Source: an optimization exercise on an open RTL-to-GDS flow (aim: small area). Production flows keep margins and buffers that such runs may drop.
At most, simulation tests tie the RTL to the original design; equivalence was not proved.
Some runs may be left out. An edit can pass the tests and still lose a function that they never use.
The RTL of runs 2 to 5 was laid out without a check of its function.
In runs 7 to 12 the design's own scripts or RTL, not TritonCTS, make the clock network.
The clock input has no modelled driver; a real chip could not lean on it and would need a root buffer or a full tree.
Power and IR drop assume default switching activity.

run_1/port_nets.png
The bar under the picture is 20 um long.
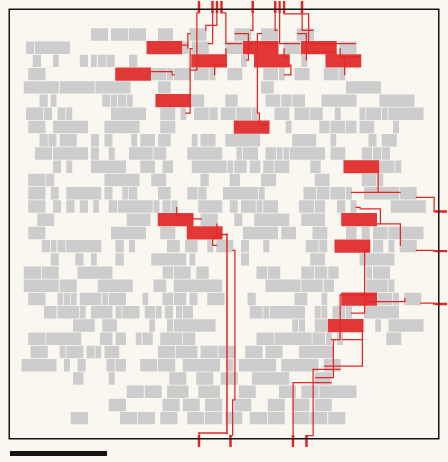
run_1/density.png
The bar under the picture is 20 um long. 9 x 9 tiles, from black (low) to pale yellow (high), 0 to 100% covered.
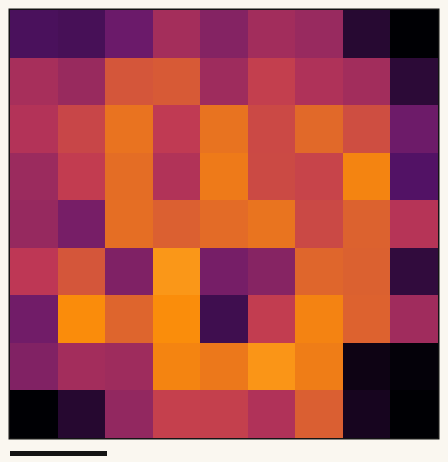
run_1/final_routing.png
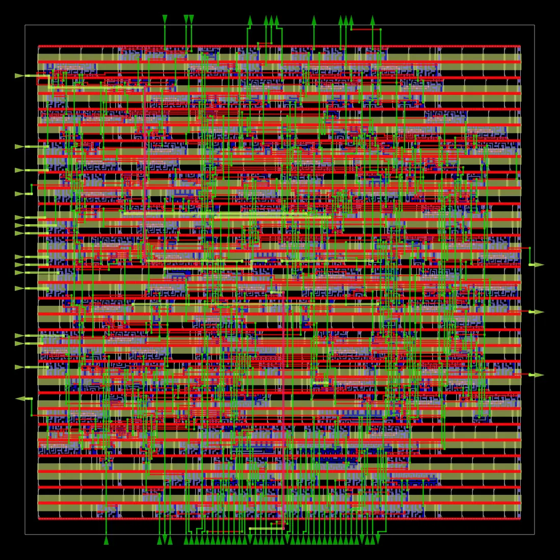
## flow/config.mk

```make
export PLATFORM = sky130hd
export DESIGN_NAME = timer
export DESIGN_NICKNAME = timer
export VERILOG_FILES = /design/flow/design.v
export SDC_FILE = /design/flow/constraint.sdc
export NUM_CORES = 4
export LEC_CHECK = 0
export CAP_MARGIN = 20
export CORE_MARGIN = 2
export CORE_UTILIZATION = 40
export SLEW_MARGIN = 20
```

## flow/constraint.sdc

```tcl
create_clock -name core_clock -period 4.0 [get_ports {clk}]
set_input_delay 0.8000 -clock core_clock [delete_from_list [all_inputs] [get_ports {clk}]]
set_output_delay 0.8000 -clock core_clock [all_outputs]
set_load 0.01 [all_outputs]
```

## flow/design.v

```verilog
module timer #(
    parameter timerBaseAddr = 0,
    parameter timerbits = 16,
    parameter addrWidth = 32
) (
    input sel,
    enable,
    reset,
    clk,
    write,
    input logic [addrWidth-1:0] addr,
    input logic [timerbits-1:0] wdata,
    output logic [timerbits-1:0] rdata,
    output logic ready,
    slverr
);
  localparam STATE_IDLE = 0;
  localparam STATE_SETUP = 1;
  localparam STATE_WRITE = 2;
  localparam STATE_READ = 3;
  localparam CTR_STATUS_ADDR = timerBaseAddr;
  localparam CTR_GOAL_ADDR = timerBaseAddr + 1;
  localparam CTR_CURR_ADDR = timerBaseAddr + 2;
  localparam CTR_STATUS_START = 0;
  localparam CTR_STATUS_PAUSE = 1;
  localparam CTR_STATUS_STATE = 2;
  localparam CTR_STATE_LEN = 2;
  logic [1:0] apb_state;
  logic [timerbits-1:0] current_value;
  logic [timerbits-1:0] max_value;
  localparam CTR_IDLE = 2'b00;
  localparam CTR_RUNNING = 2'b01;
  localparam CTR_COMPLETE = 2'b10;
  logic [3:0] state_bits;
  always @(posedge clk) begin
    if (!reset) begin
      apb_state <= STATE_IDLE;
      current_value <= 0;
      max_value <= 0;
      state_bits <= 0;
      rdata <= 0;
      ready <= 0;
      slverr <= 0;
    end else begin
    if (state_bits[CTR_STATUS_STATE+:CTR_STATE_LEN] == CTR_RUNNING && current_value == max_value)
      state_bits[CTR_STATUS_STATE+:CTR_STATE_LEN] <= CTR_COMPLETE;
    if (state_bits[CTR_STATUS_STATE+:CTR_STATE_LEN] == CTR_RUNNING && !state_bits[CTR_STATUS_PAUSE])
      current_value <= current_value + 8'b00000001;
    if (addr >= timerBaseAddr && addr <= timerBaseAddr + 2) begin
      case (apb_state)
        STATE_IDLE: begin
          rdata  <= 0;
          slverr <= 0;
          ready  <= 0;
          if (sel) apb_state <= STATE_SETUP;
        end
        STATE_SETUP: begin
          if (sel && enable) begin
            if (write) begin
              apb_state <= STATE_WRITE;
            end else begin
              apb_state <= STATE_READ;
            end
          end
        end
        STATE_WRITE: begin
          ready <= 1;
          if (sel && enable) begin
            case (addr)
              CTR_STATUS_ADDR: begin
                state_bits[CTR_STATUS_START] <= wdata[0];
                state_bits[CTR_STATUS_PAUSE] <= wdata[1];
                if (wdata[CTR_STATUS_START] == 1)
                  state_bits[CTR_STATUS_STATE+:CTR_STATE_LEN] <= CTR_RUNNING;
                else begin
                  current_value <= 0;
                  state_bits[CTR_STATUS_STATE+:CTR_STATE_LEN] <= CTR_IDLE;
                end
              end
              CTR_GOAL_ADDR: begin
                max_value <= wdata;
              end
              CTR_CURR_ADDR: begin
                slverr <= 1;
              end
            endcase
          end else apb_state <= STATE_IDLE;
        end
        STATE_READ: begin
          ready <= 1;
          if (sel && enable) begin
            case (addr)
              CTR_STATUS_ADDR: begin
                rdata <= state_bits;
              end
              CTR_GOAL_ADDR: begin
                rdata <= max_value;
              end
              CTR_CURR_ADDR: begin
                rdata <= current_value;
              end
            endcase
          end else apb_state <= STATE_IDLE;
        end
        default: begin
          apb_state <= STATE_IDLE;
        end
      endcase
    end
    end
  end
endmodule
```

## flow/run.sh

```bash
#!/bin/bash
# synth_recipe.tcl (not shown) runs the flow's synth.tcl, then flattens the netlist and writes it again
# the make line also repeats each setting of config.mk as NAME=value (left out here)
make -C /OpenROAD-flow-scripts/flow DESIGN_CONFIG=/design/flow/config.mk WORK_HOME=/design/flow/orfs CLKGATE_MAP_FILE= SYNTH_SCRIPT=/design/flow/synth_recipe.tcl finish
```

==> impl_metrics.py, run 1 <==
metrics = {
    "yosys": {
        "synth_enable_flop_cells": 0,
        "synthSimpleGateAreaFrac_pct": 27.8,
        "async_flop_share_pct": 0,
        "avgSynthCellArea_um2": 8.93,
        "ys_seq_area_share_pct": 39.7,
        "synthDistinctLibCells": 42,
        "synth_mux_area_share_pct": 1.42,
        "synthMostInstantiatedCell": "dfxtp_1",
        "ys_seq_elements": 56,
        "post_synth_fa_ha_maj_area_fraction_pct": 2.22,
        "ys_top_cells_by_area": "dfxtp_1, nand2_1, xnor2_1",
    },
    "timing": {
        "setup_tns_ns": 0,
        "clock_skew_ns": 0.00540,
        "finalSetupViolations": 0,
        "worst_pin_slew_ns": 0.786,
        "relSlewSlack_pct": 47.6,
    },
    "place": {
        "hpwl_um": 5150,
        "dpl_cell_area_um2": 3600,
        "port_buffers": 70,
    },
    "clock_tree": {
        "cts_tree": "built",
        "cts_setup_buffers": 0,
        "cts-resized-gates": 0,
    },
    "critical_path": {
        "arrival_ns": 3.07,
        "r2r_setup_slack_ns": 1.83,
        "rr_endpoint": "rdata[3]$_SDFFE_PN0P_",
        "cp-startpoint": "addr[4]",
        "end_kind": "flip-flop",
        "critPathMaxStageDelay_ns": 0.93,
        "worstReg2RegStart": "apb_state[0]$_SDFFE_PN0P_",
        "crit_chain": "clkdlybuf4s50_1, nor4_4, nand4_4, or4_1, o211ai_1",
    },
    "cells_and_area": {
        "drive_gt1_share_pct": 8.95,
        "diodes": 0,
        "area_growth_pct": 30.3,
    },
    "floorplanning": {
        "num_rows": 30,
        "fp.coreArea_um2": 6790,
        "ios": 71,
        "die_h_um": 88.0,
    },
    "power_and_ir_drop": {
        "power.switching_w": 0.000205,
        "leakage_nw": 1.29,
        "ir_drop_mv": 0.141,
    },
    "routing": {
        "viasPerCell": 5.00,
        "drtIter0Drc": 103,
        "first_pass_iters": 4,
    },
    "hold_path": {
        "hold_class": "flip-flop to flip-flop",
        "hp-start": "rdata[7]$_SDFFE_PN0P_",
        "min_path_cells": 2,
    },
    "status": {
        "run_status": "complete, no violations",
    },
    "grt": {
        "antenna_found_initial": 0,
    },
}
Notes on port_nets.png above:
Key: red = rdata [bits 16, direction output, end cells 16, buffers 16, wire 448 um]

Notes on density.png above:
The mean over all tiles is 46%. 4.9% of the tiles are nearly empty. 4.9% of the tiles are over 75% full. The fullest tile reaches 77%.

Notes on final_routing.png above:
DR WL/cell: 14.1 um
drt total wl: 6710 um

==> run 1: layer usage <==
layer | share of wire (%) | global-route usage, %
met5 | 0 | 0
met4 | 1.0 | 4.62
met3 | 3.4 | 2.92
met2 | 46 | 29.5
met1 | 50 | 26.4
==> run 1: area by class of cell <==
cell class | count | area (um2)
Clock inverter | 1 | 5.00
Tap cell | 96 | 120
Inverter | 5 | 18.8
Sequential cell | 56 | 1120
Clock buffer | 6 | 72.6
Multi-Input combinational cell | 237 | 1600
Timing Repair Buffer | 75 | 738
Fill cell | 656 | 3120
==> run 1: how the worst max path moves through the flow <==
stage,slack [ns],to
final,1.14,rdata[3]$_SDFFE_PN0P_
after global routing,1.01,rdata[3]$_SDFFE_PN0P_
after CTS,1.12,rdata[0]$_SDFFE_PN0P_
after detailed placement,0.80,rdata[3]$_SDFFE_PN0P_
after global placement,0.88,rdata[3]$_SDFFE_PN0P_
after floorplan,1.68,rdata[10]$_SDFFE_PN0P_
==> run 1: critical path: cells and delay by family <==
family,cells,cell delay [ns]
simple gates,3,1.49
buf+inv,1,0.45
compound gates,1,0.32
==> run 1: kinds of logic after synthesis <==
| family | Yosys count |
|---|---|
| DFF | 56 |
| buffers and inverters | 23 |
| muxes | 4 |
| AOI/OAI and AO/OA | 63 |
| and+or+nand+nor | 136 |
| adders and majority gates | 5 |
| xor gates and xnor gates | 29 |
==> run 1: metrics by stage <==
stage / worst slack [ns] / power, W / hold WS [ns] / util, % / std cells
CTS: 1.12 / 0.000948 / 0.464 / 54.1 / 476
floorplan: 1.68 / 0.000596 / 0.440 / - / 316
finish: 1.14 / 0.000936 / 0.461 / 54.1 / 476
global placement: 0.877 / 0.000661 / 0.438 / 53.0 / 469
global route: 1.01 / 0.000975 / 0.486 / 54.1 / 476
detailed placement: 0.797 / 0.000661 / 0.446 / 53.0 / 469
==> run 1: cells in the final DEF, fill, tap and decap left out, types with 6 or more instances in the layout <==
cell type / instances
and3_1: 6
o21ai_0: 21
nor2b_1: 7
nand3_1: 24
xnor2_1: 15
a22oi_1: 16
xor2_1: 14
o21ai_2: 10
nand2_1: 50
clkdlybuf4s50_1: 70
nor2_1: 20
dfxtp_1: 56
==> run 1: power groups by stage <==
stage	combinational, W	clock, W	sequential (W)
6_report	0.0000909	0.000288	0.000557
3_5_place_dp	0.0000915	0	0.000570
5_1_grt	0.0000977	0.000320	0.000557
4_1_cts	0.0000917	0.000300	0.000557
3_3_place_gp	0.0000906	0	0.000570
2_1_floorplan	0.0000259	0	0.000570
==> run 1: flip-flops by register name, summed over array words and instances (netlist names) <==
signal / cells
apb_state: 2
current_value: 16
max_value: 16
rdata: 16
ready: 1
slverr: 1
state_bits: 4
run_1/pins.png
Pins as bars across the die edge, other pins in gray.
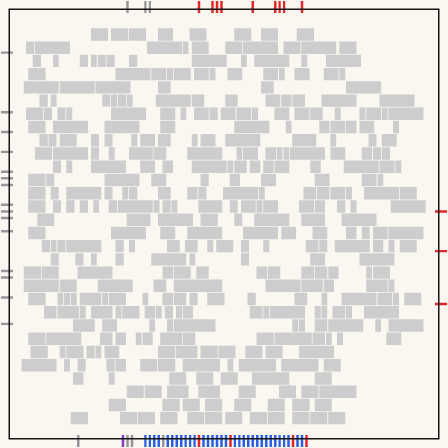

==> inputs of run 2 (changes only) <==
==> flow/design.v (replaced) <==
module timer #(
    parameter timerBaseAddr = 0,
    parameter timerbits = 16,
    parameter addrWidth = 32
) (
    input sel,
    enable,
    reset,
    clk,
    write,
    input logic [addrWidth-1:0] addr,
    input logic [timerbits-1:0] wdata,
    output logic [timerbits-1:0] rdata,
    output logic ready,
    slverr
);
  logic [1:0] apb_state;
  logic [timerbits-1:0] current_value;
  logic [timerbits-1:0] max_value;
  logic pause;
  logic running;    
  logic complete;   
  wire [addrWidth-1:0] offs = addr - timerBaseAddr;
  wire in_range = (offs[addrWidth-1:2] == 0) && !(offs[1] && offs[0]);
  wire a_goal = offs[0];   
  wire a_curr = offs[1];   
  wire a_stat = !offs[1] && !offs[0];
  wire se = sel && enable;
  wire is_write = apb_state == 2'b10;
  wire is_read = apb_state == 2'b11;
  wire wr_cycle = reset && in_range && is_write && se;
  wire rd_cycle = reset && in_range && is_read && se;
  wire wr_stat = wr_cycle && a_stat;
  wire wr_goal = wr_cycle && a_goal;
  wire equal = current_value == max_value;
  wire goal_keep = reset && !wr_goal;
  wire [timerbits-1:0] goal_next = ({timerbits{wr_goal}} & wdata) |
                                   ({timerbits{goal_keep}} & max_value);
  wire cnt_keep = reset && !(wr_stat && !wdata[0]);
  wire [timerbits-1:0] carry;
  assign carry[0] = running && !pause;
  genvar i;
  generate
    for (i = 1; i < timerbits; i = i + 1) begin : g_carry
      assign carry[i] = carry[i-1] && current_value[i-1];
    end
  endgenerate
  wire [timerbits-1:0] cnt_next = {timerbits{cnt_keep}} & (current_value ^ carry);
  wire stat_keep = reset && !wr_stat;
  wire pause_next = (wr_stat && wdata[1]) || (stat_keep && pause);
  wire running_next = (wr_stat && wdata[0]) || (stat_keep && running && !equal);
  wire complete_next = stat_keep && (complete || (running && equal));
  wire bus_keep = reset && !in_range;
  wire bus_step = reset && in_range;
  logic [1:0] apb_next;
  always_comb begin
    case (apb_state)
      2'b00: apb_next = sel ? 2'b01 : 2'b00;
      2'b01: apb_next = se ? (write ? 2'b10 : 2'b11) : 2'b01;
      default: apb_next = se ? apb_state : 2'b00;
    endcase
    apb_next = ({2{bus_step}} & apb_next) | ({2{bus_keep}} & apb_state);
  end
  wire ready_next = (bus_step && apb_state[1]) || (bus_keep && ready);
  wire slverr_next = (bus_step && is_write && (slverr || (se && a_curr))) ||
                     (bus_keep && slverr);
  wire rd_keep = bus_keep || (bus_step && is_read && !se);
  wire rd_goal = rd_cycle && a_goal;
  wire rd_curr = rd_cycle && a_curr;
  wire rd_stat = rd_cycle && a_stat;
  wire [3:0] status = {complete, running, pause, running | complete};
  wire [timerbits-1:0] rdata_next = ({timerbits{rd_goal}} & max_value) |
                                    ({timerbits{rd_curr}} & current_value) |
                                    ({timerbits{rd_stat}} & {{(timerbits-4){1'b0}}, status}) |
                                    ({timerbits{rd_keep}} & rdata);
  always @(posedge clk) begin
    apb_state <= apb_next;
    current_value <= cnt_next;
    max_value <= goal_next;
    pause <= pause_next;
    running <= running_next;
    complete <= complete_next;
    rdata <= rdata_next;
    ready <= ready_next;
    slverr <= slverr_next;
  end
endmodule
==> flow/flow/run.sh (new file) <==
#!/bin/bash
# Standard layout, but with the smallest buffer on the ports.
export BUFFER_PORTS_ARGS="-buffer_cell sky130_fd_sc_hd__buf_1"
bash standard.sh > standard.log 2>&1
==> flow/standard.sh (new file) <==
#!/bin/bash
# synth_recipe.tcl (not shown) runs the flow's synth.tcl, then flattens the netlist and writes it again
# the make line also repeats each setting of config.mk as NAME=value (left out here)
make -C /OpenROAD-flow-scripts/flow DESIGN_CONFIG=/design/flow/config.mk WORK_HOME=/design/flow/orfs CLKGATE_MAP_FILE= SYNTH_SCRIPT=/design/flow/synth_recipe.tcl "${@:-finish}"
removed: flow/run.sh
run_2/pins.png
Pins as bars across the die edge, other pins in gray.
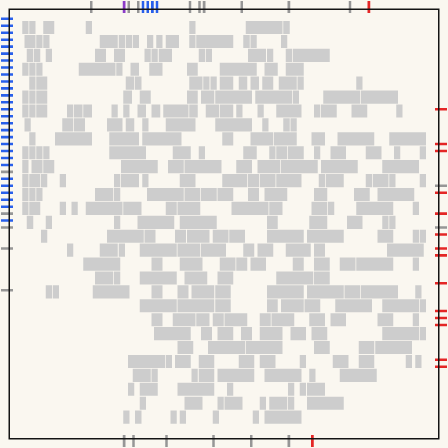
Key: red = rdata [pins 16, direction output, edge 14 right, 1 top, 1 bottom]; purple = sel [pins 1, direction input, edge top]; blue = addr [pins 32, direction input, edge 28 left, 4 top]

==> impl_metrics.py, run 2 <==
metrics = {
    "critical_path": {
        "arrival_ns": 3.84,
        "crit_fanout": 5,
        "cp-start-kind": "flip-flop",
        "critical_path_required_ns": 4.21,
        "critPathKind": "flip-flop to flip-flop",
        "end_kind": "flip-flop",
    },
    "cells_and_area": {
        "area_growth_pct": 16.7,
        "final_common_cell": "buf_1",
        "nets": 394,
        "diodes": 0,
        "multi_input_area_um2": 1310,
        "layout_common_cells": "buf_1, dfxtp_1, nand2_1, a22o_1",
        "drive_gt1_share_pct": 4.89,
        "final_util_pct": 47.5,
        "reg_top3": "current_value: 16 flops, max_value: 16 flops, rdata: 16 flops",
        "regArea_um2": 1100,
        "filler_cell_count": 635,
    },
    "yosys": {
        "ys_seq_elements": 55,
        "synth_nets": 324,
        "ys_top_cells_by_area": "dfxtp_1, a22o_1, ha_1",
        "synth-warning-count": 1,
        "synth_enable_flop_cells": 0,
        "ys_seq_area_share_pct": 43.4,
        "synthMostInstantiatedCell": "dfxtp_1",
        "synthTopCellsByCount": "dfxtp_1, a22o_1, nand2_1, and2_1, inv_1",
        "synth_ff_type": "dfxtp_1",
        "synth_top_area_share_pct": 43.4,
        "async_flop_share_pct": 0,
        "synthDistinctLibCells": 34,
        "syn-instance-count": 256,
        "yosysTopAreaCell": "dfxtp_1",
        "avgSynthCellArea_um2": 9.92,
        "syn_area_um2": 2540,
    },
    "place": {
        "place_congestion": 0.745,
        "port_buffers": 70,
        "hpwl_um": 3970,
    },
    "clock_tree": {
        "clk_latency_ns": 0.31,
        "clock_path_buffers": 2,
        "cts_buffers": 5,
        "cts_setup_buffers": 0,
        "clk_pin_slew_ns": 0.10,
        "cts-root-buf": "clkbuf_8",
        "cts-resized-gates": 0,
        "htree_levels": 2,
        "ctsHoldBuffers": 0,
        "cts_tree": "built",
        "cts_sinks": 55,
    },
    "routing": {
        "wl_per_cell_um": 12.9,
        "drtIter0Drc": 78,
        "ant_nets": 0,
        "vias": 2019,
        "viasPerCell": 5.00,
        "wirelength_um": 5220,
        "drcViolationCount": 0,
        "first_pass_iters": 4,
    },
    "timing": {
        "slew_viol_final": 0,
        "min_period_over_period_pct": 90.7,
        "relSlewSlack_pct": 49.6,
        "hold_viol": 0,
        "setup_tns_ns": 0,
        "finalSetupViolations": 0,
        "whs_ns": 0.484,
        "fmax_ghz": 0.276,
        "clock_skew_ns": 0.00766,
        "finalCriticalPeriod_ns": 3.63,
        "rsz0062_at_grt": "false",
        "worst_pin_slew_ns": 0.756,
    },
    "flow_run": {
        "drv_cap": 0,
    },
    "floorplanning": {
        "fp.coreArea_um2": 6240,
        "die_w_um": 83.7,
        "initial_utilization_pct": 40.7,
        "die_h_um": 83.7,
        "ios": 71,
        "num_rows": 29,
        "die-area_um2": 7000,
    },
    "grt": {
        "overflow": 0,
        "grt_pass1_vias": 1871,
        "track_usage_pct": 15.3,
        "grt_max_degree": 21,
        "antenna_found_initial": 0,
        "grt_pass1_wl_um": 8810,
    },
    "power_and_ir_drop": {
        "p_total_w": 0.000920,
        "leakage_nw": 1.34,
        "ir_drop_mv": 0.162,
        "p_per_area_nw_per_um2": 311,
    },
    "status": {
        "run_status": "complete, no violations",
    },
    "hold_path": {
        "hold_class": "flip-flop to flip-flop",
    },
}
run_2/density.png
The bar under the picture is 20 um long. 8 x 8 tiles, from black (low) to pale yellow (high), 0 to 100% covered.
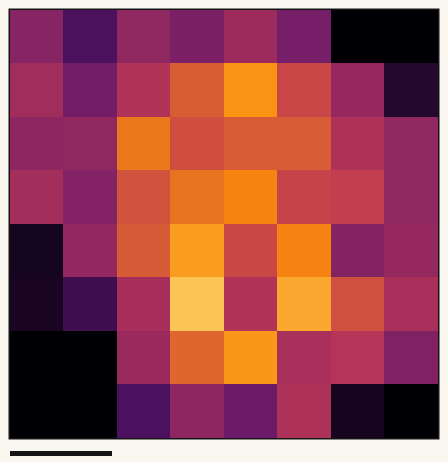
7.8% of the tiles are over 75% full. The densest ninth of the die: middle. The fullest tile reaches 87%.

-- run 2: cell count changes after synthesis, moves of 10 or more --
| cell | change |
|---|---|
| a22o_1 | +28 |
| a22oi_1 | -12 |
| and2_1 | +17 |
| ha_1 | +10 |
| inv_1 | +13 |
| mux2i_1 | +13 |
| nand2_1 | -22 |
| nand3_1 | -21 |
| nor2_1 | -16 |
| o21ai_0 | -19 |
| o21ai_2 | -10 |
| xor2_1 | -13 |
-- run 2: worst paths after layout --
| check | end | slack (ns) | cells after the start | start |
|---|---|---|---|---|
| hold / removal | rdata[9]$_DFF_P_ | 0.48 | 1 | rdata[9]$_DFF_P_ |
| hold reg to reg | rdata[9]$_DFF_P_ | 0.48 | 1 | rdata[9]$_DFF_P_ |
| setup reg to reg | current_value[15]$_DFF_P_ | 0.37 | 18 | running$_DFF_P_ |
| setup / recovery | current_value[15]$_DFF_P_ | 0.37 | 18 | running$_DFF_P_ |
-- run 2: layer usage --
metal | track usage (%) | part of all wire (%) | vias up
met1 | 21.7 | 52 | 910
met5 | 0 | 0 | -
met4 | 3.96 | 0.77 | 0
li1 | - | - | 1042
met3 | 2.77 | 4.7 | 4
met2 | 23.9 | 43 | 63
-- run 2: final cells by class --
cell class                      count  share of cell area (%)
Multi-Input combinational cell    172                    44.1
Sequential cell                    55                    37.2
Timing Repair Buffer               74                    9.89
Tap cell                           77                    3.25
Clock buffer                        6                    2.79
Inverter                           18                    2.28
Clock inverter                      2                   0.549
-- run 2: power by group --
| part | total (W) | switching (W) | leakage [nW] | internal (W) |
|---|---|---|---|---|
| logic | 0.0000472 | 0.0000289 | 0.849 | 0.0000182 |
| clock network | 0.000326 | 0.000184 | 0.0474 | 0.000142 |
| registers | 0.000547 | 0.0000000000000196 | 0.443 | 0.000547 |
| total | 0.000920 | 0.000213 | 1.34 | 0.000707 |
-- run 2: critical path, cell delays in order (launching register included) --
cell and delay [ns]:
dfxtp_1 0.35, nor2b_1 0.15, ha_1 0.17, ha_1 0.19, ha_1 0.18, ha_1 0.19, ha_1 0.18, ha_1 0.18
ha_1 0.18, ha_1 0.18, ha_1 0.17, ha_1 0.18, ha_1 0.18, ha_1 0.18, ha_1 0.17, ha_1 0.17
ha_1 0.19, xor2_1 0.16, and2_1 0.16
-- run 2: cells by family after synthesis --
family                     after synthesis  share of synthesized area, %
and+or+nand+nor                         77                          16.6
DFF                                     55                          43.4
AOI/OAI and AO/OA                       46                          14.8
buffers and inverters                   29                          5.22
xor gates and xnor gates                17                          5.86
muxes                                   17                          6.70
adders and majority gates               15                          7.39
-- run 2: stage by stage --
step / cells / setup WS [ns] / cell area [um2]
floorplan: 256 / 0.584 / 2540
global placement: 396 / 0.465 / 2860
detailed placement: 396 / 0.374 / 2860
finish: 404 / 0.372 / 2960
global route: 404 / 0.213 / 2960
CTS: 404 / 0.362 / 2960
run_2/zoom.png
The bar under the picture is 5 um long. Region (53, 53) to (73, 73) um. Cells in gray, sequential cells in the stronger gray; small squares are vias.
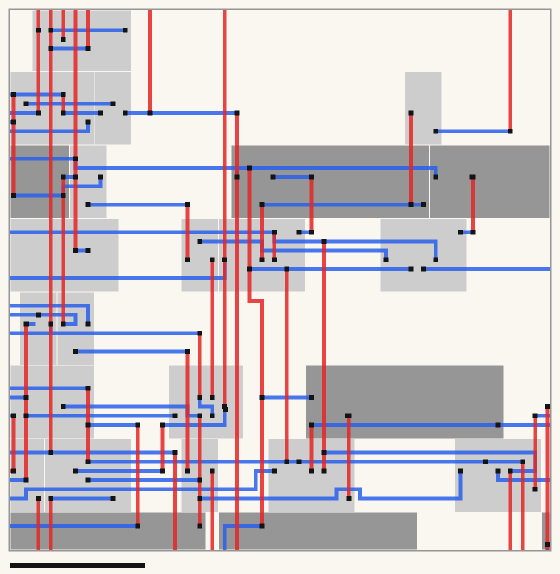

==> inputs of run 3 (changes only) <==
==> flow/flow/run.sh (replaced) <==
#!/bin/bash
# Layout flow: the standard flow (standard.sh) with three changes:
#  - synthesis is ORFS's synthesis script with an area-oriented ABC script
#    (flow/area.abc) and without the half-adder extraction step;
#  - the ports are buffered with the smallest buffer (buf_1);
#  - CTS uses small clock buffers and no dummy loads.
# Each tool's full output is in the ORFS logs under orfs/logs/, and make's in
# the *.log files here.
set -euo pipefail
HERE=$(pwd)
FLOWDIR=$HERE/flow

# Synthesis script: ORFS's synth.tcl with ABC running flow/area.abc.
sed "s|  log_cmd abc {\*}\$abc_args|  set abc_args [lreplace \$abc_args 1 1 $FLOWDIR/area.abc]\n  log_cmd abc {*}\$abc_args|" \
  "$FLOW_HOME/scripts/synth.tcl" > "$HERE/area_synth.tcl"
grep -q "area.abc" "$HERE/area_synth.tcl"
sed "s|source \$::env(SCRIPTS_DIR)/synth.tcl|source $HERE/area_synth.tcl|" \
  "$HERE/synth_recipe.tcl" > "$HERE/area_synth_recipe.tcl"
grep -q "area_synth.tcl" "$HERE/area_synth_recipe.tcl"

# standard.sh with that synthesis script and no adder mapping.
sed -e "s|SYNTH_SCRIPT=[^ ]*|SYNTH_SCRIPT=$HERE/area_synth_recipe.tcl ADDER_MAP_FILE=|" \
  "$HERE/standard.sh" > "$HERE/area_standard.sh"
grep -q "area_synth_recipe.tcl" "$HERE/area_standard.sh"

export BUFFER_PORTS_ARGS="-buffer_cell sky130_fd_sc_hd__buf_1"
export CTS_ARGS="-sink_clustering_enable -repair_clock_nets -dont_use_dummy_load -buf_list {sky130_fd_sc_hd__clkbuf_4 sky130_fd_sc_hd__clkbuf_8}"

bash "$HERE/area_standard.sh" > "$HERE/flow_make.log" 2>&1
==> flow/flow/area.abc (new file) <==
strash
dch -f
amap
strash
dch -f
amap
topo
run_3/zoom.png
The bar under the picture is 5 um long. Region (48, 48) to (68, 68) um. Cells in gray, sequential cells in the stronger gray; small squares are vias.
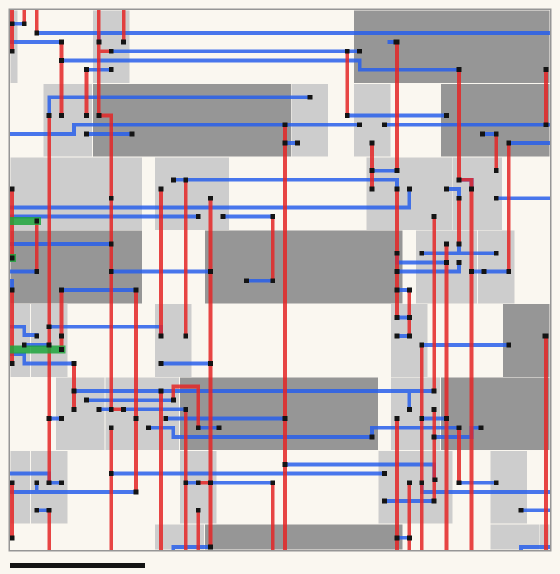
Key: red = met2; blue = met1; green = met3
Netlist names of flops here include rdata (3), current_value (2), max_value (2). Most frequent: dfxtp_1 (7), o21ai_0 (4), nand2_1 (4). 27 logic cells have their middle in the window. Sequential cells in the window: 7.

run_3/pins.png
Pins as bars across the die edge, other pins in gray.
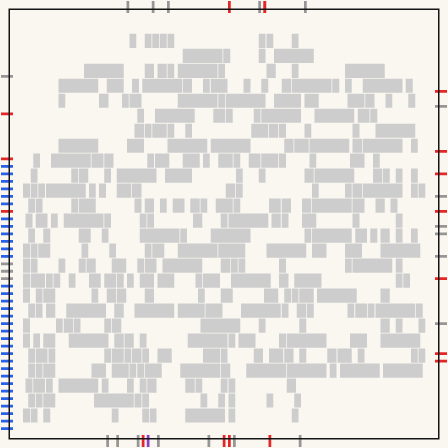
Key: purple = sel [pins 1, direction input, edge bottom]; red = rdata [pins 16, direction output, edge 7 right, 4 bottom, 3 left, 2 top]; blue = addr [pins 32, direction input, edge left]
All pins by edge: 39 left, 13 right, 12 bottom, 7 top.

==> impl_metrics.py, run 3 <==
metrics = {
    "power_and_ir_drop": {
        "p_comb_share_pct": 4.1,
        "leakage_nw": 0.818,
        "p_per_area_nw_per_um2": 330,
        "pwr-share-seq_pct": 63.4,
    },
    "routing": {
        "viasPerCell": 5.10,
        "vias": 2121,
        "drtIter0Drc": 102,
        "ant_nets": 0,
        "first_pass_iters": 4,
        "drcViolationCount": 0,
    },
    "floorplanning": {
        "ios": 71,
        "die-area_um2": 6030,
        "die_w_um": 77.7,
        "fp.coreArea_um2": 5170,
    },
    "grt": {
        "antenna_found_initial": 0,
        "grt_pass1_vias": 2029,
        "overflow": 0,
        "grt_max_degree": 17,
        "track_usage_pct": 19.0,
    },
    "clock_tree": {
        "cts_buffers": 5,
        "ctsHoldBuffers": 0,
        "cts-root-buf": "clkbuf_8",
        "cts_sinks": 55,
    },
    "yosys": {
        "ys_seq_elements": 55,
        "syn-instance-count": 268,
        "avgSynthCellArea_um2": 8.10,
        "async_flop_share_pct": 0,
        "synthTopCellsByCount": "dfxtp_1, clkinv_1, nand2_1, o21ai_0, nor2_1",
        "syn_area_um2": 2170,
        "ys_seq_area_share_pct": 50.7,
        "synth-warning-count": 1,
        "synthMostInstantiatedCell": "dfxtp_1",
    },
    "cells_and_area": {
        "drive_gt1_share_pct": 2.31,
        "regArea_um2": 1100,
        "reg_top3": "current_value: 16 flops, max_value: 16 flops, rdata: 16 flops",
        "filler_cell_count": 548,
    },
    "critical_path": {
        "crit_chain": "clkinv_1, nor2_1, nand2_1, nor2_1, nand2_1, nor2_1, nand2_1, nor2_1, nand2_1, nor2_1, nand2_1, nor2_1, nand2_1, nor2_1, nand2_1, nor2_1, nand2_1, a221oi_1",
        "critPathMaxStageDelay_ns": 0.34,
        "rr_endpoint": "current_value[15]$_DFF_P_",
        "crit_fanout": 3,
    },
    "hold_path": {
        "min_path_cells": 1,
        "hold_path_end": "ready$_DFF_P_",
    },
    "timing": {
        "fmax_ghz": 0.332,
        "hold_viol": 0,
        "finalSetupViolations": 0,
        "min_period_over_period_pct": 75.3,
    },
    "status": {
        "run_status": "complete, no violations",
    },
    "place": {
        "hpwl_um": 4000,
        "dp_slack_ns": 0.804,
    },
}
## run 3: how the worst max path moves through the flow
stage                     slack [ns]             from                        end
final                           0.99  running$_DFF_P_  current_value[15]$_DFF_P_
after detailed placement        0.80          addr[6]      max_value[10]$_DFF_P_
after floorplan                 0.45          addr[6]  current_value[15]$_DFF_P_
after CTS                       0.95  running$_DFF_P_  current_value[15]$_DFF_P_
after global placement          0.84          addr[6]          rdata[14]$_DFF_P_
after global routing            0.31  running$_DFF_P_  current_value[15]$_DFF_P_
## run 3: power groups by stage
stage	logic, W	clock network, W	registers (W)
floorplan	0.0000100	0	0.000560
global placement	0.0000359	0	0.000560
detailed placement	0.0000361	0	0.000560
CTS	0.0000362	0.000284	0.000547
global route	0.0000406	0.000307	0.000547
finish	0.0000357	0.000279	0.000547
## run 3: per-stage QoR
stage                     cells  area (um2)  total power [W]  hold slack, ns  utilization (%)
after global placement      411        2540         0.000596           0.450             49.2
final                       416        2610         0.000862           0.454             50.5
after floorplan             268        2170         0.000570           0.429                -
after CTS                   416        2610         0.000867           0.460             50.5
after detailed placement    411        2540         0.000596           0.442             49.2
after global routing        416        2610         0.000895           0.474             50.5
## run 3: final cells by class
class | instances | share of cell area (%)
Tap cell | 70 | 3.35
Clock buffer | 5 | 2.63
Multi-Input combinational cell | 173 | 35.2
Sequential cell | 55 | 42.1
Timing Repair Buffer | 73 | 10.9
Inverter | 40 | 5.75
## run 3: cell families (layout without fill, tap and decap cells)
| family | Yosys count | count (layout) | synth area share, % |
|---|---|---|---|
| buffers and inverters | 40 | 118 | 6.92 |
| AO/OA/AOI/OAI | 85 | 85 | 25.0 |
| AND/OR/NAND/NOR | 88 | 88 | 17.3 |
| flip-flops | 55 | 55 | 50.7 |
## run 3: metal layers
| metal | wire, um | vias up | track usage, % |
|---|---|---|---|
| met1 | 2470 | 924 | 24.0 |
| met5 | 0 | - | 0 |
| met4 | 66 | 0 | 5.36 |
| met3 | 285 | 6 | 3.49 |
| met2 | 2540 | 66 | 32.8 |
| li1 | - | 1125 | - |
## run 3: worst max-delay path: cells and delay by family, from the launching register on
kind | cells | cell delay [ns]
flip-flops | 1 | 0.34
buffers and inverters | 1 | 0.09
AND/OR/NAND/NOR | 16 | 2.23
AO/OA/AOI/OAI | 1 | 0.27
run_3/port_nets.png
The bar under the picture is 20 um long.
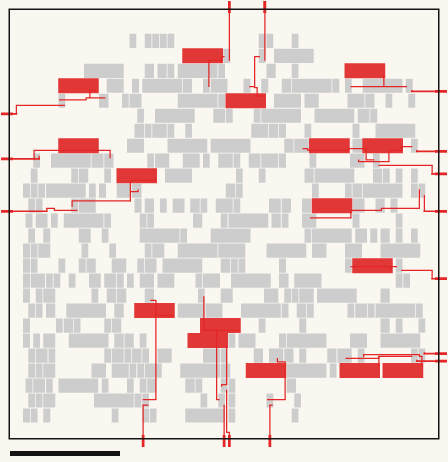

==> inputs of run 4 (changes only) <==
--- a/flow/flow/run.sh
+++ b/flow/flow/run.sh
@@ -24,6 +24,6 @@
 grep -q "area_synth_recipe.tcl" "$HERE/area_standard.sh"
 
 export BUFFER_PORTS_ARGS="-buffer_cell sky130_fd_sc_hd__buf_1"
-export CTS_ARGS="-sink_clustering_enable -repair_clock_nets -dont_use_dummy_load -buf_list {sky130_fd_sc_hd__clkbuf_4 sky130_fd_sc_hd__clkbuf_8}"
+export CTS_ARGS="-sink_clustering_enable -repair_clock_nets -dont_use_dummy_load -sink_clustering_size 60 -sink_clustering_max_diameter 500 -buf_list {sky130_fd_sc_hd__clkbuf_16}"
 
 bash "$HERE/area_standard.sh" > "$HERE/flow_make.log" 2>&1
run_4/port_nets.png
The bar under the picture is 20 um long.
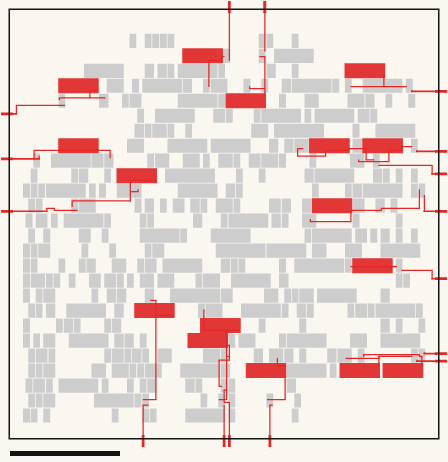
Key: red = rdata [bits 16, direction output, end cells 16, buffers 16, wire 357 um]

==> impl_metrics.py, run 4 <==
metrics = {
    "clock_tree": {
        "cts_setup_buffers": 0,
        "htree_levels": 2,
        "cts_tree": "built",
        "cts_buffers": 5,
        "cts-resized-gates": 0,
        "cts-root-buf": "clkbuf_16",
        "clock_path_buffers": 2,
        "cts_sinks": 55,
        "ctsHoldBuffers": 0,
    },
    "yosys": {
        "avgSynthCellArea_um2": 8.10,
        "synth_enable_flop_cells": 0,
        "async_flop_share_pct": 0,
        "yosysTopAreaCell": "dfxtp_1",
        "synth_nets": 321,
        "synth_ff_type": "dfxtp_1",
        "ys_seq_area_share_pct": 50.7,
        "synth_top_area_share_pct": 50.7,
        "syn_area_um2": 2170,
        "ys_seq_elements": 55,
        "synthTopCellsByCount": "dfxtp_1, clkinv_1, nand2_1, o21ai_0, nor2_1",
        "synthDistinctLibCells": 21,
        "synth-warning-count": 1,
        "synthMostInstantiatedCell": "dfxtp_1",
        "syn-instance-count": 268,
        "ys_top_cells_by_area": "dfxtp_1, o21ai_0, clkinv_1",
    },
    "routing": {
        "drcViolationCount": 0,
        "wirelength_um": 5380,
        "viasPerCell": 5.15,
        "first_pass_iters": 4,
        "wl_per_cell_um": 12.9,
        "drtIter0Drc": 109,
        "vias": 2143,
        "ant_nets": 0,
    },
    "critical_path": {
        "arrival_ns": 3.26,
        "critical_path_required_ns": 4.19,
        "slowest_stage": "dfxtp_1",
        "end_kind": "flip-flop",
        "crit_chain": "clkinv_1, nor2_1, nand2_1, nor2_1, nand2_1, nor2_1, nand2_1, nor2_1, nand2_1, nor2_1, nand2_1, nor2_1, nand2_1, nor2_1, nand2_1, nor2_1, nand2_1, a221oi_1",
        "crit_fanout": 3,
        "critPathMaxStageDelay_ns": 0.33,
        "cp-start-kind": "flip-flop",
        "r2r_setup_slack_ns": 0.93,
    },
    "timing": {
        "finalSetupViolations": 0,
        "relSlewSlack_pct": 52.9,
        "slew_viol_final": 0,
        "setup_tns_ns": 0,
        "hold_viol": 0,
        "clock_skew_ns": 0.00804,
        "worst_pin_slew_ns": 0.704,
        "fmax_ghz": 0.326,
        "rsz0062_at_grt": "false",
        "min_period_over_period_pct": 76.7,
        "finalCriticalPeriod_ns": 3.07,
    },
    "grt": {
        "overflow": 0,
        "antenna_found_initial": 0,
        "grt_pass1_vias": 2037,
        "grt_pass1_wl_um": 9140,
        "grt_max_degree": 17,
        "track_usage_pct": 19.1,
    },
    "flow_run": {
        "drv_cap": 0,
    },
    "cells_and_area": {
        "final_common_cell": "buf_1",
        "reg_top3": "current_value: 16 flops, max_value: 16 flops, rdata: 16 flops",
        "drive_gt1_share_pct": 2.31,
        "area_growth_pct": 22.9,
        "nets": 401,
        "stdcell_count": 416,
        "diodes": 0,
    },
    "place": {
        "place_congestion": 0.802,
        "dp.cells": 411,
        "port_buffers": 70,
        "hpwl_um": 4000,
    },
    "floorplanning": {
        "die-area_um2": 6030,
        "die_h_um": 77.7,
        "initial_utilization_pct": 42.0,
        "die_w_um": 77.7,
        "ios": 71,
        "num_rows": 26,
    },
    "power_and_ir_drop": {
        "ir_drop_mv": 0.196,
        "p_per_area_nw_per_um2": 366,
        "leakage_nw": 0.843,
    },
    "status": {
        "run_status": "complete, no violations",
    },
    "hold_path": {
        "hold_class": "flip-flop to flip-flop",
    },
}
run_4/density.png
The bar under the picture is 20 um long. 8 x 8 tiles, from black (low) to pale yellow (high), 0 to 100% covered.
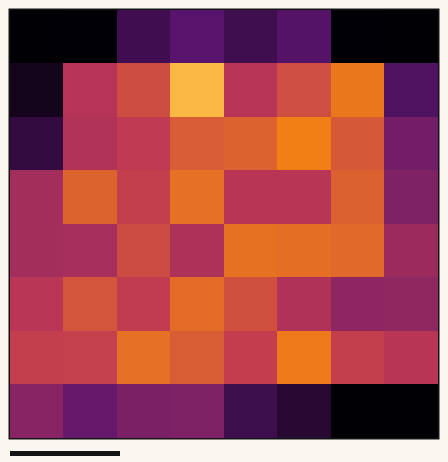
Core ar.: 5170 um2
Final Util: 51.6%

[run 4: cell counts after synthesis]
No cell type changed its count.
[run 4: power breakdown]
part	leakage, nW	internal, W	switching [W]	total [W]
sequential	0.443	0.000547	0.0000000000000102	0.000547
combinational	0.339	0.0000154	0.0000206	0.0000360
clock	0.0616	0.000222	0.000173	0.000394
[run 4: worst paths after layout]
path / startpoint / to / cells past startpoint
worst max-delay path: running$_DFF_P_ / current_value[15]$_DFF_P_ / 18
worst min-delay path: ready$_DFF_P_ / ready$_DFF_P_ / 1
worst max register to register: running$_DFF_P_ / current_value[15]$_DFF_P_ / 18
worst min register to register: ready$_DFF_P_ / ready$_DFF_P_ / 1
[run 4: final cells by class]
cell class | count | area (um2)
clock buffers | 5 | 125
fillers | 544 | 2500
inverters | 40 | 150
multi-input cells | 173 | 920
flip-flops and latches | 55 | 1100
well taps | 70 | 87.6
repair buffers | 73 | 285
[run 4: cells by family after synthesis]
group | synth area share, %
buffers and inverters | 6.92
DFF | 50.7
and+or+nand+nor | 17.3
AOI/OAI and AO/OA | 25.0
[run 4: routing by layer]
layer / global-route usage (%) / part of all wire, % / up-vias
li1: - / - / 1125
met1: 24.2 / 46 / 948
met2: 33.2 / 48 / 68
met3: 3.49 / 5.2 / 2
met4: 5.36 / 0.58 / 0
met5: 0 / 0 / -
[run 4: metrics by stage]
step	hold slack [ns]	power, W	worst slack (ns)	util [%]	area [um2]
floorplan	0.429	0.000570	0.448	-	2170
global placement	0.450	0.000596	0.839	49.2	2540
detailed placement	0.442	0.000596	0.804	49.2	2540
CTS	0.456	0.000987	0.923	51.6	2670
global route	0.468	0.00102	0.321	51.6	2670
finish	0.450	0.000978	0.934	51.6	2670
[run 4: worst max-delay path: cells and delay by family (launching register included)]
| kind | cells | cell delay [ns] |
|---|---|---|
| simple gates | 16 | 2.28 |
| flops | 1 | 0.33 |
| compound gates | 1 | 0.27 |
| buf+inv | 1 | 0.09 |
run_4/final_routing.png
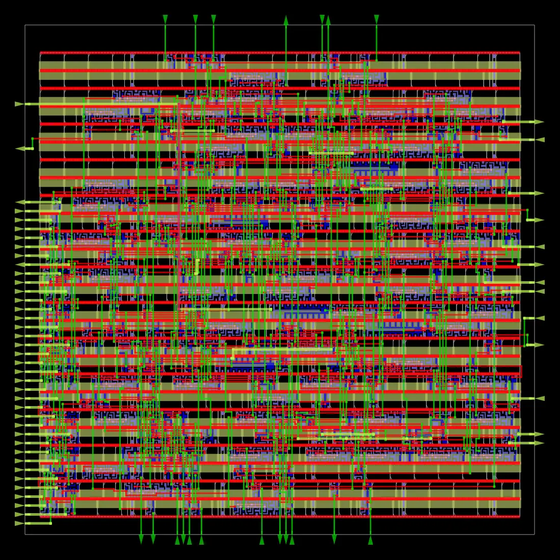

==> inputs of run 5 (changes only) <==
--- a/flow/flow/run.sh
+++ b/flow/flow/run.sh
@@ -24,6 +24,6 @@
 grep -q "area_synth_recipe.tcl" "$HERE/area_standard.sh"
 
 export BUFFER_PORTS_ARGS="-buffer_cell sky130_fd_sc_hd__buf_1"
-export CTS_ARGS="-sink_clustering_enable -repair_clock_nets -dont_use_dummy_load -sink_clustering_size 60 -sink_clustering_max_diameter 500 -buf_list {sky130_fd_sc_hd__clkbuf_16}"
+export CTS_ARGS="-sink_clustering_enable -repair_clock_nets -dont_use_dummy_load -sink_clustering_size 60 -sink_clustering_max_diameter 500 -buf_list {sky130_fd_sc_hd__clkbuf_8}"
 
 bash "$HERE/area_standard.sh" > "$HERE/flow_make.log" 2>&1
run_5/final_routing.png
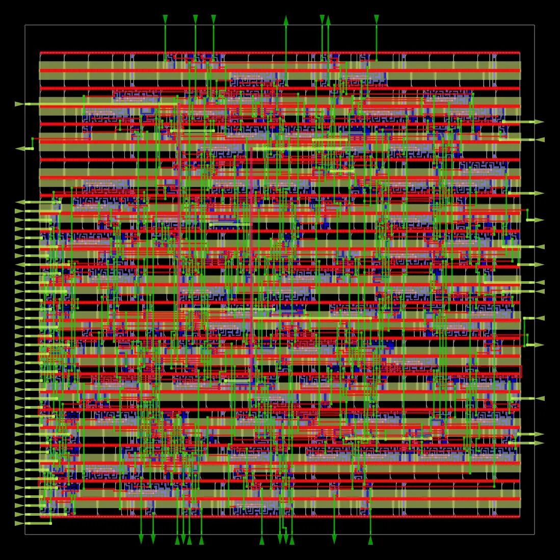
Met2 Routed Length: 2540 um
Tot GR Track Use: 19.0%
Max Used Layer: met4
DR WL/cell: 12.9 um

run_5/density.png
The bar under the picture is 20 um long. 8 x 8 tiles, from black (low) to pale yellow (high), 0 to 100% covered.
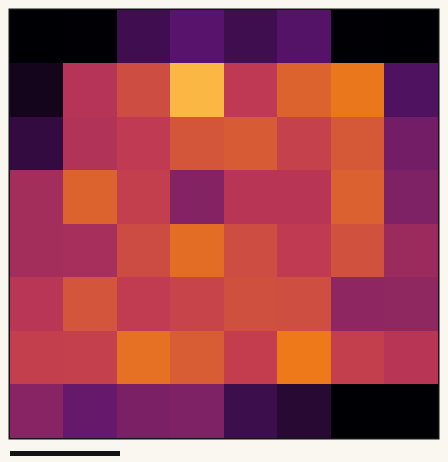
The densest ninth of the die: middle. The emptiest ninth of the die: top left. 1.6% of the tiles are over 75% full.

==> impl_metrics.py, run 5 <==
metrics = {
    "power_and_ir_drop": {
        "pwr-share-seq_pct": 63.4,
        "power.share.clock_pct": 32.4,
        "ir_drop_mv": 0.125,
    },
    "hold_path": {
        "hold_path_end": "ready$_DFF_P_",
        "min_path_cells": 1,
        "hp-start": "ready$_DFF_P_",
    },
    "timing": {
        "min_period_over_period_pct": 75.3,
        "fmax_ghz": 0.332,
        "finalSetupViolations": 0,
        "relSlewSlack_pct": 53.6,
        "worst_pin_slew_ns": 0.694,
    },
    "cells_and_area": {
        "regArea_um2": 1100,
        "final_common_cell": "buf_1",
        "filler_cell_count": 548,
        "diodes": 0,
        "drive_gt1_share_pct": 2.31,
        "area_growth_pct": 20.3,
    },
    "yosys": {
        "synth_ff_type": "dfxtp_1",
        "ys_top_cells_by_area": "dfxtp_1, o21ai_0, clkinv_1",
        "synth_enable_flop_cells": 0,
        "syn-instance-count": 268,
        "synth_nets": 321,
        "synthMostInstantiatedCell": "dfxtp_1",
        "ys_seq_elements": 55,
        "synth_top_area_share_pct": 50.7,
        "synthSimpleGateAreaFrac_pct": 17.3,
        "ys_seq_area_share_pct": 50.7,
        "synthTopCellsByCount": "dfxtp_1, clkinv_1, nand2_1, o21ai_0, nor2_1",
        "synthDistinctLibCells": 21,
    },
    "critical_path": {
        "cp-start-kind": "flip-flop",
        "worstReg2RegStart": "running$_DFF_P_",
        "rr_worst_depth": 18,
        "rr_endpoint": "current_value[15]$_DFF_P_",
        "crit_family": "simple AND/OR/NAND/NOR gates",
        "critPathMaxStageDelay_ns": 0.34,
    },
    "floorplanning": {
        "ios": 71,
        "die_h_um": 77.7,
        "die-area_um2": 6030,
        "fp.coreArea_um2": 5170,
        "die_w_um": 77.7,
        "initial_utilization_pct": 42.0,
    },
    "grt": {
        "overflow": 0,
        "grt_pass1_vias": 2029,
        "grt_pass1_wl_um": 9110,
        "gr-usage-met3_pct": 3.49,
        "antenna_found_initial": 0,
    },
    "routing": {
        "ant_nets": 0,
    },
    "clock_tree": {
        "htree_levels": 2,
        "cts_sinks": 55,
        "cts-root-buf": "clkbuf_8",
        "ctsHoldBuffers": 0,
    },
    "status": {
        "run_status": "complete, no violations",
    },
    "place": {
        "dp.cells": 411,
        "hpwl_um": 4000,
        "place_congestion": 0.802,
    },
}
-- run 5: worst max-delay path by stage --
| stage | start | endpoint | slack [ns] | cells after the start |
|---|---|---|---|---|
| finish | running$_DFF_P_ | current_value[15]$_DFF_P_ | 0.99 | 18 |
| detailed placement | addr[6] | max_value[10]$_DFF_P_ | 0.80 | 12 |
| floorplan | addr[6] | current_value[15]$_DFF_P_ | 0.45 | 10 |
| CTS | running$_DFF_P_ | current_value[15]$_DFF_P_ | 0.95 | 18 |
| global placement | addr[6] | rdata[14]$_DFF_P_ | 0.84 | 9 |
| global route | running$_DFF_P_ | current_value[15]$_DFF_P_ | 0.31 | 18 |
-- run 5: power by group through the flow --
stage	sequential (W)	combinational, W	clock (W)
6_report	0.000547	0.0000357	0.000279
5_1_grt	0.000547	0.0000406	0.000307
4_1_cts	0.000547	0.0000362	0.000284
3_5_place_dp	0.000560	0.0000361	0
3_3_place_gp	0.000560	0.0000359	0
2_1_floorplan	0.000560	0.0000100	0
-- run 5: cells by family (layout without fill, tap and decap cells) --
kind of cell | after synthesis | count (layout)
buf+inv | 40 | 118
flops | 55 | 55
simple gates | 88 | 88
compound gates | 85 | 85
-- run 5: metal layers --
layer	wire [um]	vias up	part of all wire, %
li1	-	1125	-
met1	2470	924	46
met2	2540	66	47
met3	285	6	5.3
met4	66	0	1.2
met5	0	-	0
-- run 5: area by class of cell --
type	instances	area share, %
inverters	40	5.75
multi-input cells	173	35.2
clock buffers	5	2.63
repair buffers	73	10.9
well taps	70	3.35
flip-flops and latches	55	42.1
-- run 5: per-stage QoR --
| step | utilization, % | hold slack [ns] | instance area [um2] | worst slack, ns | power (W) |
|---|---|---|---|---|---|
| after floorplan | - | 0.429 | 2170 | 0.448 | 0.000570 |
| after global placement | 49.2 | 0.450 | 2540 | 0.839 | 0.000596 |
| after detailed placement | 49.2 | 0.442 | 2540 | 0.804 | 0.000596 |
| after CTS | 50.5 | 0.460 | 2610 | 0.951 | 0.000867 |
| after global routing | 50.5 | 0.474 | 2610 | 0.307 | 0.000895 |
| final | 50.5 | 0.454 | 2610 | 0.989 | 0.000862 |
-- run 5: worst reg2reg max path: stages, from the launching register on --
cell and delay (ns):
dfxtp_1 0.34, clkinv_1 0.09, nor2_1 0.14, nand2_1 0.10, nor2_1 0.17, nand2_1 0.10
nor2_1 0.19, nand2_1 0.12, nor2_1 0.17, nand2_1 0.12, nor2_1 0.18, nand2_1 0.11
nor2_1 0.16, nand2_1 0.10, nor2_1 0.18, nand2_1 0.12, nor2_1 0.17, nand2_1 0.10
a221oi_1 0.27
==> inputs of run 6 (changes only) <==
--- a/flow/design.v
+++ b/flow/design.v
@@ -16,7 +16,8 @@
 );
   logic [1:0] apb_state;
   logic [timerbits-1:0] current_value;
-  logic [timerbits-1:0] max_value;
+  logic [timerbits-1:0] max_value_n;   
+  wire [timerbits-1:0] max_value = ~max_value_n;
   logic pause;
   logic running;    
   logic complete;   
@@ -34,8 +35,8 @@
   wire wr_goal = wr_cycle && a_goal;
   wire equal = current_value == max_value;
   wire goal_keep = reset && !wr_goal;
-  wire [timerbits-1:0] goal_next = ({timerbits{wr_goal}} & wdata) |
-                                   ({timerbits{goal_keep}} & max_value);
+  wire [timerbits-1:0] goal_next_n = ~(({timerbits{wr_goal}} & wdata) |
+                                   ({timerbits{goal_keep}} & max_value));
   wire cnt_keep = reset && !(wr_stat && !wdata[0]);
   wire [timerbits-1:0] carry;
   assign carry[0] = running && !pause;
@@ -76,7 +77,7 @@
   always @(posedge clk) begin
     apb_state <= apb_next;
     current_value <= cnt_next;
-    max_value <= goal_next;
+    max_value_n <= goal_next_n;
     pause <= pause_next;
     running <= running_next;
     complete <= complete_next;
--- a/flow/flow/run.sh
+++ b/flow/flow/run.sh
@@ -24,6 +24,6 @@
 grep -q "area_synth_recipe.tcl" "$HERE/area_standard.sh"
 
 export BUFFER_PORTS_ARGS="-buffer_cell sky130_fd_sc_hd__buf_1"
-export CTS_ARGS="-sink_clustering_enable -repair_clock_nets -dont_use_dummy_load -sink_clustering_size 60 -sink_clustering_max_diameter 500 -buf_list {sky130_fd_sc_hd__clkbuf_8}"
+export CTS_ARGS="-sink_clustering_enable -repair_clock_nets -dont_use_dummy_load -buf_list {sky130_fd_sc_hd__clkbuf_4 sky130_fd_sc_hd__clkbuf_8}"
 
 bash "$HERE/area_standard.sh" > "$HERE/flow_make.log" 2>&1
run_6/final_routing.png
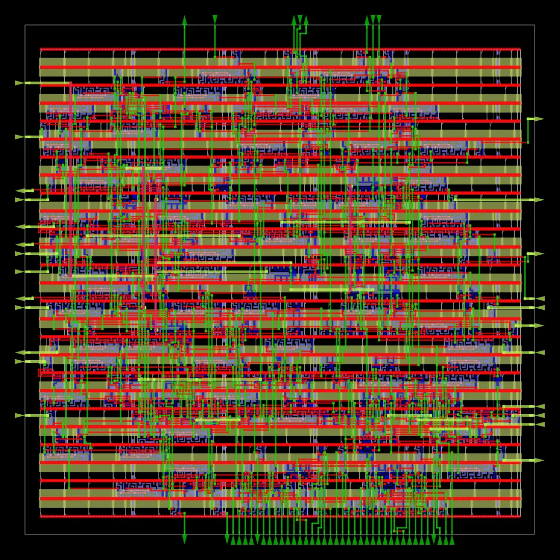
DR WL/cell: 12.6 um
drt total wl: 5170 um

run_6/zoom.png
The bar under the picture is 5 um long. Region (48, 48) to (68, 68) um. Cells in gray, sequential cells in the stronger gray; small squares are vias.
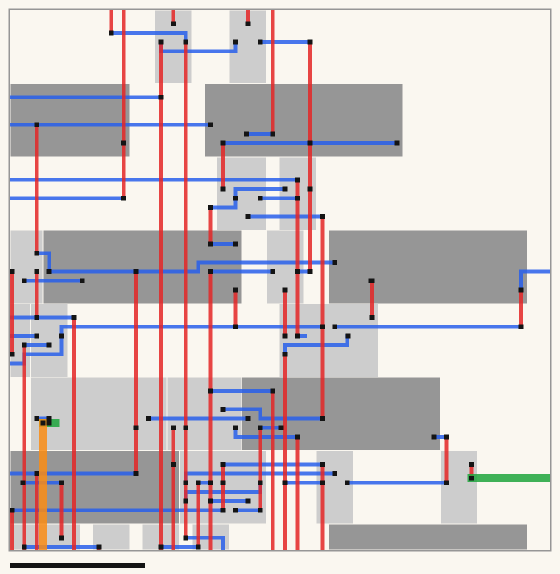
Key: green = met3; blue = met1; orange = met4; red = met2
Netlist names of flops here include rdata (3), current_value (2). Sequential cells in the window: 6. 19 logic cells have their middle in the window. Most frequent: dfxtp_1 (6), nor2_1 (4), nand2_1 (3).

==> impl_metrics.py, run 6 <==
metrics = {
    "status": {
        "run_status": "complete, no violations",
    },
    "power_and_ir_drop": {
        "leakage_nw": 0.862,
        "power.switching_w": 0.000180,
        "power.share.clock_pct": 31.8,
        "pwr-share-seq_pct": 63.8,
        "ir_drop_mv": 0.201,
    },
    "cells_and_area": {
        "final_common_cell": "buf_1",
        "regArea_um2": 1100,
        "drive_gt1_share_pct": 3.54,
        "filler_cell_count": 549,
        "diodes": 0,
        "area_growth_pct": 22.1,
        "design_area_um2": 2610,
    },
    "yosys": {
        "yosysTopAreaCell": "dfxtp_1",
        "synth_nets": 310,
        "syn-instance-count": 257,
        "synth_enable_flop_cells": 0,
        "synthDistinctLibCells": 22,
        "synth_mux_area_share_pct": 0,
        "avgSynthCellArea_um2": 8.32,
        "synth-warning-count": 1,
        "synth_top_area_share_pct": 51.5,
        "ys_seq_area_share_pct": 51.5,
        "synthTopCellsByCount": "dfxtp_1, nor2_1, nand2_1, a21oi_1, clkinv_1",
        "synthMostInstantiatedCell": "dfxtp_1",
        "synthSimpleGateAreaFrac_pct": 19.5,
        "ys_top_cells_by_area": "dfxtp_1, nor2_1, nand2_1",
        "ys_seq_elements": 55,
        "synth_ff_type": "dfxtp_1",
    },
    "place": {
        "dpl_cell_area_um2": 2540,
        "hpwl_um": 3830,
        "port_buffers": 70,
        "place_congestion": 0.844,
        "dp_slack_ns": 0.863,
    },
    "clock_tree": {
        "cts_sinks": 55,
        "cts-resized-gates": 0,
        "ctsHoldBuffers": 0,
        "htree_levels": 2,
        "clk_pin_slew_ns": 0.08,
        "cts-root-buf": "clkbuf_8",
    },
    "hold_path": {
        "min_path_cells": 1,
        "hp-start": "ready$_DFF_P_",
        "hold_path_end": "ready$_DFF_P_",
    },
    "critical_path": {
        "worstReg2RegStart": "running$_DFF_P_",
        "critical_path_required_ns": 4.21,
        "rr_worst_depth": 18,
        "rr_endpoint": "current_value[15]$_DFF_P_",
        "cp-start-kind": "flip-flop",
        "r2r_setup_slack_ns": 0.96,
    },
    "routing": {
        "first_pass_iters": 4,
        "ant_nets": 0,
    },
    "timing": {
        "relSlewSlack_pct": 49.6,
        "min_period_over_period_pct": 75.9,
        "rsz0062_at_grt": "false",
        "hold_viol": 0,
        "slew_viol_final": 0,
        "worst_pin_slew_ns": 0.754,
        "worst_slack_ns": 0.963,
        "fmax_ghz": 0.329,
        "finalSetupViolations": 0,
    },
    "floorplanning": {
        "die_h_um": 77.1,
        "initial_utilization_pct": 41.6,
        "die-area_um2": 5950,
        "ios": 71,
        "die_w_um": 77.1,
        "fp.coreArea_um2": 5140,
    },
    "grt": {
        "antenna_found_initial": 0,
        "grt_pass1_wl_um": 9080,
        "overflow": 0,
        "track_usage_pct": 18.8,
        "grt_pass1_vias": 1988,
        "grt_max_degree": 17,
    },
}
run 6: final cells by class:
type | count | area share, %
inverter | 21 | 3.02
tap | 70 | 3.36
clock buffer | 5 | 2.64
timing repair buffer | 77 | 12.1
multi-input combinational | 181 | 36.7
sequential | 55 | 42.2
run 6: per-stage QoR:
stage | hold slack, ns | instances | util [%] | power [W]
5_1_grt | 0.495 | 409 | 50.8 | 0.000892
3_3_place_gp | 0.449 | 404 | 49.4 | 0.000597
6_report | 0.461 | 409 | 50.8 | 0.000857
4_1_cts | 0.466 | 409 | 50.8 | 0.000866
3_5_place_dp | 0.449 | 404 | 49.4 | 0.000598
2_1_floorplan | 0.433 | 257 | - | 0.000570
run 6: kinds of logic (layout without fill, tap and decap cells):
group,Yosys count,after routing
buffers and inverters,21,103
AO/OA/AOI/OAI,79,79
flip-flops,55,55
XOR/XNOR,1,1
AND/OR/NAND/NOR,101,101
run 6: worst max-delay path by stage:
stage	start	cells after the start	end	slack, ns
floorplan	addr[21]	10	current_value[15]$_DFF_P_	0.62
global placement	addr[23]	12	current_value[3]$_DFF_P_	0.84
detailed placement	addr[23]	12	current_value[7]$_DFF_P_	0.86
CTS	running$_DFF_P_	18	current_value[15]$_DFF_P_	0.96
global route	running$_DFF_P_	18	current_value[15]$_DFF_P_	0.35
finish	running$_DFF_P_	18	current_value[15]$_DFF_P_	0.96
run 6: per-layer routing:
layer | wire length [um] | GRT usage [%] | vias up
met5 | 0 | 0 | -
met4 | 85 | 6.25 | 0
met3 | 240 | 3.65 | 9
met2 | 2360 | 29.9 | 51
met1 | 2480 | 25.7 | 965
li1 | - | - | 1104
run 6: power groups by stage:
| stage | combinational, W | clock [W] | sequential [W] |
|---|---|---|---|
| 6_report | 0.0000380 | 0.000272 | 0.000547 |
| 5_1_grt | 0.0000431 | 0.000302 | 0.000547 |
| 4_1_cts | 0.0000383 | 0.000281 | 0.000547 |
| 3_5_place_dp | 0.0000381 | 0 | 0.000560 |
| 3_3_place_gp | 0.0000375 | 0 | 0.000560 |
| 2_1_floorplan | 0.0000105 | 0 | 0.000560 |
run 6: worst max-delay path, cell delays in order (launching register included):
cell	delay [ns]
dfxtp_1	0.34
clkinv_1	0.13
nor2_1	0.16
nand2_1	0.09
nor2_1	0.17
nand2_1	0.11
nor2_1	0.17
nand2_1	0.10
nor2_1	0.18
nand2_1	0.12
nor2_1	0.17
nand2_1	0.11
nor2_1	0.16
nand2_1	0.10
nor2_1	0.16
nand2_1	0.11
nor2_1	0.19
nand2_1	0.10
a221oi_1	0.28
run_6/port_nets.png
The bar under the picture is 20 um long.
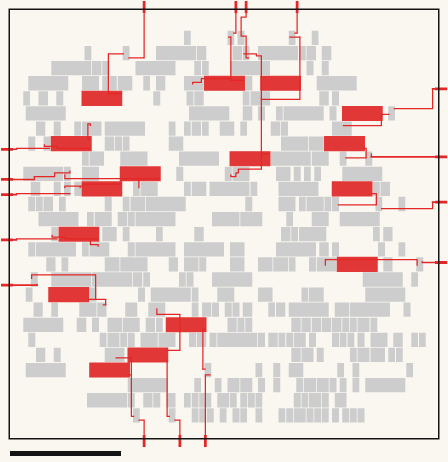

==> inputs of run 7 (changes only) <==
--- a/flow/flow/run.sh
+++ b/flow/flow/run.sh
@@ -3,7 +3,8 @@
 #  - synthesis is ORFS's synthesis script with an area-oriented ABC script
 #    (flow/area.abc) and without the half-adder extraction step;
 #  - the ports are buffered with the smallest buffer (buf_1);
-#  - CTS uses small clock buffers and no dummy loads.
+#  - the clock is buffered by flow/cts_hook.tcl (three clkbuf_8, each driving
+#    a nearby group of flip-flops) instead of TritonCTS.
 # Each tool's full output is in the ORFS logs under orfs/logs/, and make's in
 # the *.log files here.
 set -euo pipefail
@@ -24,6 +25,6 @@
 grep -q "area_synth_recipe.tcl" "$HERE/area_standard.sh"
 
 export BUFFER_PORTS_ARGS="-buffer_cell sky130_fd_sc_hd__buf_1"
-export CTS_ARGS="-sink_clustering_enable -repair_clock_nets -dont_use_dummy_load -buf_list {sky130_fd_sc_hd__clkbuf_4 sky130_fd_sc_hd__clkbuf_8}"
+export PRE_CTS_TCL="$FLOWDIR/cts_hook.tcl"
 
 bash "$HERE/area_standard.sh" > "$HERE/flow_make.log" 2>&1
==> flow/flow/clkbuf.tcl (new file) <==
# Manual clock buffering: split the flip-flops on net clk into CLKB_N groups by
# k-means on their placed locations, and drive each group from its own
# CLKB_CELL buffer placed at the group's centre; the buffers' inputs are on clk.
proc manual_clock_buffers {n cell} {
  set db [ord::get_db]; set block [[$db getChip] getBlock]
  set net [$block findNet clk]
  set pts {}
  foreach it [$net getITerms] {
    set loc [[$it getInst] getLocation]
    lappend pts [list [lindex $loc 0] [lindex $loc 1] $it]
  }
  set pts [lsort -integer -index 0 $pts]
  set m [llength $pts]
  # initial centres: evenly spaced in x order
  set cs {}
  for {set g 0} {$g < $n} {incr g} {
    set e [lindex $pts [expr {int(($g + 0.5) * $m / $n)}]]
    lappend cs [list [lindex $e 0] [lindex $e 1]]
  }
  set cap [expr {int(ceil(double($m) / $n))}]
  for {set iter 0} {$iter < 30} {incr iter} {
    # balanced assignment: greedy by distance, each group at most cap sinks
    set pairs {}
    set i 0
    foreach p $pts {
      set g 0
      foreach c $cs {
        set d [expr {abs([lindex $p 0] - [lindex $c 0]) + abs([lindex $p 1] - [lindex $c 1])}]
        lappend pairs [list $d $i $g]
        incr g
      }
      incr i
    }
    set pairs [lsort -integer -index 0 $pairs]
    set asg [lrepeat $m -1]; set cnt [lrepeat $n 0]
    foreach pr $pairs {
      lassign $pr d i g
      if {[lindex $asg $i] >= 0} continue
      if {[lindex $cnt $g] >= $cap} continue
      lset asg $i $g; lset cnt $g [expr {[lindex $cnt $g] + 1}]
    }
    set ncs {}
    for {set g 0} {$g < $n} {incr g} {
      set sx 0; set sy 0; set k 0
      for {set i 0} {$i < $m} {incr i} {
        if {[lindex $asg $i] == $g} { set p [lindex $pts $i]; incr sx [lindex $p 0]; incr sy [lindex $p 1]; incr k }
      }
      if {$k > 0} { lappend ncs [list [expr {$sx / $k}] [expr {$sy / $k}]] } else { lappend ncs [lindex $cs $g] }
    }
    set cs $ncs
  }
  set master [$db findMaster $cell]
  for {set g 0} {$g < $n} {incr g} {
    set inst [odb::dbInst_create $block $master clkbuf_manual_$g]
    set nn [odb::dbNet_create $block clk_manual_$g]
    $nn setSigType CLOCK
    for {set i 0} {$i < $m} {incr i} {
      if {[lindex $asg $i] == $g} { set it [lindex [lindex $pts $i] 2]; $it disconnect; $it connect $nn }
    }
    [$inst findITerm A] connect $net
    [$inst findITerm X] connect $nn
    $inst setLocation [lindex [lindex $cs $g] 0] [lindex [lindex $cs $g] 1]
    $inst setPlacementStatus PLACED
    $inst setSourceType TIMING
  }
}
==> flow/flow/cts_hook.tcl (new file) <==
# PRE_CTS hook: buffer the clock by hand instead of TritonCTS. The clock port
# drives a few clock buffers; each drives a nearby group of flip-flops.
source [file join [file dirname [info script]] clkbuf.tcl]
manual_clock_buffers 3 sky130_fd_sc_hd__clkbuf_8
set_propagated_clock [all_clocks]
proc clock_tree_synthesis {args} {
  puts "clock_tree_synthesis skipped: the clock was buffered by cts_hook.tcl"
}
run_7/port_nets.png
The bar under the picture is 20 um long.
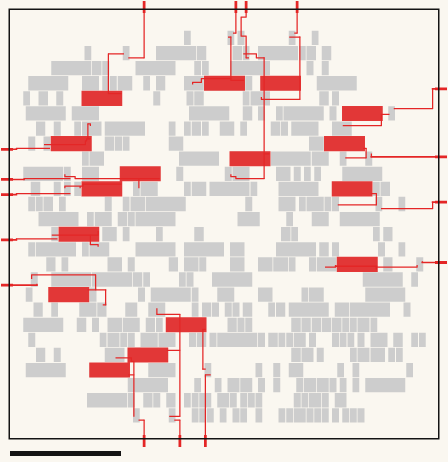
Key: red = rdata [bits 16, direction output, end cells 16, buffers 16, wire 384 um]

run_7/final_routing.png
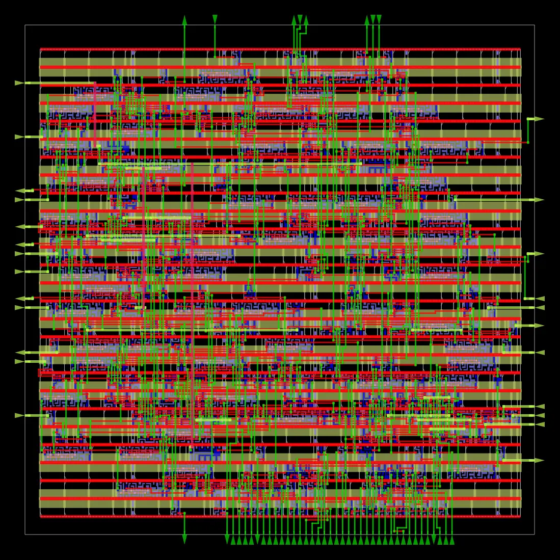
Met2 Routed Length: 2340 um
drt total wl: 5130 um
routed length on met1: 2470 um

==> impl_metrics.py, run 7 <==
metrics = {
    "timing": {
        "min_period_over_period_pct": 76.6,
        "rsz0062_at_grt": "false",
        "relSlewSlack_pct": 49.8,
        "worst_slack_ns": 0.937,
        "finalSetupViolations": 0,
        "finalCriticalPeriod_ns": 3.06,
        "slew_viol_final": 0,
        "clock_skew_ns": 0.0188,
        "whs_ns": 0.473,
        "fmax_ghz": 0.326,
        "hold_viol": 0,
        "worst_pin_slew_ns": 0.751,
        "setup_tns_ns": 0,
    },
    "cells_and_area": {
        "drive_gt1_share_pct": 2.97,
        "stdcell_count": 407,
        "reg_top3": "current_value: 16 flops, max_value_n: 16 flops, rdata: 16 flops",
        "area_growth_pct": 20.8,
        "final_common_cell": "buf_1",
        "diodes": 0,
        "nets": 392,
        "layout_common_cells": "buf_1, dfxtp_1, nor2_1",
    },
    "floorplanning": {
        "fp.coreArea_um2": 5140,
        "die-area_um2": 5950,
        "die_h_um": 77.1,
        "num_rows": 26,
        "initial_utilization_pct": 41.6,
        "die_w_um": 77.1,
        "ios": 71,
    },
    "place": {
        "place_congestion": 0.844,
        "hpwl_um": 3830,
        "dp_slack_ns": 0.863,
        "dp.cells": 404,
        "port_buffers": 70,
    },
    "yosys": {
        "synth_nets": 310,
        "ys_top_cells_by_area": "dfxtp_1, nor2_1, nand2_1",
        "synthDistinctLibCells": 22,
        "synth_enable_flop_cells": 0,
        "synthMostInstantiatedCell": "dfxtp_1",
        "syn_area_um2": 2140,
        "ys_seq_elements": 55,
        "syn-instance-count": 257,
        "avgSynthCellArea_um2": 8.32,
        "synth_top_area_share_pct": 51.5,
        "synthTopCellsByCount": "dfxtp_1, nor2_1, nand2_1, a21oi_1, clkinv_1",
        "yosysTopAreaCell": "dfxtp_1",
        "ys_seq_area_share_pct": 51.5,
        "async_flop_share_pct": 0,
        "synth-warning-count": 1,
        "synth_ff_type": "dfxtp_1",
    },
    "critical_path": {
        "crit_family": "simple AND/OR/NAND/NOR gates",
        "end_kind": "flip-flop",
        "r2r_setup_slack_ns": 0.94,
        "rr_worst_depth": 18,
        "cp-start-kind": "flip-flop",
        "slowest_stage": "dfxtp_1",
        "worstSetupPathDepth": 18,
        "critPathKind": "flip-flop to flip-flop",
        "path_buf_inv": 1,
        "critical_path_required_ns": 4.08,
        "critPathMaxStageDelay_ns": 0.36,
        "rr_endpoint": "current_value[15]$_DFF_P_",
        "crit_chain": "clkinv_1, nor2_1, nand2_1, nor2_1, nand2_1, nor2_1, nand2_1, nor2_1, nand2_1, nor2_1, nand2_1, nor2_1, nand2_1, nor2_1, nand2_1, nor2_1, nand2_1, a221oi_1",
        "worstReg2RegStart": "running$_DFF_P_",
        "crit_fanout": 4,
        "arrival_ns": 3.15,
    },
    "grt": {
        "grt_pass1_wl_um": 9050,
        "grt_max_degree": 20,
        "overflow": 0,
        "grt_pass1_vias": 1974,
        "track_usage_pct": 17.8,
        "antenna_found_initial": 0,
    },
    "routing": {
        "ant_nets": 0,
        "drcViolationCount": 0,
        "viasPerCell": 5.19,
        "drtIter0Drc": 131,
        "vias": 2113,
        "wl_per_cell_um": 12.6,
        "first_pass_iters": 4,
    },
    "flow_run": {
        "drv_cap": 0,
    },
    "clock_tree": {
        "cts-resized-gates": 0,
        "ctsHoldBuffers": 0,
        "clk_latency_ns": 0.17,
        "cts_setup_buffers": 0,
        "clk_pin_slew_ns": 0.12,
    },
    "hold_path": {
        "hold_class": "flip-flop to flip-flop",
        "hold_path_end": "ready$_DFF_P_",
        "hp-start": "ready$_DFF_P_",
        "min_path_cells": 1,
    },
    "power_and_ir_drop": {
        "ir_drop_mv": 0.292,
        "leakage_nw": 0.848,
        "p_per_area_nw_per_um2": 309,
        "p_total_w": 0.000797,
    },
    "status": {
        "run_status": "complete, no violations",
    },
}
run 7: cell counts after synthesis:
Identical to the previous run, type by type.
run 7: kinds of logic (layout without fill, tap and decap cells):
| family | after synthesis | count (layout) | share of synthesized area, % |
|---|---|---|---|
| xor gates and xnor gates | 1 | 1 | 0.410 |
| DFF | 55 | 55 | 51.5 |
| AOI/OAI and AO/OA | 79 | 79 | 24.9 |
| buffers and inverters | 21 | 101 | 3.69 |
| and+or+nand+nor | 101 | 101 | 19.5 |
run 7: power breakdown:
group          total (W)  internal, W         switching, W
logic          0.0000378    0.0000168            0.0000210
registers       0.000547     0.000547  0.00000000000000727
clock network   0.000212    0.0000702             0.000142
total           0.000797     0.000634             0.000163
run 7: worst max-delay path by stage:
stage                                      to            start
detailed placement   current_value[7]$_DFF_P_         addr[23]
floorplan           current_value[15]$_DFF_P_         addr[21]
CTS                 current_value[15]$_DFF_P_  running$_DFF_P_
global placement     current_value[3]$_DFF_P_         addr[23]
global route        current_value[15]$_DFF_P_  running$_DFF_P_
finish              current_value[15]$_DFF_P_  running$_DFF_P_
run 7: area by class of cell, clock buffers not listed:
cell class / instances / area [um2]
sequential: 55 / 1100
timing repair buffer: 77 / 315
tap: 70 / 87.6
fill: 554 / 2560
multi-input combinational: 181 / 958
inverter: 21 / 78.8
run 7: through the flow:
stage	utilization, %	instance area (um2)
global route	50.2	2580
finish	50.2	2580
CTS	50.2	2580
floorplan	-	2140
detailed placement	49.4	2540
global placement	49.4	2540
run 7: worst register-to-register path, stage by stage (launching register included):
cell and delay [ns]:
dfxtp_1 0.36, clkinv_1 0.13, nor2_1 0.16, nand2_1 0.09
nor2_1 0.17, nand2_1 0.11, nor2_1 0.17, nand2_1 0.10
nor2_1 0.17, nand2_1 0.11, nor2_1 0.17, nand2_1 0.11
nor2_1 0.16, nand2_1 0.11, nor2_1 0.16, nand2_1 0.11
nor2_1 0.19, nand2_1 0.10, a221oi_1 0.28
run 7: metal layers:
metal | global-route usage, % | part of all wire [%] | vias to the layer above
met1 | 25.7 | 48 | 959
met4 | 2.86 | 1.4 | 0
met2 | 30.0 | 46 | 55
met3 | 0.941 | 4.8 | 6
met5 | 0 | 0 | -
li1 | - | - | 1093
==> inputs of run 8 (changes only) <==
--- a/flow/config.mk
+++ b/flow/config.mk
@@ -5,7 +5,7 @@
 export SDC_FILE = /design/flow/constraint.sdc
 export NUM_CORES = 4
 export LEC_CHECK = 0
-export CAP_MARGIN = 20
+export CAP_MARGIN = 0
 export CORE_MARGIN = 2
 export CORE_UTILIZATION = 40
-export SLEW_MARGIN = 20
+export SLEW_MARGIN = 0
run_8/zoom.png
The bar under the picture is 5 um long. Region (48, 48) to (68, 68) um. Cells in gray, sequential cells in the stronger gray; small squares are vias.
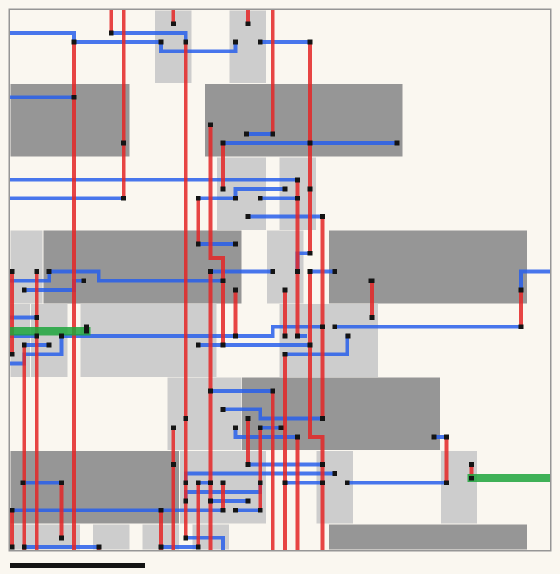
Key: green = met3; blue = met1; red = met2
Most frequent: dfxtp_1 (6), nor2_1 (4), nand2_1 (3). Sequential cells in the window: 6. Netlist names of flops here include rdata (3), current_value (2). 19 logic cells have their middle in the window.

run_8/pins.png
Pins as bars across the die edge, other pins in gray.
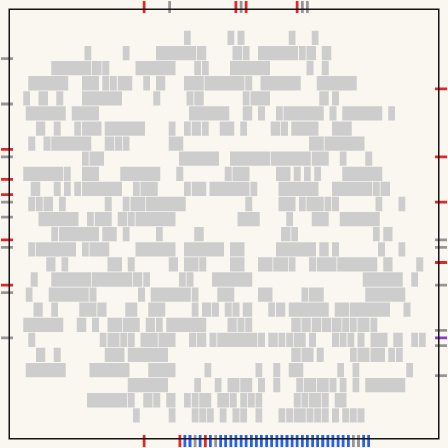
I/O Buffers: 70
die span in x: 77.1 um
Die H: 77.1 um

==> impl_metrics.py, run 8 <==
metrics = {
    "timing": {
        "setup_tns_ns": 0,
        "hold_viol": 0,
        "clock_skew_ns": 0.0188,
        "relSlewSlack_pct": 49.8,
        "fmax_ghz": 0.326,
        "slew_viol_final": 0,
    },
    "critical_path": {
        "arrival_ns": 3.15,
        "cp-startpoint": "running$_DFF_P_",
        "critical_path_required_ns": 4.08,
        "rr_endpoint": "current_value[15]$_DFF_P_",
        "worstReg2RegStart": "running$_DFF_P_",
        "critPathKind": "flip-flop to flip-flop",
        "rr_worst_depth": 18,
        "end_kind": "flip-flop",
    },
    "yosys": {
        "ys_top_cells_by_area": "dfxtp_1, nor2_1, nand2_1",
        "async_flop_share_pct": 0,
        "syn_area_um2": 2140,
        "synth_enable_flop_cells": 0,
        "synthDistinctLibCells": 22,
        "ys_seq_area_share_pct": 51.5,
        "syn-instance-count": 257,
        "synthTopCellsByCount": "dfxtp_1, nor2_1, nand2_1, a21oi_1, clkinv_1",
        "synth-warning-count": 1,
        "synth_nets": 310,
        "synthMostInstantiatedCell": "dfxtp_1",
    },
    "clock_tree": {
        "clk_latency_ns": 0.17,
        "cts-resized-gates": 0,
    },
    "power_and_ir_drop": {
        "p_per_area_nw_per_um2": 309,
        "p_comb_share_pct": 4.7,
        "power.internal_w": 0.000634,
        "power.switching_w": 0.000163,
        "pwr-share-seq_pct": 68.7,
        "switching_share_pct": 20.4,
    },
    "routing": {
        "vias": 2113,
        "viasPerCell": 5.19,
        "wl_per_cell_um": 12.6,
        "ant_nets": 0,
        "wirelength_um": 5130,
        "drtIter0Drc": 131,
        "first_pass_iters": 4,
    },
    "cells_and_area": {
        "final_util_pct": 50.2,
        "reg_top3": "current_value: 16 flops, max_value_n: 16 flops, rdata: 16 flops",
        "filler_cell_count": 554,
        "final_common_cell": "buf_1",
        "layout_common_cells": "buf_1, dfxtp_1, nor2_1",
        "nets": 392,
        "area_growth_pct": 20.8,
    },
    "grt": {
        "grt_pass1_vias": 1974,
        "overflow": 0,
        "antenna_found_initial": 0,
        "grt_pass1_wl_um": 9050,
    },
    "status": {
        "run_status": "complete, no violations",
    },
    "hold_path": {
        "hp-start": "ready$_DFF_P_",
        "hold_class": "flip-flop to flip-flop",
    },
    "floorplanning": {
        "die-area_um2": 5950,
        "fp.coreArea_um2": 5140,
        "ios": 71,
    },
    "place": {
        "place_congestion": 0.844,
        "hpwl_um": 3830,
    },
}
[run 8: cell counts in the layout (fill, tap and decap cells not counted)]
Identical to the previous run, type by type.
[run 8: worst max path at each step]
| stage | slack (ns) | depth (start not counted) | to |
|---|---|---|---|
| after floorplan | 0.62 | 10 | current_value[15]$_DFF_P_ |
| after global placement | 0.84 | 12 | current_value[3]$_DFF_P_ |
| after detailed placement | 0.86 | 12 | current_value[7]$_DFF_P_ |
| after CTS | 0.93 | 18 | current_value[15]$_DFF_P_ |
| after global routing | 0.32 | 18 | current_value[15]$_DFF_P_ |
| final | 0.94 | 18 | current_value[15]$_DFF_P_ |
[run 8: cell type report, clock buffers not listed]
type	count	area, um2	area share (%)
flip-flops and latches	55	1100	42.6
repair buffers	77	315	12.2
well taps	70	87.6	3.39
inverters	21	78.8	3.05
multi-input cells	181	958	37.1
[run 8: power by group through the flow]
stage / Clock [W] / Combinational (W) / Sequential, W
3_3_place_gp: 0 / 0.0000375 / 0.000560
3_5_place_dp: 0 / 0.0000381 / 0.000560
5_1_grt: 0.000235 / 0.0000431 / 0.000548
4_1_cts: 0.000217 / 0.0000383 / 0.000547
6_report: 0.000212 / 0.0000378 / 0.000547
2_1_floorplan: 0 / 0.0000105 / 0.000560
[run 8: critical path, cell delays in order (launching register included)]
cell and delay, ns:
dfxtp_1 0.36, clkinv_1 0.13, nor2_1 0.16, nand2_1 0.09
nor2_1 0.17, nand2_1 0.11, nor2_1 0.17, nand2_1 0.10
nor2_1 0.17, nand2_1 0.11, nor2_1 0.17, nand2_1 0.11
nor2_1 0.16, nand2_1 0.11, nor2_1 0.16, nand2_1 0.11
nor2_1 0.19, nand2_1 0.10, a221oi_1 0.27
[run 8: cell families (layout without fill, tap and decap cells)]
group | after synthesis | in the layout | synth area share (%)
flip-flops | 55 | 55 | 51.5
AO/OA/AOI/OAI | 79 | 79 | 24.9
buffers and inverters | 21 | 101 | 3.69
XOR/XNOR | 1 | 1 | 0.410
AND/OR/NAND/NOR | 101 | 101 | 19.5
[run 8: metal layers]
metal | up-vias | part of all wire (%) | track usage (%)
li1 | 1093 | - | -
met1 | 959 | 48 | 25.7
met2 | 55 | 46 | 30.0
met3 | 6 | 4.8 | 0.941
met4 | 0 | 1.4 | 2.86
met5 | - | 0 | 0
[run 8: per-stage QoR]
stage	power, W	cells	worst slack (ns)	hold slack [ns]
3_5_place_dp	0.000598	404	0.863	0.449
2_1_floorplan	0.000570	257	0.624	0.433
6_report	0.000797	407	0.937	0.473
4_1_cts	0.000803	407	0.935	0.476
5_1_grt	0.000825	407	0.321	0.502
3_3_place_gp	0.000597	404	0.844	0.449
run_8/density.png
The bar under the picture is 20 um long. 8 x 8 tiles, from black (low) to pale yellow (high), 0 to 100% covered.
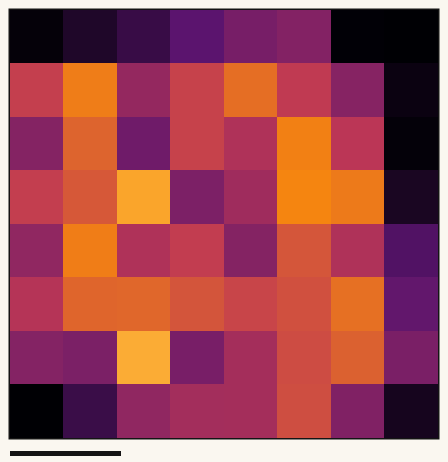

==> inputs of run 9 (changes only) <==
--- a/flow/config.mk
+++ b/flow/config.mk
@@ -8,4 +8,5 @@
 export CAP_MARGIN = 0
 export CORE_MARGIN = 2
 export CORE_UTILIZATION = 40
+export GPL_TIMING_DRIVEN = 0
 export SLEW_MARGIN = 0
run_9/density.png
The bar under the picture is 20 um long. 8 x 8 tiles, from black (low) to pale yellow (high), 0 to 100% covered.
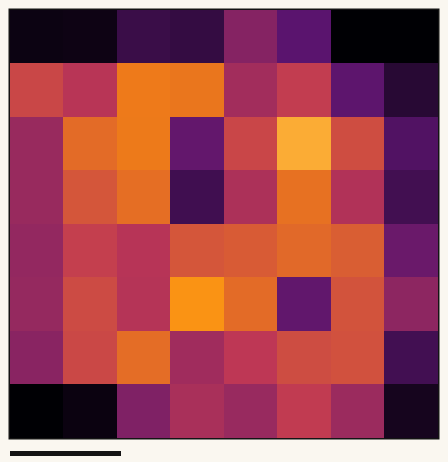
The fullest tile reaches 82%. The mean over all tiles is 42%. 4.7% of the tiles are nearly empty. 3.1% of the tiles are over 75% full. The emptiest ninth of the die: top right.

run_9/zoom.png
The bar under the picture is 5 um long. Region (48, 48) to (68, 68) um. Cells in gray, sequential cells in the stronger gray; small squares are vias.
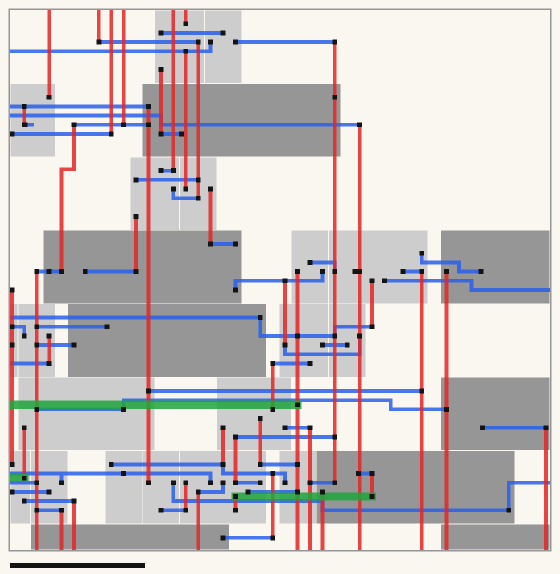
Key: green = met3; blue = met1; red = met2
Most frequent: nor2_1 (6), dfxtp_1 (6). Netlist names of flops here include max_value_n (3), rdata (2). 22 logic cells have their middle in the window. Sequential cells in the window: 6.

==> impl_metrics.py, run 9 <==
metrics = {
    "status": {
        "run_status": "complete, no violations",
    },
    "yosys": {
        "synth_enable_flop_cells": 0,
        "syn-instance-count": 257,
        "synth_nets": 310,
        "async_flop_share_pct": 0,
        "synth-warning-count": 1,
        "synthDistinctLibCells": 22,
        "synthTopCellsByCount": "dfxtp_1, nor2_1, nand2_1, a21oi_1, clkinv_1",
        "ys_top_cells_by_area": "dfxtp_1, nor2_1, nand2_1",
        "synthMostInstantiatedCell": "dfxtp_1",
        "ys_seq_area_share_pct": 51.5,
        "syn_area_um2": 2140,
    },
    "cells_and_area": {
        "nets": 389,
        "reg_top3": "current_value: 16 flops, max_value_n: 16 flops, rdata: 16 flops",
        "stdcell_count": 404,
        "area_growth_pct": 20.4,
        "drive_gt1_share_pct": 2.10,
        "final_common_cell": "buf_1",
        "layout_common_cells": "buf_1, dfxtp_1, nor2_1",
    },
    "timing": {
        "clock_skew_ns": 0.00777,
        "fmax_ghz": 0.306,
        "slew_viol_final": 0,
        "relSlewSlack_pct": 49.8,
        "hold_viol": 0,
        "worst_pin_slew_ns": 0.751,
        "worst_slack_ns": 0.730,
    },
    "critical_path": {
        "cp-startpoint": "addr[23]",
        "crit_end": "current_value[11]$_DFF_P_",
        "crit_chain": "buf_1, nor4_1, nand4_1, a211oi_1, nand2_1, nor3_1, nand2_1, nor3_1, clkinv_1, o21ai_1, buf_6, a211oi_1",
        "worstSetupPathDepth": 12,
        "slowest_stage": "o21ai_1",
        "arrival_ns": 3.33,
        "critPathKind": "input pin to flip-flop",
        "path_buf_inv": 3,
        "worstReg2RegStart": "running$_DFF_P_",
        "critical_path_required_ns": 4.06,
        "rr_worst_depth": 18,
        "end_kind": "flip-flop",
        "rr_endpoint": "current_value[15]$_DFF_P_",
        "r2r_setup_slack_ns": 0.85,
        "critPathMaxStageDelay_ns": 0.51,
        "crit_family": "simple AND/OR/NAND/NOR gates",
    },
    "hold_path": {
        "hold_class": "flip-flop to flip-flop",
    },
    "power_and_ir_drop": {
        "p_per_area_nw_per_um2": 308,
        "power.internal_w": 0.000635,
        "p_comb_share_pct": 4.9,
        "power.switching_w": 0.000158,
        "switching_share_pct": 19.9,
        "pwr-share-seq_pct": 69.0,
    },
    "place": {
        "dp_slack_ns": 0.447,
        "port_buffers": 70,
        "place_congestion": 0.749,
        "hpwl_um": 3900,
    },
    "grt": {
        "antenna_found_initial": 0,
        "grt_pass1_wl_um": 8860,
        "gr-usage-met2_pct": 31.0,
        "overflow": 0,
        "gr-usage-met3_pct": 0.824,
        "grt_pass1_vias": 1935,
        "top_usage_layer": "met2",
        "grt_util_met1_pct": 25.0,
    },
    "clock_tree": {
        "cts-resized-gates": 0,
        "clk_latency_ns": 0.17,
    },
    "floorplanning": {
        "num_rows": 26,
        "ios": 71,
        "die_h_um": 77.1,
        "die_w_um": 77.1,
        "fp.coreArea_um2": 5140,
        "die-area_um2": 5950,
    },
    "routing": {
        "wirelength_um": 5300,
        "vias": 2094,
        "viasPerCell": 5.18,
        "wl_per_cell_um": 13.1,
        "first_pass_iters": 4,
        "drtIter0Drc": 100,
    },
}
-- run 9: cell counts after synthesis --
Identical to the previous run, type by type.
-- run 9: how the worst min path moves through the flow --
stage | endpoint | slack (ns) | depth (start not counted) | start
6_report | ready$_DFF_P_ | 0.47 | 1 | ready$_DFF_P_
2_1_floorplan | complete$_DFF_P_ | 0.43 | 2 | complete$_DFF_P_
4_1_cts | ready$_DFF_P_ | 0.47 | 1 | ready$_DFF_P_
5_1_grt | complete$_DFF_P_ | 0.50 | 2 | running$_DFF_P_
3_3_place_gp | ready$_DFF_P_ | 0.44 | 1 | ready$_DFF_P_
3_5_place_dp | rdata[5]$_DFF_P_ | 0.45 | 2 | rdata[5]$_DFF_P_
-- run 9: layout make-up, clock buffers not listed --
cell class | instances | area (um2)
inverters | 21 | 78.8
multi-input cells | 181 | 958
flip-flops and latches | 55 | 1100
fillers | 529 | 2560
repair buffers | 74 | 308
well taps | 70 | 87.6
-- run 9: logic make-up (layout without fill, tap and decap cells) --
group / Yosys count / in the layout / share of synthesized area (%)
AND/OR/NAND/NOR: 101 / 101 / 19.5
AO/OA/AOI/OAI: 79 / 79 / 24.9
flip-flops: 55 / 55 / 51.5
buffers and inverters: 21 / 98 / 3.69
XOR/XNOR: 1 / 1 / 0.410
-- run 9: power groups by stage --
stage	combinational, W	sequential, W	clock, W
after floorplan	0.0000105	0.000560	0
after global placement	0.0000347	0.000560	0
after detailed placement	0.0000389	0.000560	0
after CTS	0.0000393	0.000547	0.000214
after global routing	0.0000438	0.000548	0.000231
final	0.0000390	0.000547	0.000206
-- run 9: per-stage QoR --
step / total power, W / setup TNS [ns] / utilization (%) / hold WS [ns]
floorplan: 0.000570 / 0 / - / 0.433
global placement: 0.000595 / -12.59 / 48.4 / 0.437
detailed placement: 0.000599 / 0 / 49.1 / 0.447
CTS: 0.000801 / 0 / 49.9 / 0.474
global route: 0.000823 / 0 / 50.1 / 0.501
finish: 0.000793 / 0 / 50.1 / 0.468
-- run 9: per-layer routing --
metal	up-vias	part of all wire, %
met5	-	0
met4	0	1.2
met3	6	4.6
met2	46	48
met1	951	46
li1	1091	-
-- run 9: worst register-to-register path: stages (launching register included) --
cell and delay, ns:
dfxtp_1 0.36, clkinv_1 0.13, nor2_1 0.15, nand2_1 0.09
nor2_1 0.19, nand2_1 0.12, nor2_1 0.17, nand2_1 0.12
nor2_1 0.19, nand2_1 0.12, nor2_1 0.18, nand2_1 0.12
nor2_1 0.17, nand2_1 0.10, nor2_1 0.17, nand2_1 0.11
nor2_1 0.20, nand2_1 0.11, a221oi_1 0.27
run_9/final_routing.png
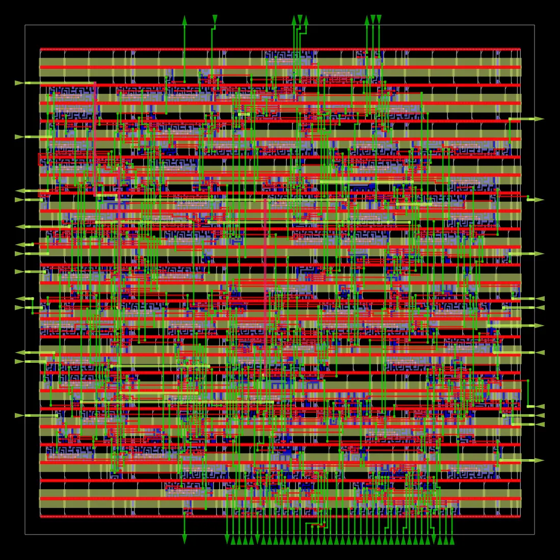

==> inputs of run 10 (changes only) <==
--- a/flow/flow/run.sh
+++ b/flow/flow/run.sh
@@ -3,8 +3,9 @@
 #  - synthesis is ORFS's synthesis script with an area-oriented ABC script
 #    (flow/area.abc) and without the half-adder extraction step;
 #  - the ports are buffered with the smallest buffer (buf_1);
-#  - the clock is buffered by flow/cts_hook.tcl (three clkbuf_8, each driving
-#    a nearby group of flip-flops) instead of TritonCTS.
+#  - the clock is buffered by flow/cts_hook.tcl (four clock buffers, each
+#    driving a nearby group of flip-flops) instead of TritonCTS;
+#  - the repair steps may use only small buffers (flow/small_bufs.tcl).
 # Each tool's full output is in the ORFS logs under orfs/logs/, and make's in
 # the *.log files here.
 set -euo pipefail
@@ -26,5 +27,8 @@
 
 export BUFFER_PORTS_ARGS="-buffer_cell sky130_fd_sc_hd__buf_1"
 export PRE_CTS_TCL="$FLOWDIR/cts_hook.tcl"
+export PRE_GLOBAL_PLACE_TCL="$FLOWDIR/small_bufs.tcl"
+export PRE_RESIZE_TCL="$FLOWDIR/small_bufs.tcl"
+export PRE_GLOBAL_ROUTE_TCL="$FLOWDIR/small_bufs.tcl"
 
 bash "$HERE/area_standard.sh" > "$HERE/flow_make.log" 2>&1
--- a/flow/flow/clkbuf.tcl
+++ b/flow/flow/clkbuf.tcl
@@ -50,6 +50,7 @@
     set cs $ncs
   }
   set master [$db findMaster $cell]
+  set insts {}
   for {set g 0} {$g < $n} {incr g} {
     set inst [odb::dbInst_create $block $master clkbuf_manual_$g]
     set nn [odb::dbNet_create $block clk_manual_$g]
@@ -62,5 +63,37 @@
     $inst setLocation [lindex [lindex $cs $g] 0] [lindex [lindex $cs $g] 1]
     $inst setPlacementStatus PLACED
     $inst setSourceType TIMING
+    lappend insts $inst
+  }
+  return $insts
+}
+
+# Clock slew at the flip-flops each buffer drives, from placement parasitics.
+proc manual_clock_group_slew {inst} {
+  set mx 0
+  set nn [[$inst findITerm X] getNet]
+  foreach it [$nn getITerms] {
+    if {[$it isOutputSignal]} continue
+    set p [get_pins [[$it getInst] getName]/[[$it getMTerm] getName]]
+    set s [get_property $p slew_max]
+    if {$s > $mx} { set mx $s }
+  }
+  return $mx
+}
+
+# Size each clock buffer up, one step at a time, until the clock slew at its
+# flip-flops is at most max_slew (ns) by the placement estimate.
+proc manual_clock_buffer_sizes {insts sizes max_slew} {
+  foreach inst $insts {
+    set i 0
+    while {1} {
+      estimate_parasitics -placement
+      set s [manual_clock_group_slew $inst]
+      set m [[$inst getMaster] getName]
+      puts "clock buffer [$inst getName] $m: [llength [[[$inst findITerm X] getNet] getITerms]] pins, slew [format %.3f $s]"
+      set i [lsearch $sizes $m]
+      if {$s <= $max_slew || $i < 0 || $i + 1 >= [llength $sizes]} break
+      replace_cell [get_cells [$inst getName]] [lindex $sizes [expr {$i + 1}]]
+    }
   }
 }
==> flow/flow/cts_hook.tcl (replaced) <==
# PRE_CTS hook: buffer the clock by hand instead of TritonCTS. The clock port
# drives four clock buffers; each drives a nearby group of flip-flops, and is
# sized up if the clock slew at its flip-flops would be high.
source [file join [file dirname [info script]] small_bufs.tcl]
source [file join [file dirname [info script]] clkbuf.tcl]
set_propagated_clock [all_clocks]
set clock_buffers [manual_clock_buffers 4 sky130_fd_sc_hd__clkbuf_8]
manual_clock_buffer_sizes $clock_buffers \
  {sky130_fd_sc_hd__clkbuf_8 sky130_fd_sc_hd__clkbuf_16} 0.110
proc clock_tree_synthesis {args} {
  puts "clock_tree_synthesis skipped: the clock was buffered by cts_hook.tcl"
}
==> flow/flow/small_bufs.tcl (new file) <==
# Hook for the steps that repair slew, capacitance and timing: keep the
# resizer to small buffers, so that an overloaded net gets a small buffer or a
# stronger driver instead of a large buffer.
set_dont_use {sky130_fd_sc_hd__buf_4 sky130_fd_sc_hd__buf_6 sky130_fd_sc_hd__buf_8
  sky130_fd_sc_hd__buf_12 sky130_fd_sc_hd__buf_16 sky130_fd_sc_hd__bufbuf_8
  sky130_fd_sc_hd__bufbuf_16}
--- a/flow/config.mk
+++ b/flow/config.mk
@@ -5,8 +5,8 @@
 export SDC_FILE = /design/flow/constraint.sdc
 export NUM_CORES = 4
 export LEC_CHECK = 0
-export CAP_MARGIN = 0
+export CAP_MARGIN = 20
 export CORE_MARGIN = 2
 export CORE_UTILIZATION = 40
 export GPL_TIMING_DRIVEN = 0
-export SLEW_MARGIN = 0
+export SLEW_MARGIN = 20
run_10/final_routing.png
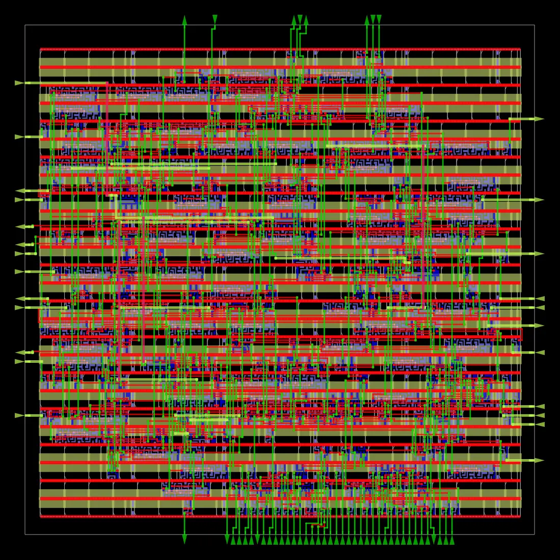
drt total wl: 5310 um
routed length on met1: 2470 um
routed vias: 2077
Met2 Routed Length: 2470 um

run_10/zoom.png
The bar under the picture is 5 um long. Region (48, 48) to (68, 68) um. Cells in gray, sequential cells in the stronger gray; small squares are vias.
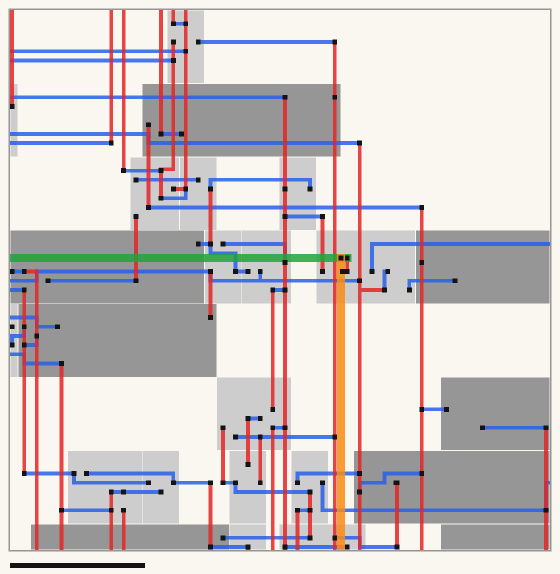
Key: blue = met1; green = met3; orange = met4; red = met2
18 logic cells have their middle in the window. Netlist names of flops here include max_value_n (3), rdata (2). Sequential cells in the window: 6. Most frequent: dfxtp_1 (6), nor2_1 (5).

==> impl_metrics.py, run 10 <==
metrics = {
    "yosys": {
        "syn_area_um2": 2140,
        "synth-warning-count": 1,
        "synth_enable_flop_cells": 0,
        "synthMostInstantiatedCell": "dfxtp_1",
        "synthDistinctLibCells": 22,
        "ys_top_cells_by_area": "dfxtp_1, nor2_1, nand2_1",
        "syn-instance-count": 257,
        "synth_nets": 310,
        "ys_seq_area_share_pct": 51.5,
        "async_flop_share_pct": 0,
        "synthTopCellsByCount": "dfxtp_1, nor2_1, nand2_1, a21oi_1, clkinv_1",
    },
    "floorplanning": {
        "die-area_um2": 5950,
        "die_w_um": 77.1,
        "ios": 71,
        "num_rows": 26,
        "fp.coreArea_um2": 5140,
    },
    "critical_path": {
        "end_kind": "flip-flop",
        "arrival_ns": 3.29,
        "worstReg2RegStart": "running$_DFF_P_",
        "critical_path_required_ns": 3.99,
        "cp-startpoint": "addr[23]",
    },
    "place": {
        "place_congestion": 0.749,
        "hpwl_um": 3860,
        "dpl_cell_area_um2": 2510,
        "dp_slack_ns": 0.517,
        "port_buffers": 70,
    },
    "power_and_ir_drop": {
        "switching_share_pct": 20.2,
        "leakage_nw": 0.832,
        "p_per_area_nw_per_um2": 320,
        "power.switching_w": 0.000166,
        "p_total_w": 0.000820,
        "power.internal_w": 0.000655,
        "pwr-share-seq_pct": 66.7,
    },
    "timing": {
        "worst_slack_ns": 0.701,
        "hold_viol": 0,
        "fmax_ghz": 0.303,
        "slew_viol_final": 0,
        "setup_tns_ns": 0,
        "finalSetupViolations": 0,
        "worst_pin_slew_ns": 0.818,
        "clock_skew_ns": 0.0144,
    },
    "routing": {
        "drtIter0Drc": 64,
        "wl_per_cell_um": 13.2,
        "viasPerCell": 5.15,
        "first_pass_iters": 4,
    },
    "grt": {
        "antenna_found_initial": 0,
        "grt_pass1_wl_um": 8740,
        "overflow": 0,
    },
    "cells_and_area": {
        "filler_cell_count": 539,
        "reg_top3": "current_value: 16 flops, max_value_n: 16 flops, rdata: 16 flops",
        "drive_gt1_share_pct": 3.00,
        "nets": 388,
        "final_util_pct": 50.0,
        "layout_common_cells": "buf_1, dfxtp_1, nor2_1",
        "regArea_um2": 1100,
        "area_growth_pct": 20.1,
        "final_common_cell": "buf_1",
        "multi_input_area_um2": 972,
    },
    "clock_tree": {
        "clk_latency_ns": 0.16,
        "cts-resized-gates": 0,
    },
    "hold_path": {
        "hp-start": "ready$_DFF_P_",
        "hold_class": "flip-flop to flip-flop",
    },
    "status": {
        "run_status": "complete, no violations",
    },
}
==> run 10: layout make-up, clock buffers not listed <==
cell class / count / share of cell area, %
multi-input combinational: 181 / 37.9
sequential: 55 / 42.9
timing repair buffer: 72 / 10.6
tap: 70 / 3.41
inverter: 21 / 3.07
==> run 10: path summary, 6_finish.rpt <==
check	slack [ns]	endpoint	cells past startpoint
worst max-delay path	0.70	current_value[15]$_DFF_P_	11
worst min-delay path	0.47	ready$_DFF_P_	1
worst max register to register	0.89	current_value[15]$_DFF_P_	18
worst min register to register	0.47	ready$_DFF_P_	1
==> run 10: kinds of logic after synthesis <==
kind of cell | Yosys count | synth area share, %
buf+inv | 21 | 3.69
compound gates | 79 | 24.9
simple gates | 101 | 19.5
flops | 55 | 51.5
xor+xnor | 1 | 0.410
==> run 10: metal layers <==
metal	vias to the layer above	global-route usage [%]	part of all wire, %
met5	-	0	0
li1	1090	-	-
met4	0	2.50	1.6
met2	49	30.0	47
met3	8	1.06	5.1
met1	930	25.1	47
==> run 10: metrics by stage <==
step	std cells	hold WS, ns
floorplan	257	0.433
global placement	397	0.437
detailed placement	399	0.450
CTS	403	0.475
global route	403	0.502
finish	403	0.470
==> run 10: power groups by stage <==
stage	Sequential, W	Combinational (W)	Clock (W)
finish	0.000547	0.0000370	0.000237
global route	0.000547	0.0000415	0.000266
CTS	0.000547	0.0000374	0.000245
detailed placement	0.000560	0.0000372	0
global placement	0.000560	0.0000347	0
floorplan	0.000560	0.0000105	0
==> run 10: worst max-delay path: stages <==
cell and delay (ns):
buf_1 0.07, nor4_1 0.28, nand4_1 0.14, a211oi_1 0.30, nand2_1 0.16, nor3_1 0.24
nand2_1 0.17, nor3_1 0.26, clkinv_1 0.18, o21ai_2 0.59, a221oi_1 0.10
run_10/density.png
The bar under the picture is 20 um long. 8 x 8 tiles, from black (low) to pale yellow (high), 0 to 100% covered.
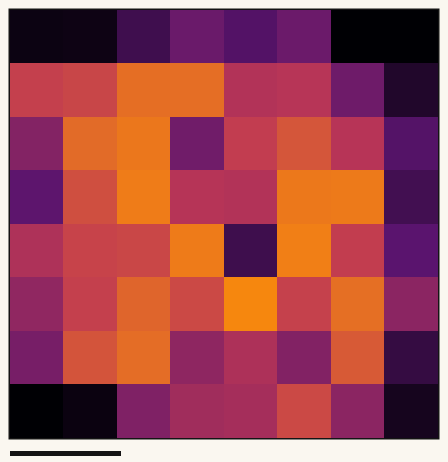

==> inputs of run 11 (changes only) <==
--- a/flow/config.mk
+++ b/flow/config.mk
@@ -7,6 +7,6 @@
 export LEC_CHECK = 0
 export CAP_MARGIN = 20
 export CORE_MARGIN = 2
-export CORE_UTILIZATION = 40
+export CORE_UTILIZATION = 70
 export GPL_TIMING_DRIVEN = 0
 export SLEW_MARGIN = 20
run_11/density.png
The bar under the picture is 20 um long. 12 x 12 tiles, from black (low) to pale yellow (high), 0 to 100% covered.
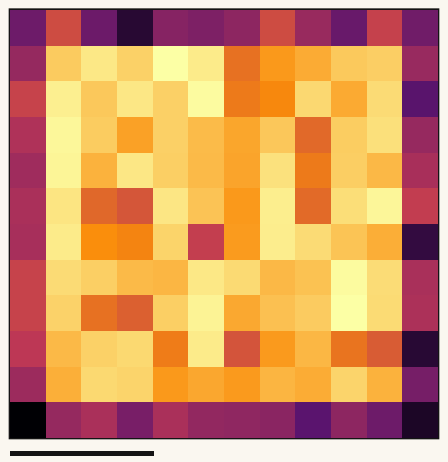
Core ar.: 2980 um2
Final Util: 84.5%
Initial Util: 71.8%

==> impl_metrics.py, run 11 <==
metrics = {
    "routing": {
        "wl_per_cell_um": 14.4,
        "viasPerCell": 5.88,
        "wirelength_um": 5270,
        "drtIter0Drc": 180,
        "vias": 2148,
        "first_pass_iters": 4,
    },
    "yosys": {
        "async_flop_share_pct": 0,
        "synth-warning-count": 1,
        "synth_nets": 310,
        "synthDistinctLibCells": 22,
        "yosysTopAreaCell": "dfxtp_1",
        "syn_area_um2": 2140,
        "syn-instance-count": 257,
        "synthTopCellsByCount": "dfxtp_1, nor2_1, nand2_1, a21oi_1, clkinv_1",
        "synthMostInstantiatedCell": "dfxtp_1",
        "synth_ff_type": "dfxtp_1",
        "ys_top_cells_by_area": "dfxtp_1, nor2_1, nand2_1",
        "synth_enable_flop_cells": 0,
        "ys_seq_area_share_pct": 51.5,
        "avgSynthCellArea_um2": 8.32,
    },
    "critical_path": {
        "arrival_ns": 3.50,
        "end_kind": "flip-flop",
        "critical_path_required_ns": 4.04,
        "critPathKind": "input pin to flip-flop",
        "slowest_stage": "o21ai_2",
        "critPathMaxStageDelay_ns": 0.42,
        "worstSetupPathDepth": 12,
        "path_buf_inv": 3,
        "crit_chain": "buf_1, nor4_1, nand4_1, a211oi_1, nand2_1, nor3_1, nand2_1, nor3_1, clkinv_1, o21ai_2, buf_2, a211oi_1",
        "crit_fanout": 10,
        "crit_family": "simple AND/OR/NAND/NOR gates",
        "rr_worst_depth": 18,
    },
    "cells_and_area": {
        "area_growth_pct": 17.7,
        "stdcell_count": 365,
        "reg_top3": "current_value: 16 flops, max_value_n: 16 flops, rdata: 16 flops",
        "layout_common_cells": "buf_1, dfxtp_1, nor2_1",
        "nets": 387,
        "final_common_cell": "buf_1",
        "drive_gt1_share_pct": 2.71,
    },
    "place": {
        "port_buffers": 70,
        "place_congestion": 0.791,
        "hpwl_um": 3820,
        "dp.cells": 361,
        "dpl_cell_area_um2": 2460,
    },
    "floorplanning": {
        "die-area_um2": 3510,
        "num_rows": 20,
        "ios": 71,
    },
    "grt": {
        "overflow": 0,
        "grt_pass1_vias": 1911,
        "antenna_found_initial": 0,
        "track_usage_pct": 30.1,
        "grt_max_degree": 17,
        "grt_pass1_wl_um": 8290,
    },
    "timing": {
        "finalSetupViolations": 0,
        "hold_viol": 0,
        "fmax_ghz": 0.289,
        "min_period_over_period_pct": 86.5,
        "slew_viol_final": 0,
        "worst_pin_slew_ns": 0.785,
        "clock_skew_ns": 0.00960,
    },
    "hold_path": {
        "hold_class": "flip-flop to flip-flop",
        "min_path_cells": 1,
    },
    "power_and_ir_drop": {
        "p_per_area_nw_per_um2": 322,
        "p_comb_share_pct": 4.7,
        "leakage_nw": 0.828,
        "switching_share_pct": 19.2,
        "power.switching_w": 0.000156,
        "pwr-share-seq_pct": 67.5,
        "power.internal_w": 0.000654,
    },
    "status": {
        "run_status": "complete, no violations",
    },
    "clock_tree": {
        "clk_latency_ns": 0.15,
        "clk_pin_slew_ns": 0.09,
    },
}
run_11/pins.png
Pins as bars across the die edge, other pins in gray.
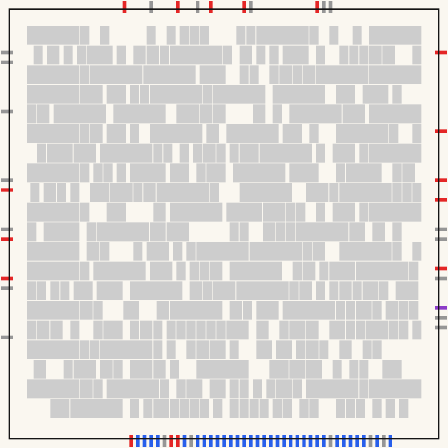
Die H: 59.3 um
die span in x: 59.3 um

-- run 11: cell count changes in the layout (fill, tap and decap cells not counted) --
cell	change
buf_2	-1
-- run 11: cells by family (layout without fill, tap and decap cells) --
family                 Yosys count  in the layout  share of synthesized area (%)
AO/OA/AOI/OAI                   79             79                           24.9
XOR/XNOR                         1              1                          0.410
buffers and inverters           21             96                           3.69
flip-flops                      55             55                           51.5
AND/OR/NAND/NOR                101            101                           19.5
-- run 11: layout make-up, clock buffers not listed --
type	instances	area, um2
tap	33	41.3
fill	207	462
sequential	55	1100
timing repair buffer	71	268
multi-input combinational	181	972
inverter	21	78.8
-- run 11: power groups by stage --
stage                logic, W  registers [W]  clock network [W]
floorplan           0.0000105       0.000560                  0
global placement    0.0000335       0.000560                  0
detailed placement  0.0000365       0.000560                  0
CTS                 0.0000368       0.000547           0.000226
global route        0.0000411       0.000547           0.000247
finish              0.0000377       0.000547           0.000225
-- run 11: stage by stage --
stage                     setup slack, ns  utilization (%)  setup TNS [ns]  hold slack (ns)  total power [W]
after global placement             -0.247             82.0           -4.60            0.438         0.000593
final                               0.540             84.5               0            0.459         0.000810
after detailed placement            0.194             82.5               0            0.442         0.000596
after floorplan                     0.624                -               0            0.433         0.000570
after CTS                           0.361             84.4               0            0.461         0.000810
after global routing                0.231             84.5               0            0.488         0.000835
-- run 11: final timing paths --
path | start | end | slack [ns]
worst min-delay path | ready$_DFF_P_ | ready$_DFF_P_ | 0.46
worst max-delay path | addr[13] | current_value[5]$_DFF_P_ | 0.54
worst max register to register | running$_DFF_P_ | current_value[15]$_DFF_P_ | 0.83
worst min register to register | ready$_DFF_P_ | ready$_DFF_P_ | 0.46
-- run 11: timing repair --
action,CTS,global route
endpoints found under the setup margin,0,6
resized for setup,0,1
setup buffers,0,0
-- run 11: layer usage --
metal  vias up  wire length, um  track usage [%]
met3         5              317             2.40
met1       970             2200             37.9
met4         0               45             5.19
met2        80             2700             56.2
met5         -                0                0
li1       1093                -                -
run_11/zoom.png
The bar under the picture is 5 um long. Region (34, 34) to (54, 54) um. Cells in gray, sequential cells in the stronger gray; small squares are vias.
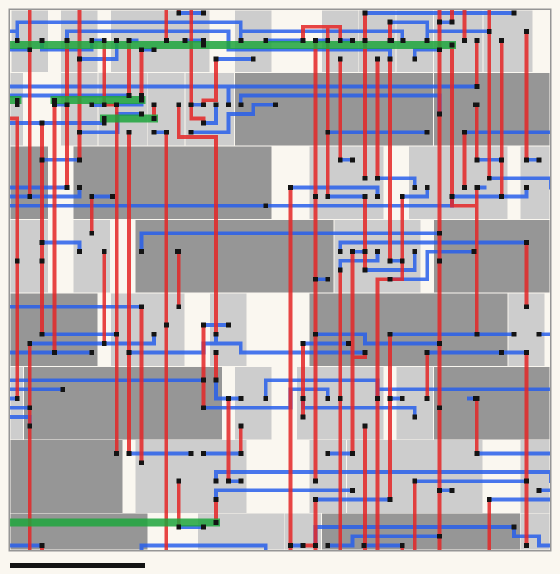

==> inputs of run 12 (changes only) <==
--- a/flow/flow/run.sh
+++ b/flow/flow/run.sh
@@ -1,7 +1,8 @@
 #!/bin/bash
-# Layout flow: the standard flow (standard.sh) with three changes:
-#  - synthesis is ORFS's synthesis script with an area-oriented ABC script
-#    (flow/area.abc) and without the half-adder extraction step;
+# Layout flow: the standard flow (standard.sh) with these changes:
+#  - synthesis is ORFS's synthesis script without the half-adder extraction
+#    step, and with ABC run with each area-oriented script in flow/abc/,
+#    keeping the smallest mapping (flow/abc_best.tcl);
 #  - the ports are buffered with the smallest buffer (buf_1);
 #  - the clock is buffered by flow/cts_hook.tcl (four clock buffers, each
 #    driving a nearby group of flip-flops) instead of TritonCTS;
@@ -12,10 +13,10 @@
 HERE=$(pwd)
 FLOWDIR=$HERE/flow
 
-# Synthesis script: ORFS's synth.tcl with ABC running flow/area.abc.
-sed "s|  log_cmd abc {\*}\$abc_args|  set abc_args [lreplace \$abc_args 1 1 $FLOWDIR/area.abc]\n  log_cmd abc {*}\$abc_args|" \
+# Synthesis script: ORFS's synth.tcl with ABC run by flow/abc_best.tcl.
+sed "s|  log_cmd abc {\*}\$abc_args|  set area_abc_scripts [lsort [glob $FLOWDIR/abc/*.abc]]\n  source $FLOWDIR/abc_best.tcl|" \
   "$FLOW_HOME/scripts/synth.tcl" > "$HERE/area_synth.tcl"
-grep -q "area.abc" "$HERE/area_synth.tcl"
+grep -q "abc_best.tcl" "$HERE/area_synth.tcl"
 sed "s|source \$::env(SCRIPTS_DIR)/synth.tcl|source $HERE/area_synth.tcl|" \
   "$HERE/synth_recipe.tcl" > "$HERE/area_synth_recipe.tcl"
 grep -q "area_synth.tcl" "$HERE/area_synth_recipe.tcl"
==> flow/flow/abc/b2.abc (new file) <==
strash
dch -f
amap
strash
dch -f
amap
topo
==> flow/flow/abc/b4.abc (new file) <==
strash
dc2
dch -f
amap
topo
==> flow/flow/abc/d1.abc (new file) <==
strash
dch -f
amap
strash
dch -f
amap
strash
dch -f
amap
topo
==> flow/flow/abc/d7.abc (new file) <==
strash
dch -f
map -a
strash
dch -f
amap
topo
==> flow/flow/abc/g3.abc (new file) <==
strash
dch -f
amap
strash
dch -f
amap
strash
balance; rewrite; refactor; balance; rewrite; rewrite -z; balance; refactor -z; rewrite -z; balance
dch -f
amap
topo
==> flow/flow/abc/g6.abc (new file) <==
strash
dch -f
map -a
strash
dch -f
map -a
strash
dch -f
amap
topo
==> flow/flow/abc/g8.abc (new file) <==
strash
fraig
balance -l
dch -f
amap
strash
balance -l
dch -f
amap
topo
==> flow/flow/abc_best.tcl (new file) <==
# Sourced by the synthesis script in place of its single ABC run: map the
# design with each ABC script in area_abc_scripts and keep the smallest result.
design -save area_pre_abc
set area_best ""
set area_best_val 0
set area_stat [file join $::env(RESULTS_DIR) area_abc_stat.txt]
foreach area_script $area_abc_scripts {
  design -load area_pre_abc
  log_cmd abc {*}[lreplace $abc_args 1 1 $area_script]
  tee -q -o $area_stat stat {*}$lib_args
  set fh [open $area_stat]
  set txt [read $fh]
  close $fh
  if {![regexp {Chip area for module '[^']*': ([0-9.]+)} $txt -> a]} {
    error "no area from stat after $area_script"
  }
  puts "ABC script $area_script: area $a"
  if {$area_best eq "" || $a < $area_best_val} {
    set area_best $area_script
    set area_best_val $a
    design -save area_best_abc
  }
}
design -load area_best_abc
puts "Chosen ABC script $area_best: area $area_best_val"
removed: flow/flow/area.abc
run_12/zoom.png
The bar under the picture is 5 um long. Region (34, 34) to (54, 54) um. Cells in gray, sequential cells in the stronger gray; small squares are vias.
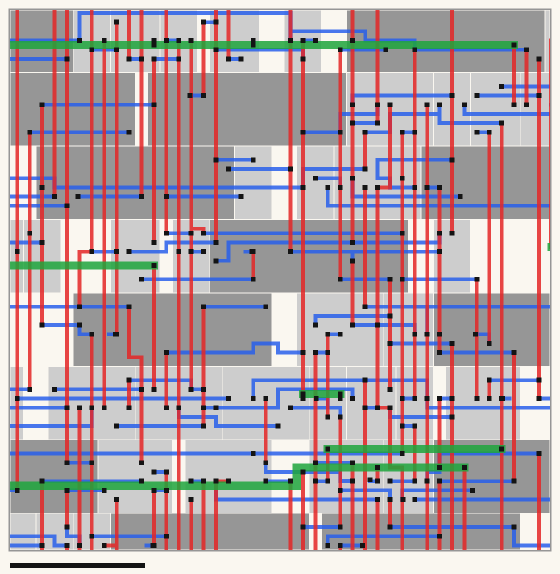

run_12/density.png
The bar under the picture is 20 um long. 12 x 12 tiles, from black (low) to pale yellow (high), 0 to 100% covered.
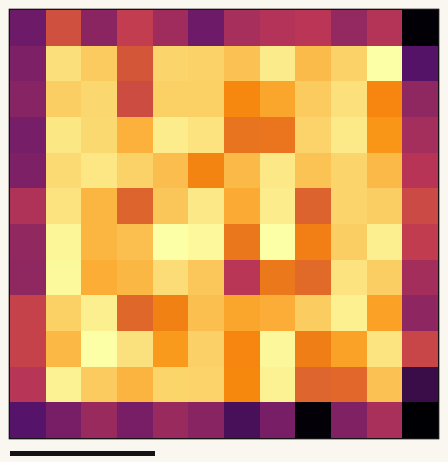
The densest ninth of the die: middle. The mean over all tiles is 71%. The emptiest ninth of the die: bottom right.

==> impl_metrics.py, run 12 <==
metrics = {
    "status": {
        "run_status": "complete, no violations",
    },
    "floorplanning": {
        "fp.coreArea_um2": 2980,
        "die_w_um": 59.2,
        "initial_utilization_pct": 71.6,
        "die-area_um2": 3510,
    },
    "yosys": {
        "ys_top_cells_by_area": "dfxtp_1, nor2_1, a21oi_1",
        "synthDistinctLibCells": 30,
        "synthMostInstantiatedCell": "dfxtp_1",
        "syn_area_um2": 2130,
        "ys_seq_area_share_pct": 51.6,
        "synthTopCellsByCount": "dfxtp_1, nor2_1, a21oi_1, nand2_1, o21ai_0",
        "syn-instance-count": 249,
        "avgSynthCellArea_um2": 8.57,
        "synth-warning-count": 1,
    },
    "routing": {
        "first_pass_iters": 4,
        "vias": 2136,
        "wirelength_um": 5270,
        "viasPerCell": 5.97,
        "wl_per_cell_um": 14.7,
    },
    "clock_tree": {
        "clk_latency_ns": 0.15,
        "clk_pin_slew_ns": 0.08,
    },
    "grt": {
        "grt_pass1_vias": 2065,
        "grt_pass1_wl_um": 8830,
        "grt_max_degree": 17,
        "overflow": 0,
        "track_usage_pct": 31.7,
        "antenna_found_initial": 0,
    },
    "timing": {
        "hold_viol": 0,
        "slew_viol_final": 0,
        "worst_slack_ns": 0.399,
        "min_period_over_period_pct": 90.0,
        "worst_pin_slew_ns": 0.812,
        "whs_ns": 0.457,
        "finalSetupViolations": 0,
    },
    "hold_path": {
        "hold_class": "flip-flop to flip-flop",
    },
    "cells_and_area": {
        "layout_common_cells": "buf_1, dfxtp_1, nor2_1",
        "reg_top3": "current_value: 16 flops, max_value_n: 16 flops, rdata: 16 flops",
        "drive_gt1_share_pct": 2.77,
        "filler_cell_count": 194,
        "multi_input_area_um2": 978,
        "regArea_um2": 1100,
        "final_common_cell": "buf_1",
        "final_util_pct": 84.5,
        "area_growth_pct": 17.9,
    },
    "place": {
        "place_congestion": 0.835,
        "port_buffers": 70,
        "dp_slack_ns": -0.257,
        "hpwl_um": 4060,
    },
    "critical_path": {
        "crit_chain": "buf_1, or4_1, a2111o_1, nor3_2, nand2_1, nor3_1, nand3_1, nor2_1, clkinv_1, o21ai_1, buf_2, a221oi_1",
        "path_buf_inv": 3,
        "critPathKind": "input pin to flip-flop",
        "crit_family": "simple AND/OR/NAND/NOR gates",
        "slowest_stage": "or4_1",
        "critical_path_required_ns": 4.03,
        "arrival_ns": 3.63,
    },
    "power_and_ir_drop": {
        "p_per_area_nw_per_um2": 321,
    },
}
==> run 12: power by group <==
group	leakage, nW	switching (W)	internal [W]
clock network	0.0288	0.000133	0.0000920
registers	0.443	0.0000000000000130	0.000547
logic	0.326	0.0000217	0.0000150
total	0.798	0.000155	0.000654
==> run 12: area by class of cell, clock buffers not listed <==
cell class                      instances  area share (%)
Inverter                               18            2.69
Multi-Input combinational cell        176            38.9
Sequential cell                        55            43.8
Tap cell                               33            1.64
Timing Repair Buffer                   72            10.8
==> run 12: path summary, 6_finish.rpt <==
check	depth (start not counted)	to	from	slack, ns
min	1	ready$_DFF_P_	ready$_DFF_P_	0.46
max	12	current_value[15]$_DFF_P_	addr[4]	0.40
max reg2reg	18	current_value[15]$_DFF_P_	running$_DFF_P_	0.85
min reg2reg	1	ready$_DFF_P_	ready$_DFF_P_	0.46
==> run 12: per-layer routing <==
layer | routed length [um] | global-route usage (%) | up-vias
met3 | 258 | 2.40 | 4
met5 | 0 | 0 | -
met2 | 2820 | 57.6 | 71
met1 | 2150 | 40.3 | 981
li1 | - | - | 1080
met4 | 29 | 7.79 | 0
==> run 12: cell families (layout without fill, tap and decap cells) <==
family | Yosys count | after routing | synth area share [%]
AO/OA/AOI/OAI | 88 | 88 | 27.6
buffers and inverters | 18 | 94 | 3.17
AND/OR/NAND/NOR | 88 | 88 | 17.6
flip-flops | 55 | 55 | 51.6
==> run 12: repair_timing <==
item,in CTS,in global routing
resized for setup,1,1
buffers inserted,0,0
setup endpoints to repair,9,12
endpoints found under the hold margin,0,0
==> run 12: worst register-to-register path, stage by stage, from the launching register on <==
cell	delay, ns
dfxtp_1	0.34
clkinv_1	0.10
nor2_1	0.15
nand2_1	0.10
nor2_1	0.19
nand2_1	0.11
nor2_1	0.17
nand2_1	0.10
nor2_1	0.19
nand2_1	0.12
nor2_1	0.20
nand2_1	0.11
nor2_1	0.17
nand2_1	0.11
nor2_1	0.16
nand2_1	0.11
nor2_1	0.21
nand2_1	0.12
a221oi_1	0.29
==> run 12: through the flow <==
step,cell area (um2),setup TNS (ns),total power (W),std cells
after floorplan,2130,0,0.000570,249
after global placement,2440,-16.05,0.000594,352
after detailed placement,2450,-2.15,0.000596,354
after CTS,2510,0,0.000811,358
after global routing,2520,0,0.000834,358
final,2520,0,0.000808,358

==> gallery <==
Signal routing as the flow saved it.
picture 1
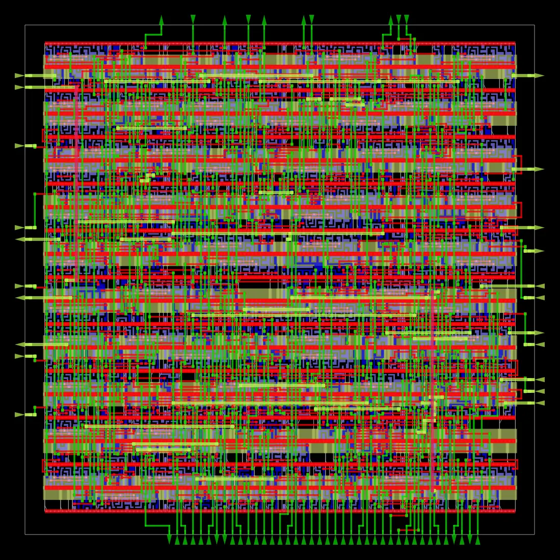
picture 2
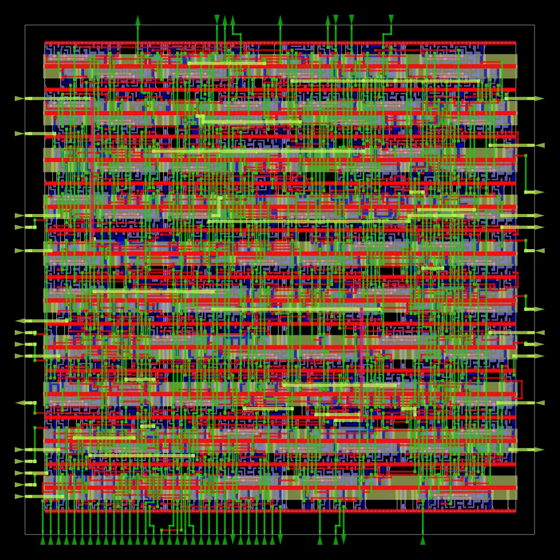
picture 3
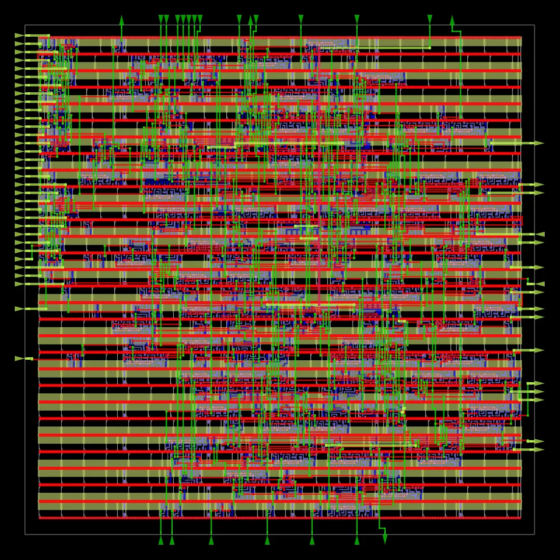
The one with the lowest track usage is picture 3.
picture 3 -> run 2
picture 2 -> run 12
picture 1 -> run 11


==> notes/layouts.md <==
Pictures saved along the way, in no particular order.

Pin map.
Pins as bars across the die edge, other pins in gray.
panel A
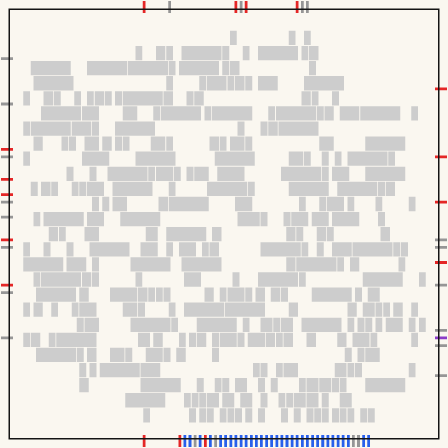
panel B
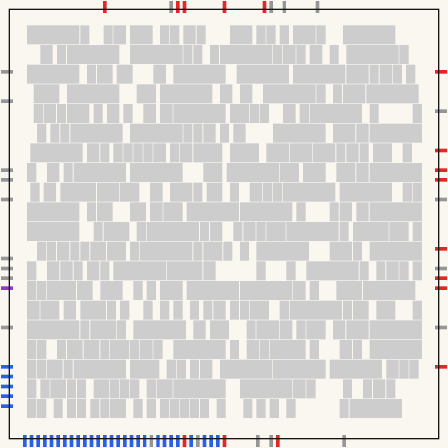
panel C
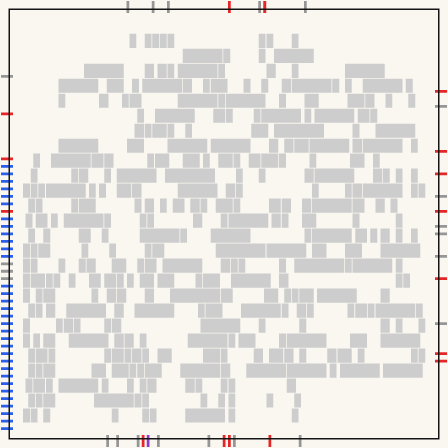
Run 12 is panel B.
Run 10 is panel A.
Run 4 is panel C.

[port drivers added, routing unchanged]
The results above use ideal ports. As a check the final layouts listed here were re-extracted and re-timed, cells and wires unchanged. Step 1 assumes that a clkbuf_16 drives the clock port and a buf_2 every other input. Step 2 times the ports against the registers' clock, not the clock port: input delays grow and output delays shrink by t, the midpoint of the rising clock arrivals with the driver on. a / b / c = ideal / step 1 / step 2; a / b = the first two.
run	t (ns)	slack for setup (ns)	hold slack, ns	slew at the worst register clock pin (ns)	pins driven straight from the clock port
run 1	0.324	1.144 / 1.153 / 0.829	0.461 / 0.461 / 0.461	0.09 / 0.09	1
run 2	0.330	0.372 / 0.372 / 0.372	0.484 / 0.484 / 0.484	0.10 / 0.10	1
run 3	0.328	0.989 / 0.989 / 0.826	0.454 / 0.454 / 0.454	0.09 / 0.09	1
run 4	0.311	0.934 / 0.934 / 0.811	0.450 / 0.450 / 0.450	0.07 / 0.07	1
run 5	0.328	0.989 / 0.989 / 0.826	0.454 / 0.454 / 0.454	0.09 / 0.09	1
run 6	0.322	0.963 / 0.963 / 0.844	0.461 / 0.461 / 0.461	0.10 / 0.10	1
run 7	0.212	0.937 / 0.937 / 0.845	0.473 / 0.473 / 0.473	0.12 / 0.12	3
run 8	0.212	0.937 / 0.937 / 0.845	0.473 / 0.473 / 0.473	0.12 / 0.12	3
run 9	0.206	0.730 / 0.754 / 0.548	0.468 / 0.468 / 0.468	0.11 / 0.11	3
run 10	0.204	0.701 / 0.735 / 0.531	0.470 / 0.470 / 0.470	0.10 / 0.10	4
run 11	0.190	0.540 / 0.562 / 0.372	0.459 / 0.459 / 0.459	0.09 / 0.09	4
run 12	0.196	0.399 / 0.426 / 0.231	0.457 / 0.457 / 0.457	0.09 / 0.09	4
After both steps setup and hold are still met in every run listed. For run 1, which loses most, drivers alone change the setup slack by +0.009 ns; drivers and shift together by -0.315 ns.
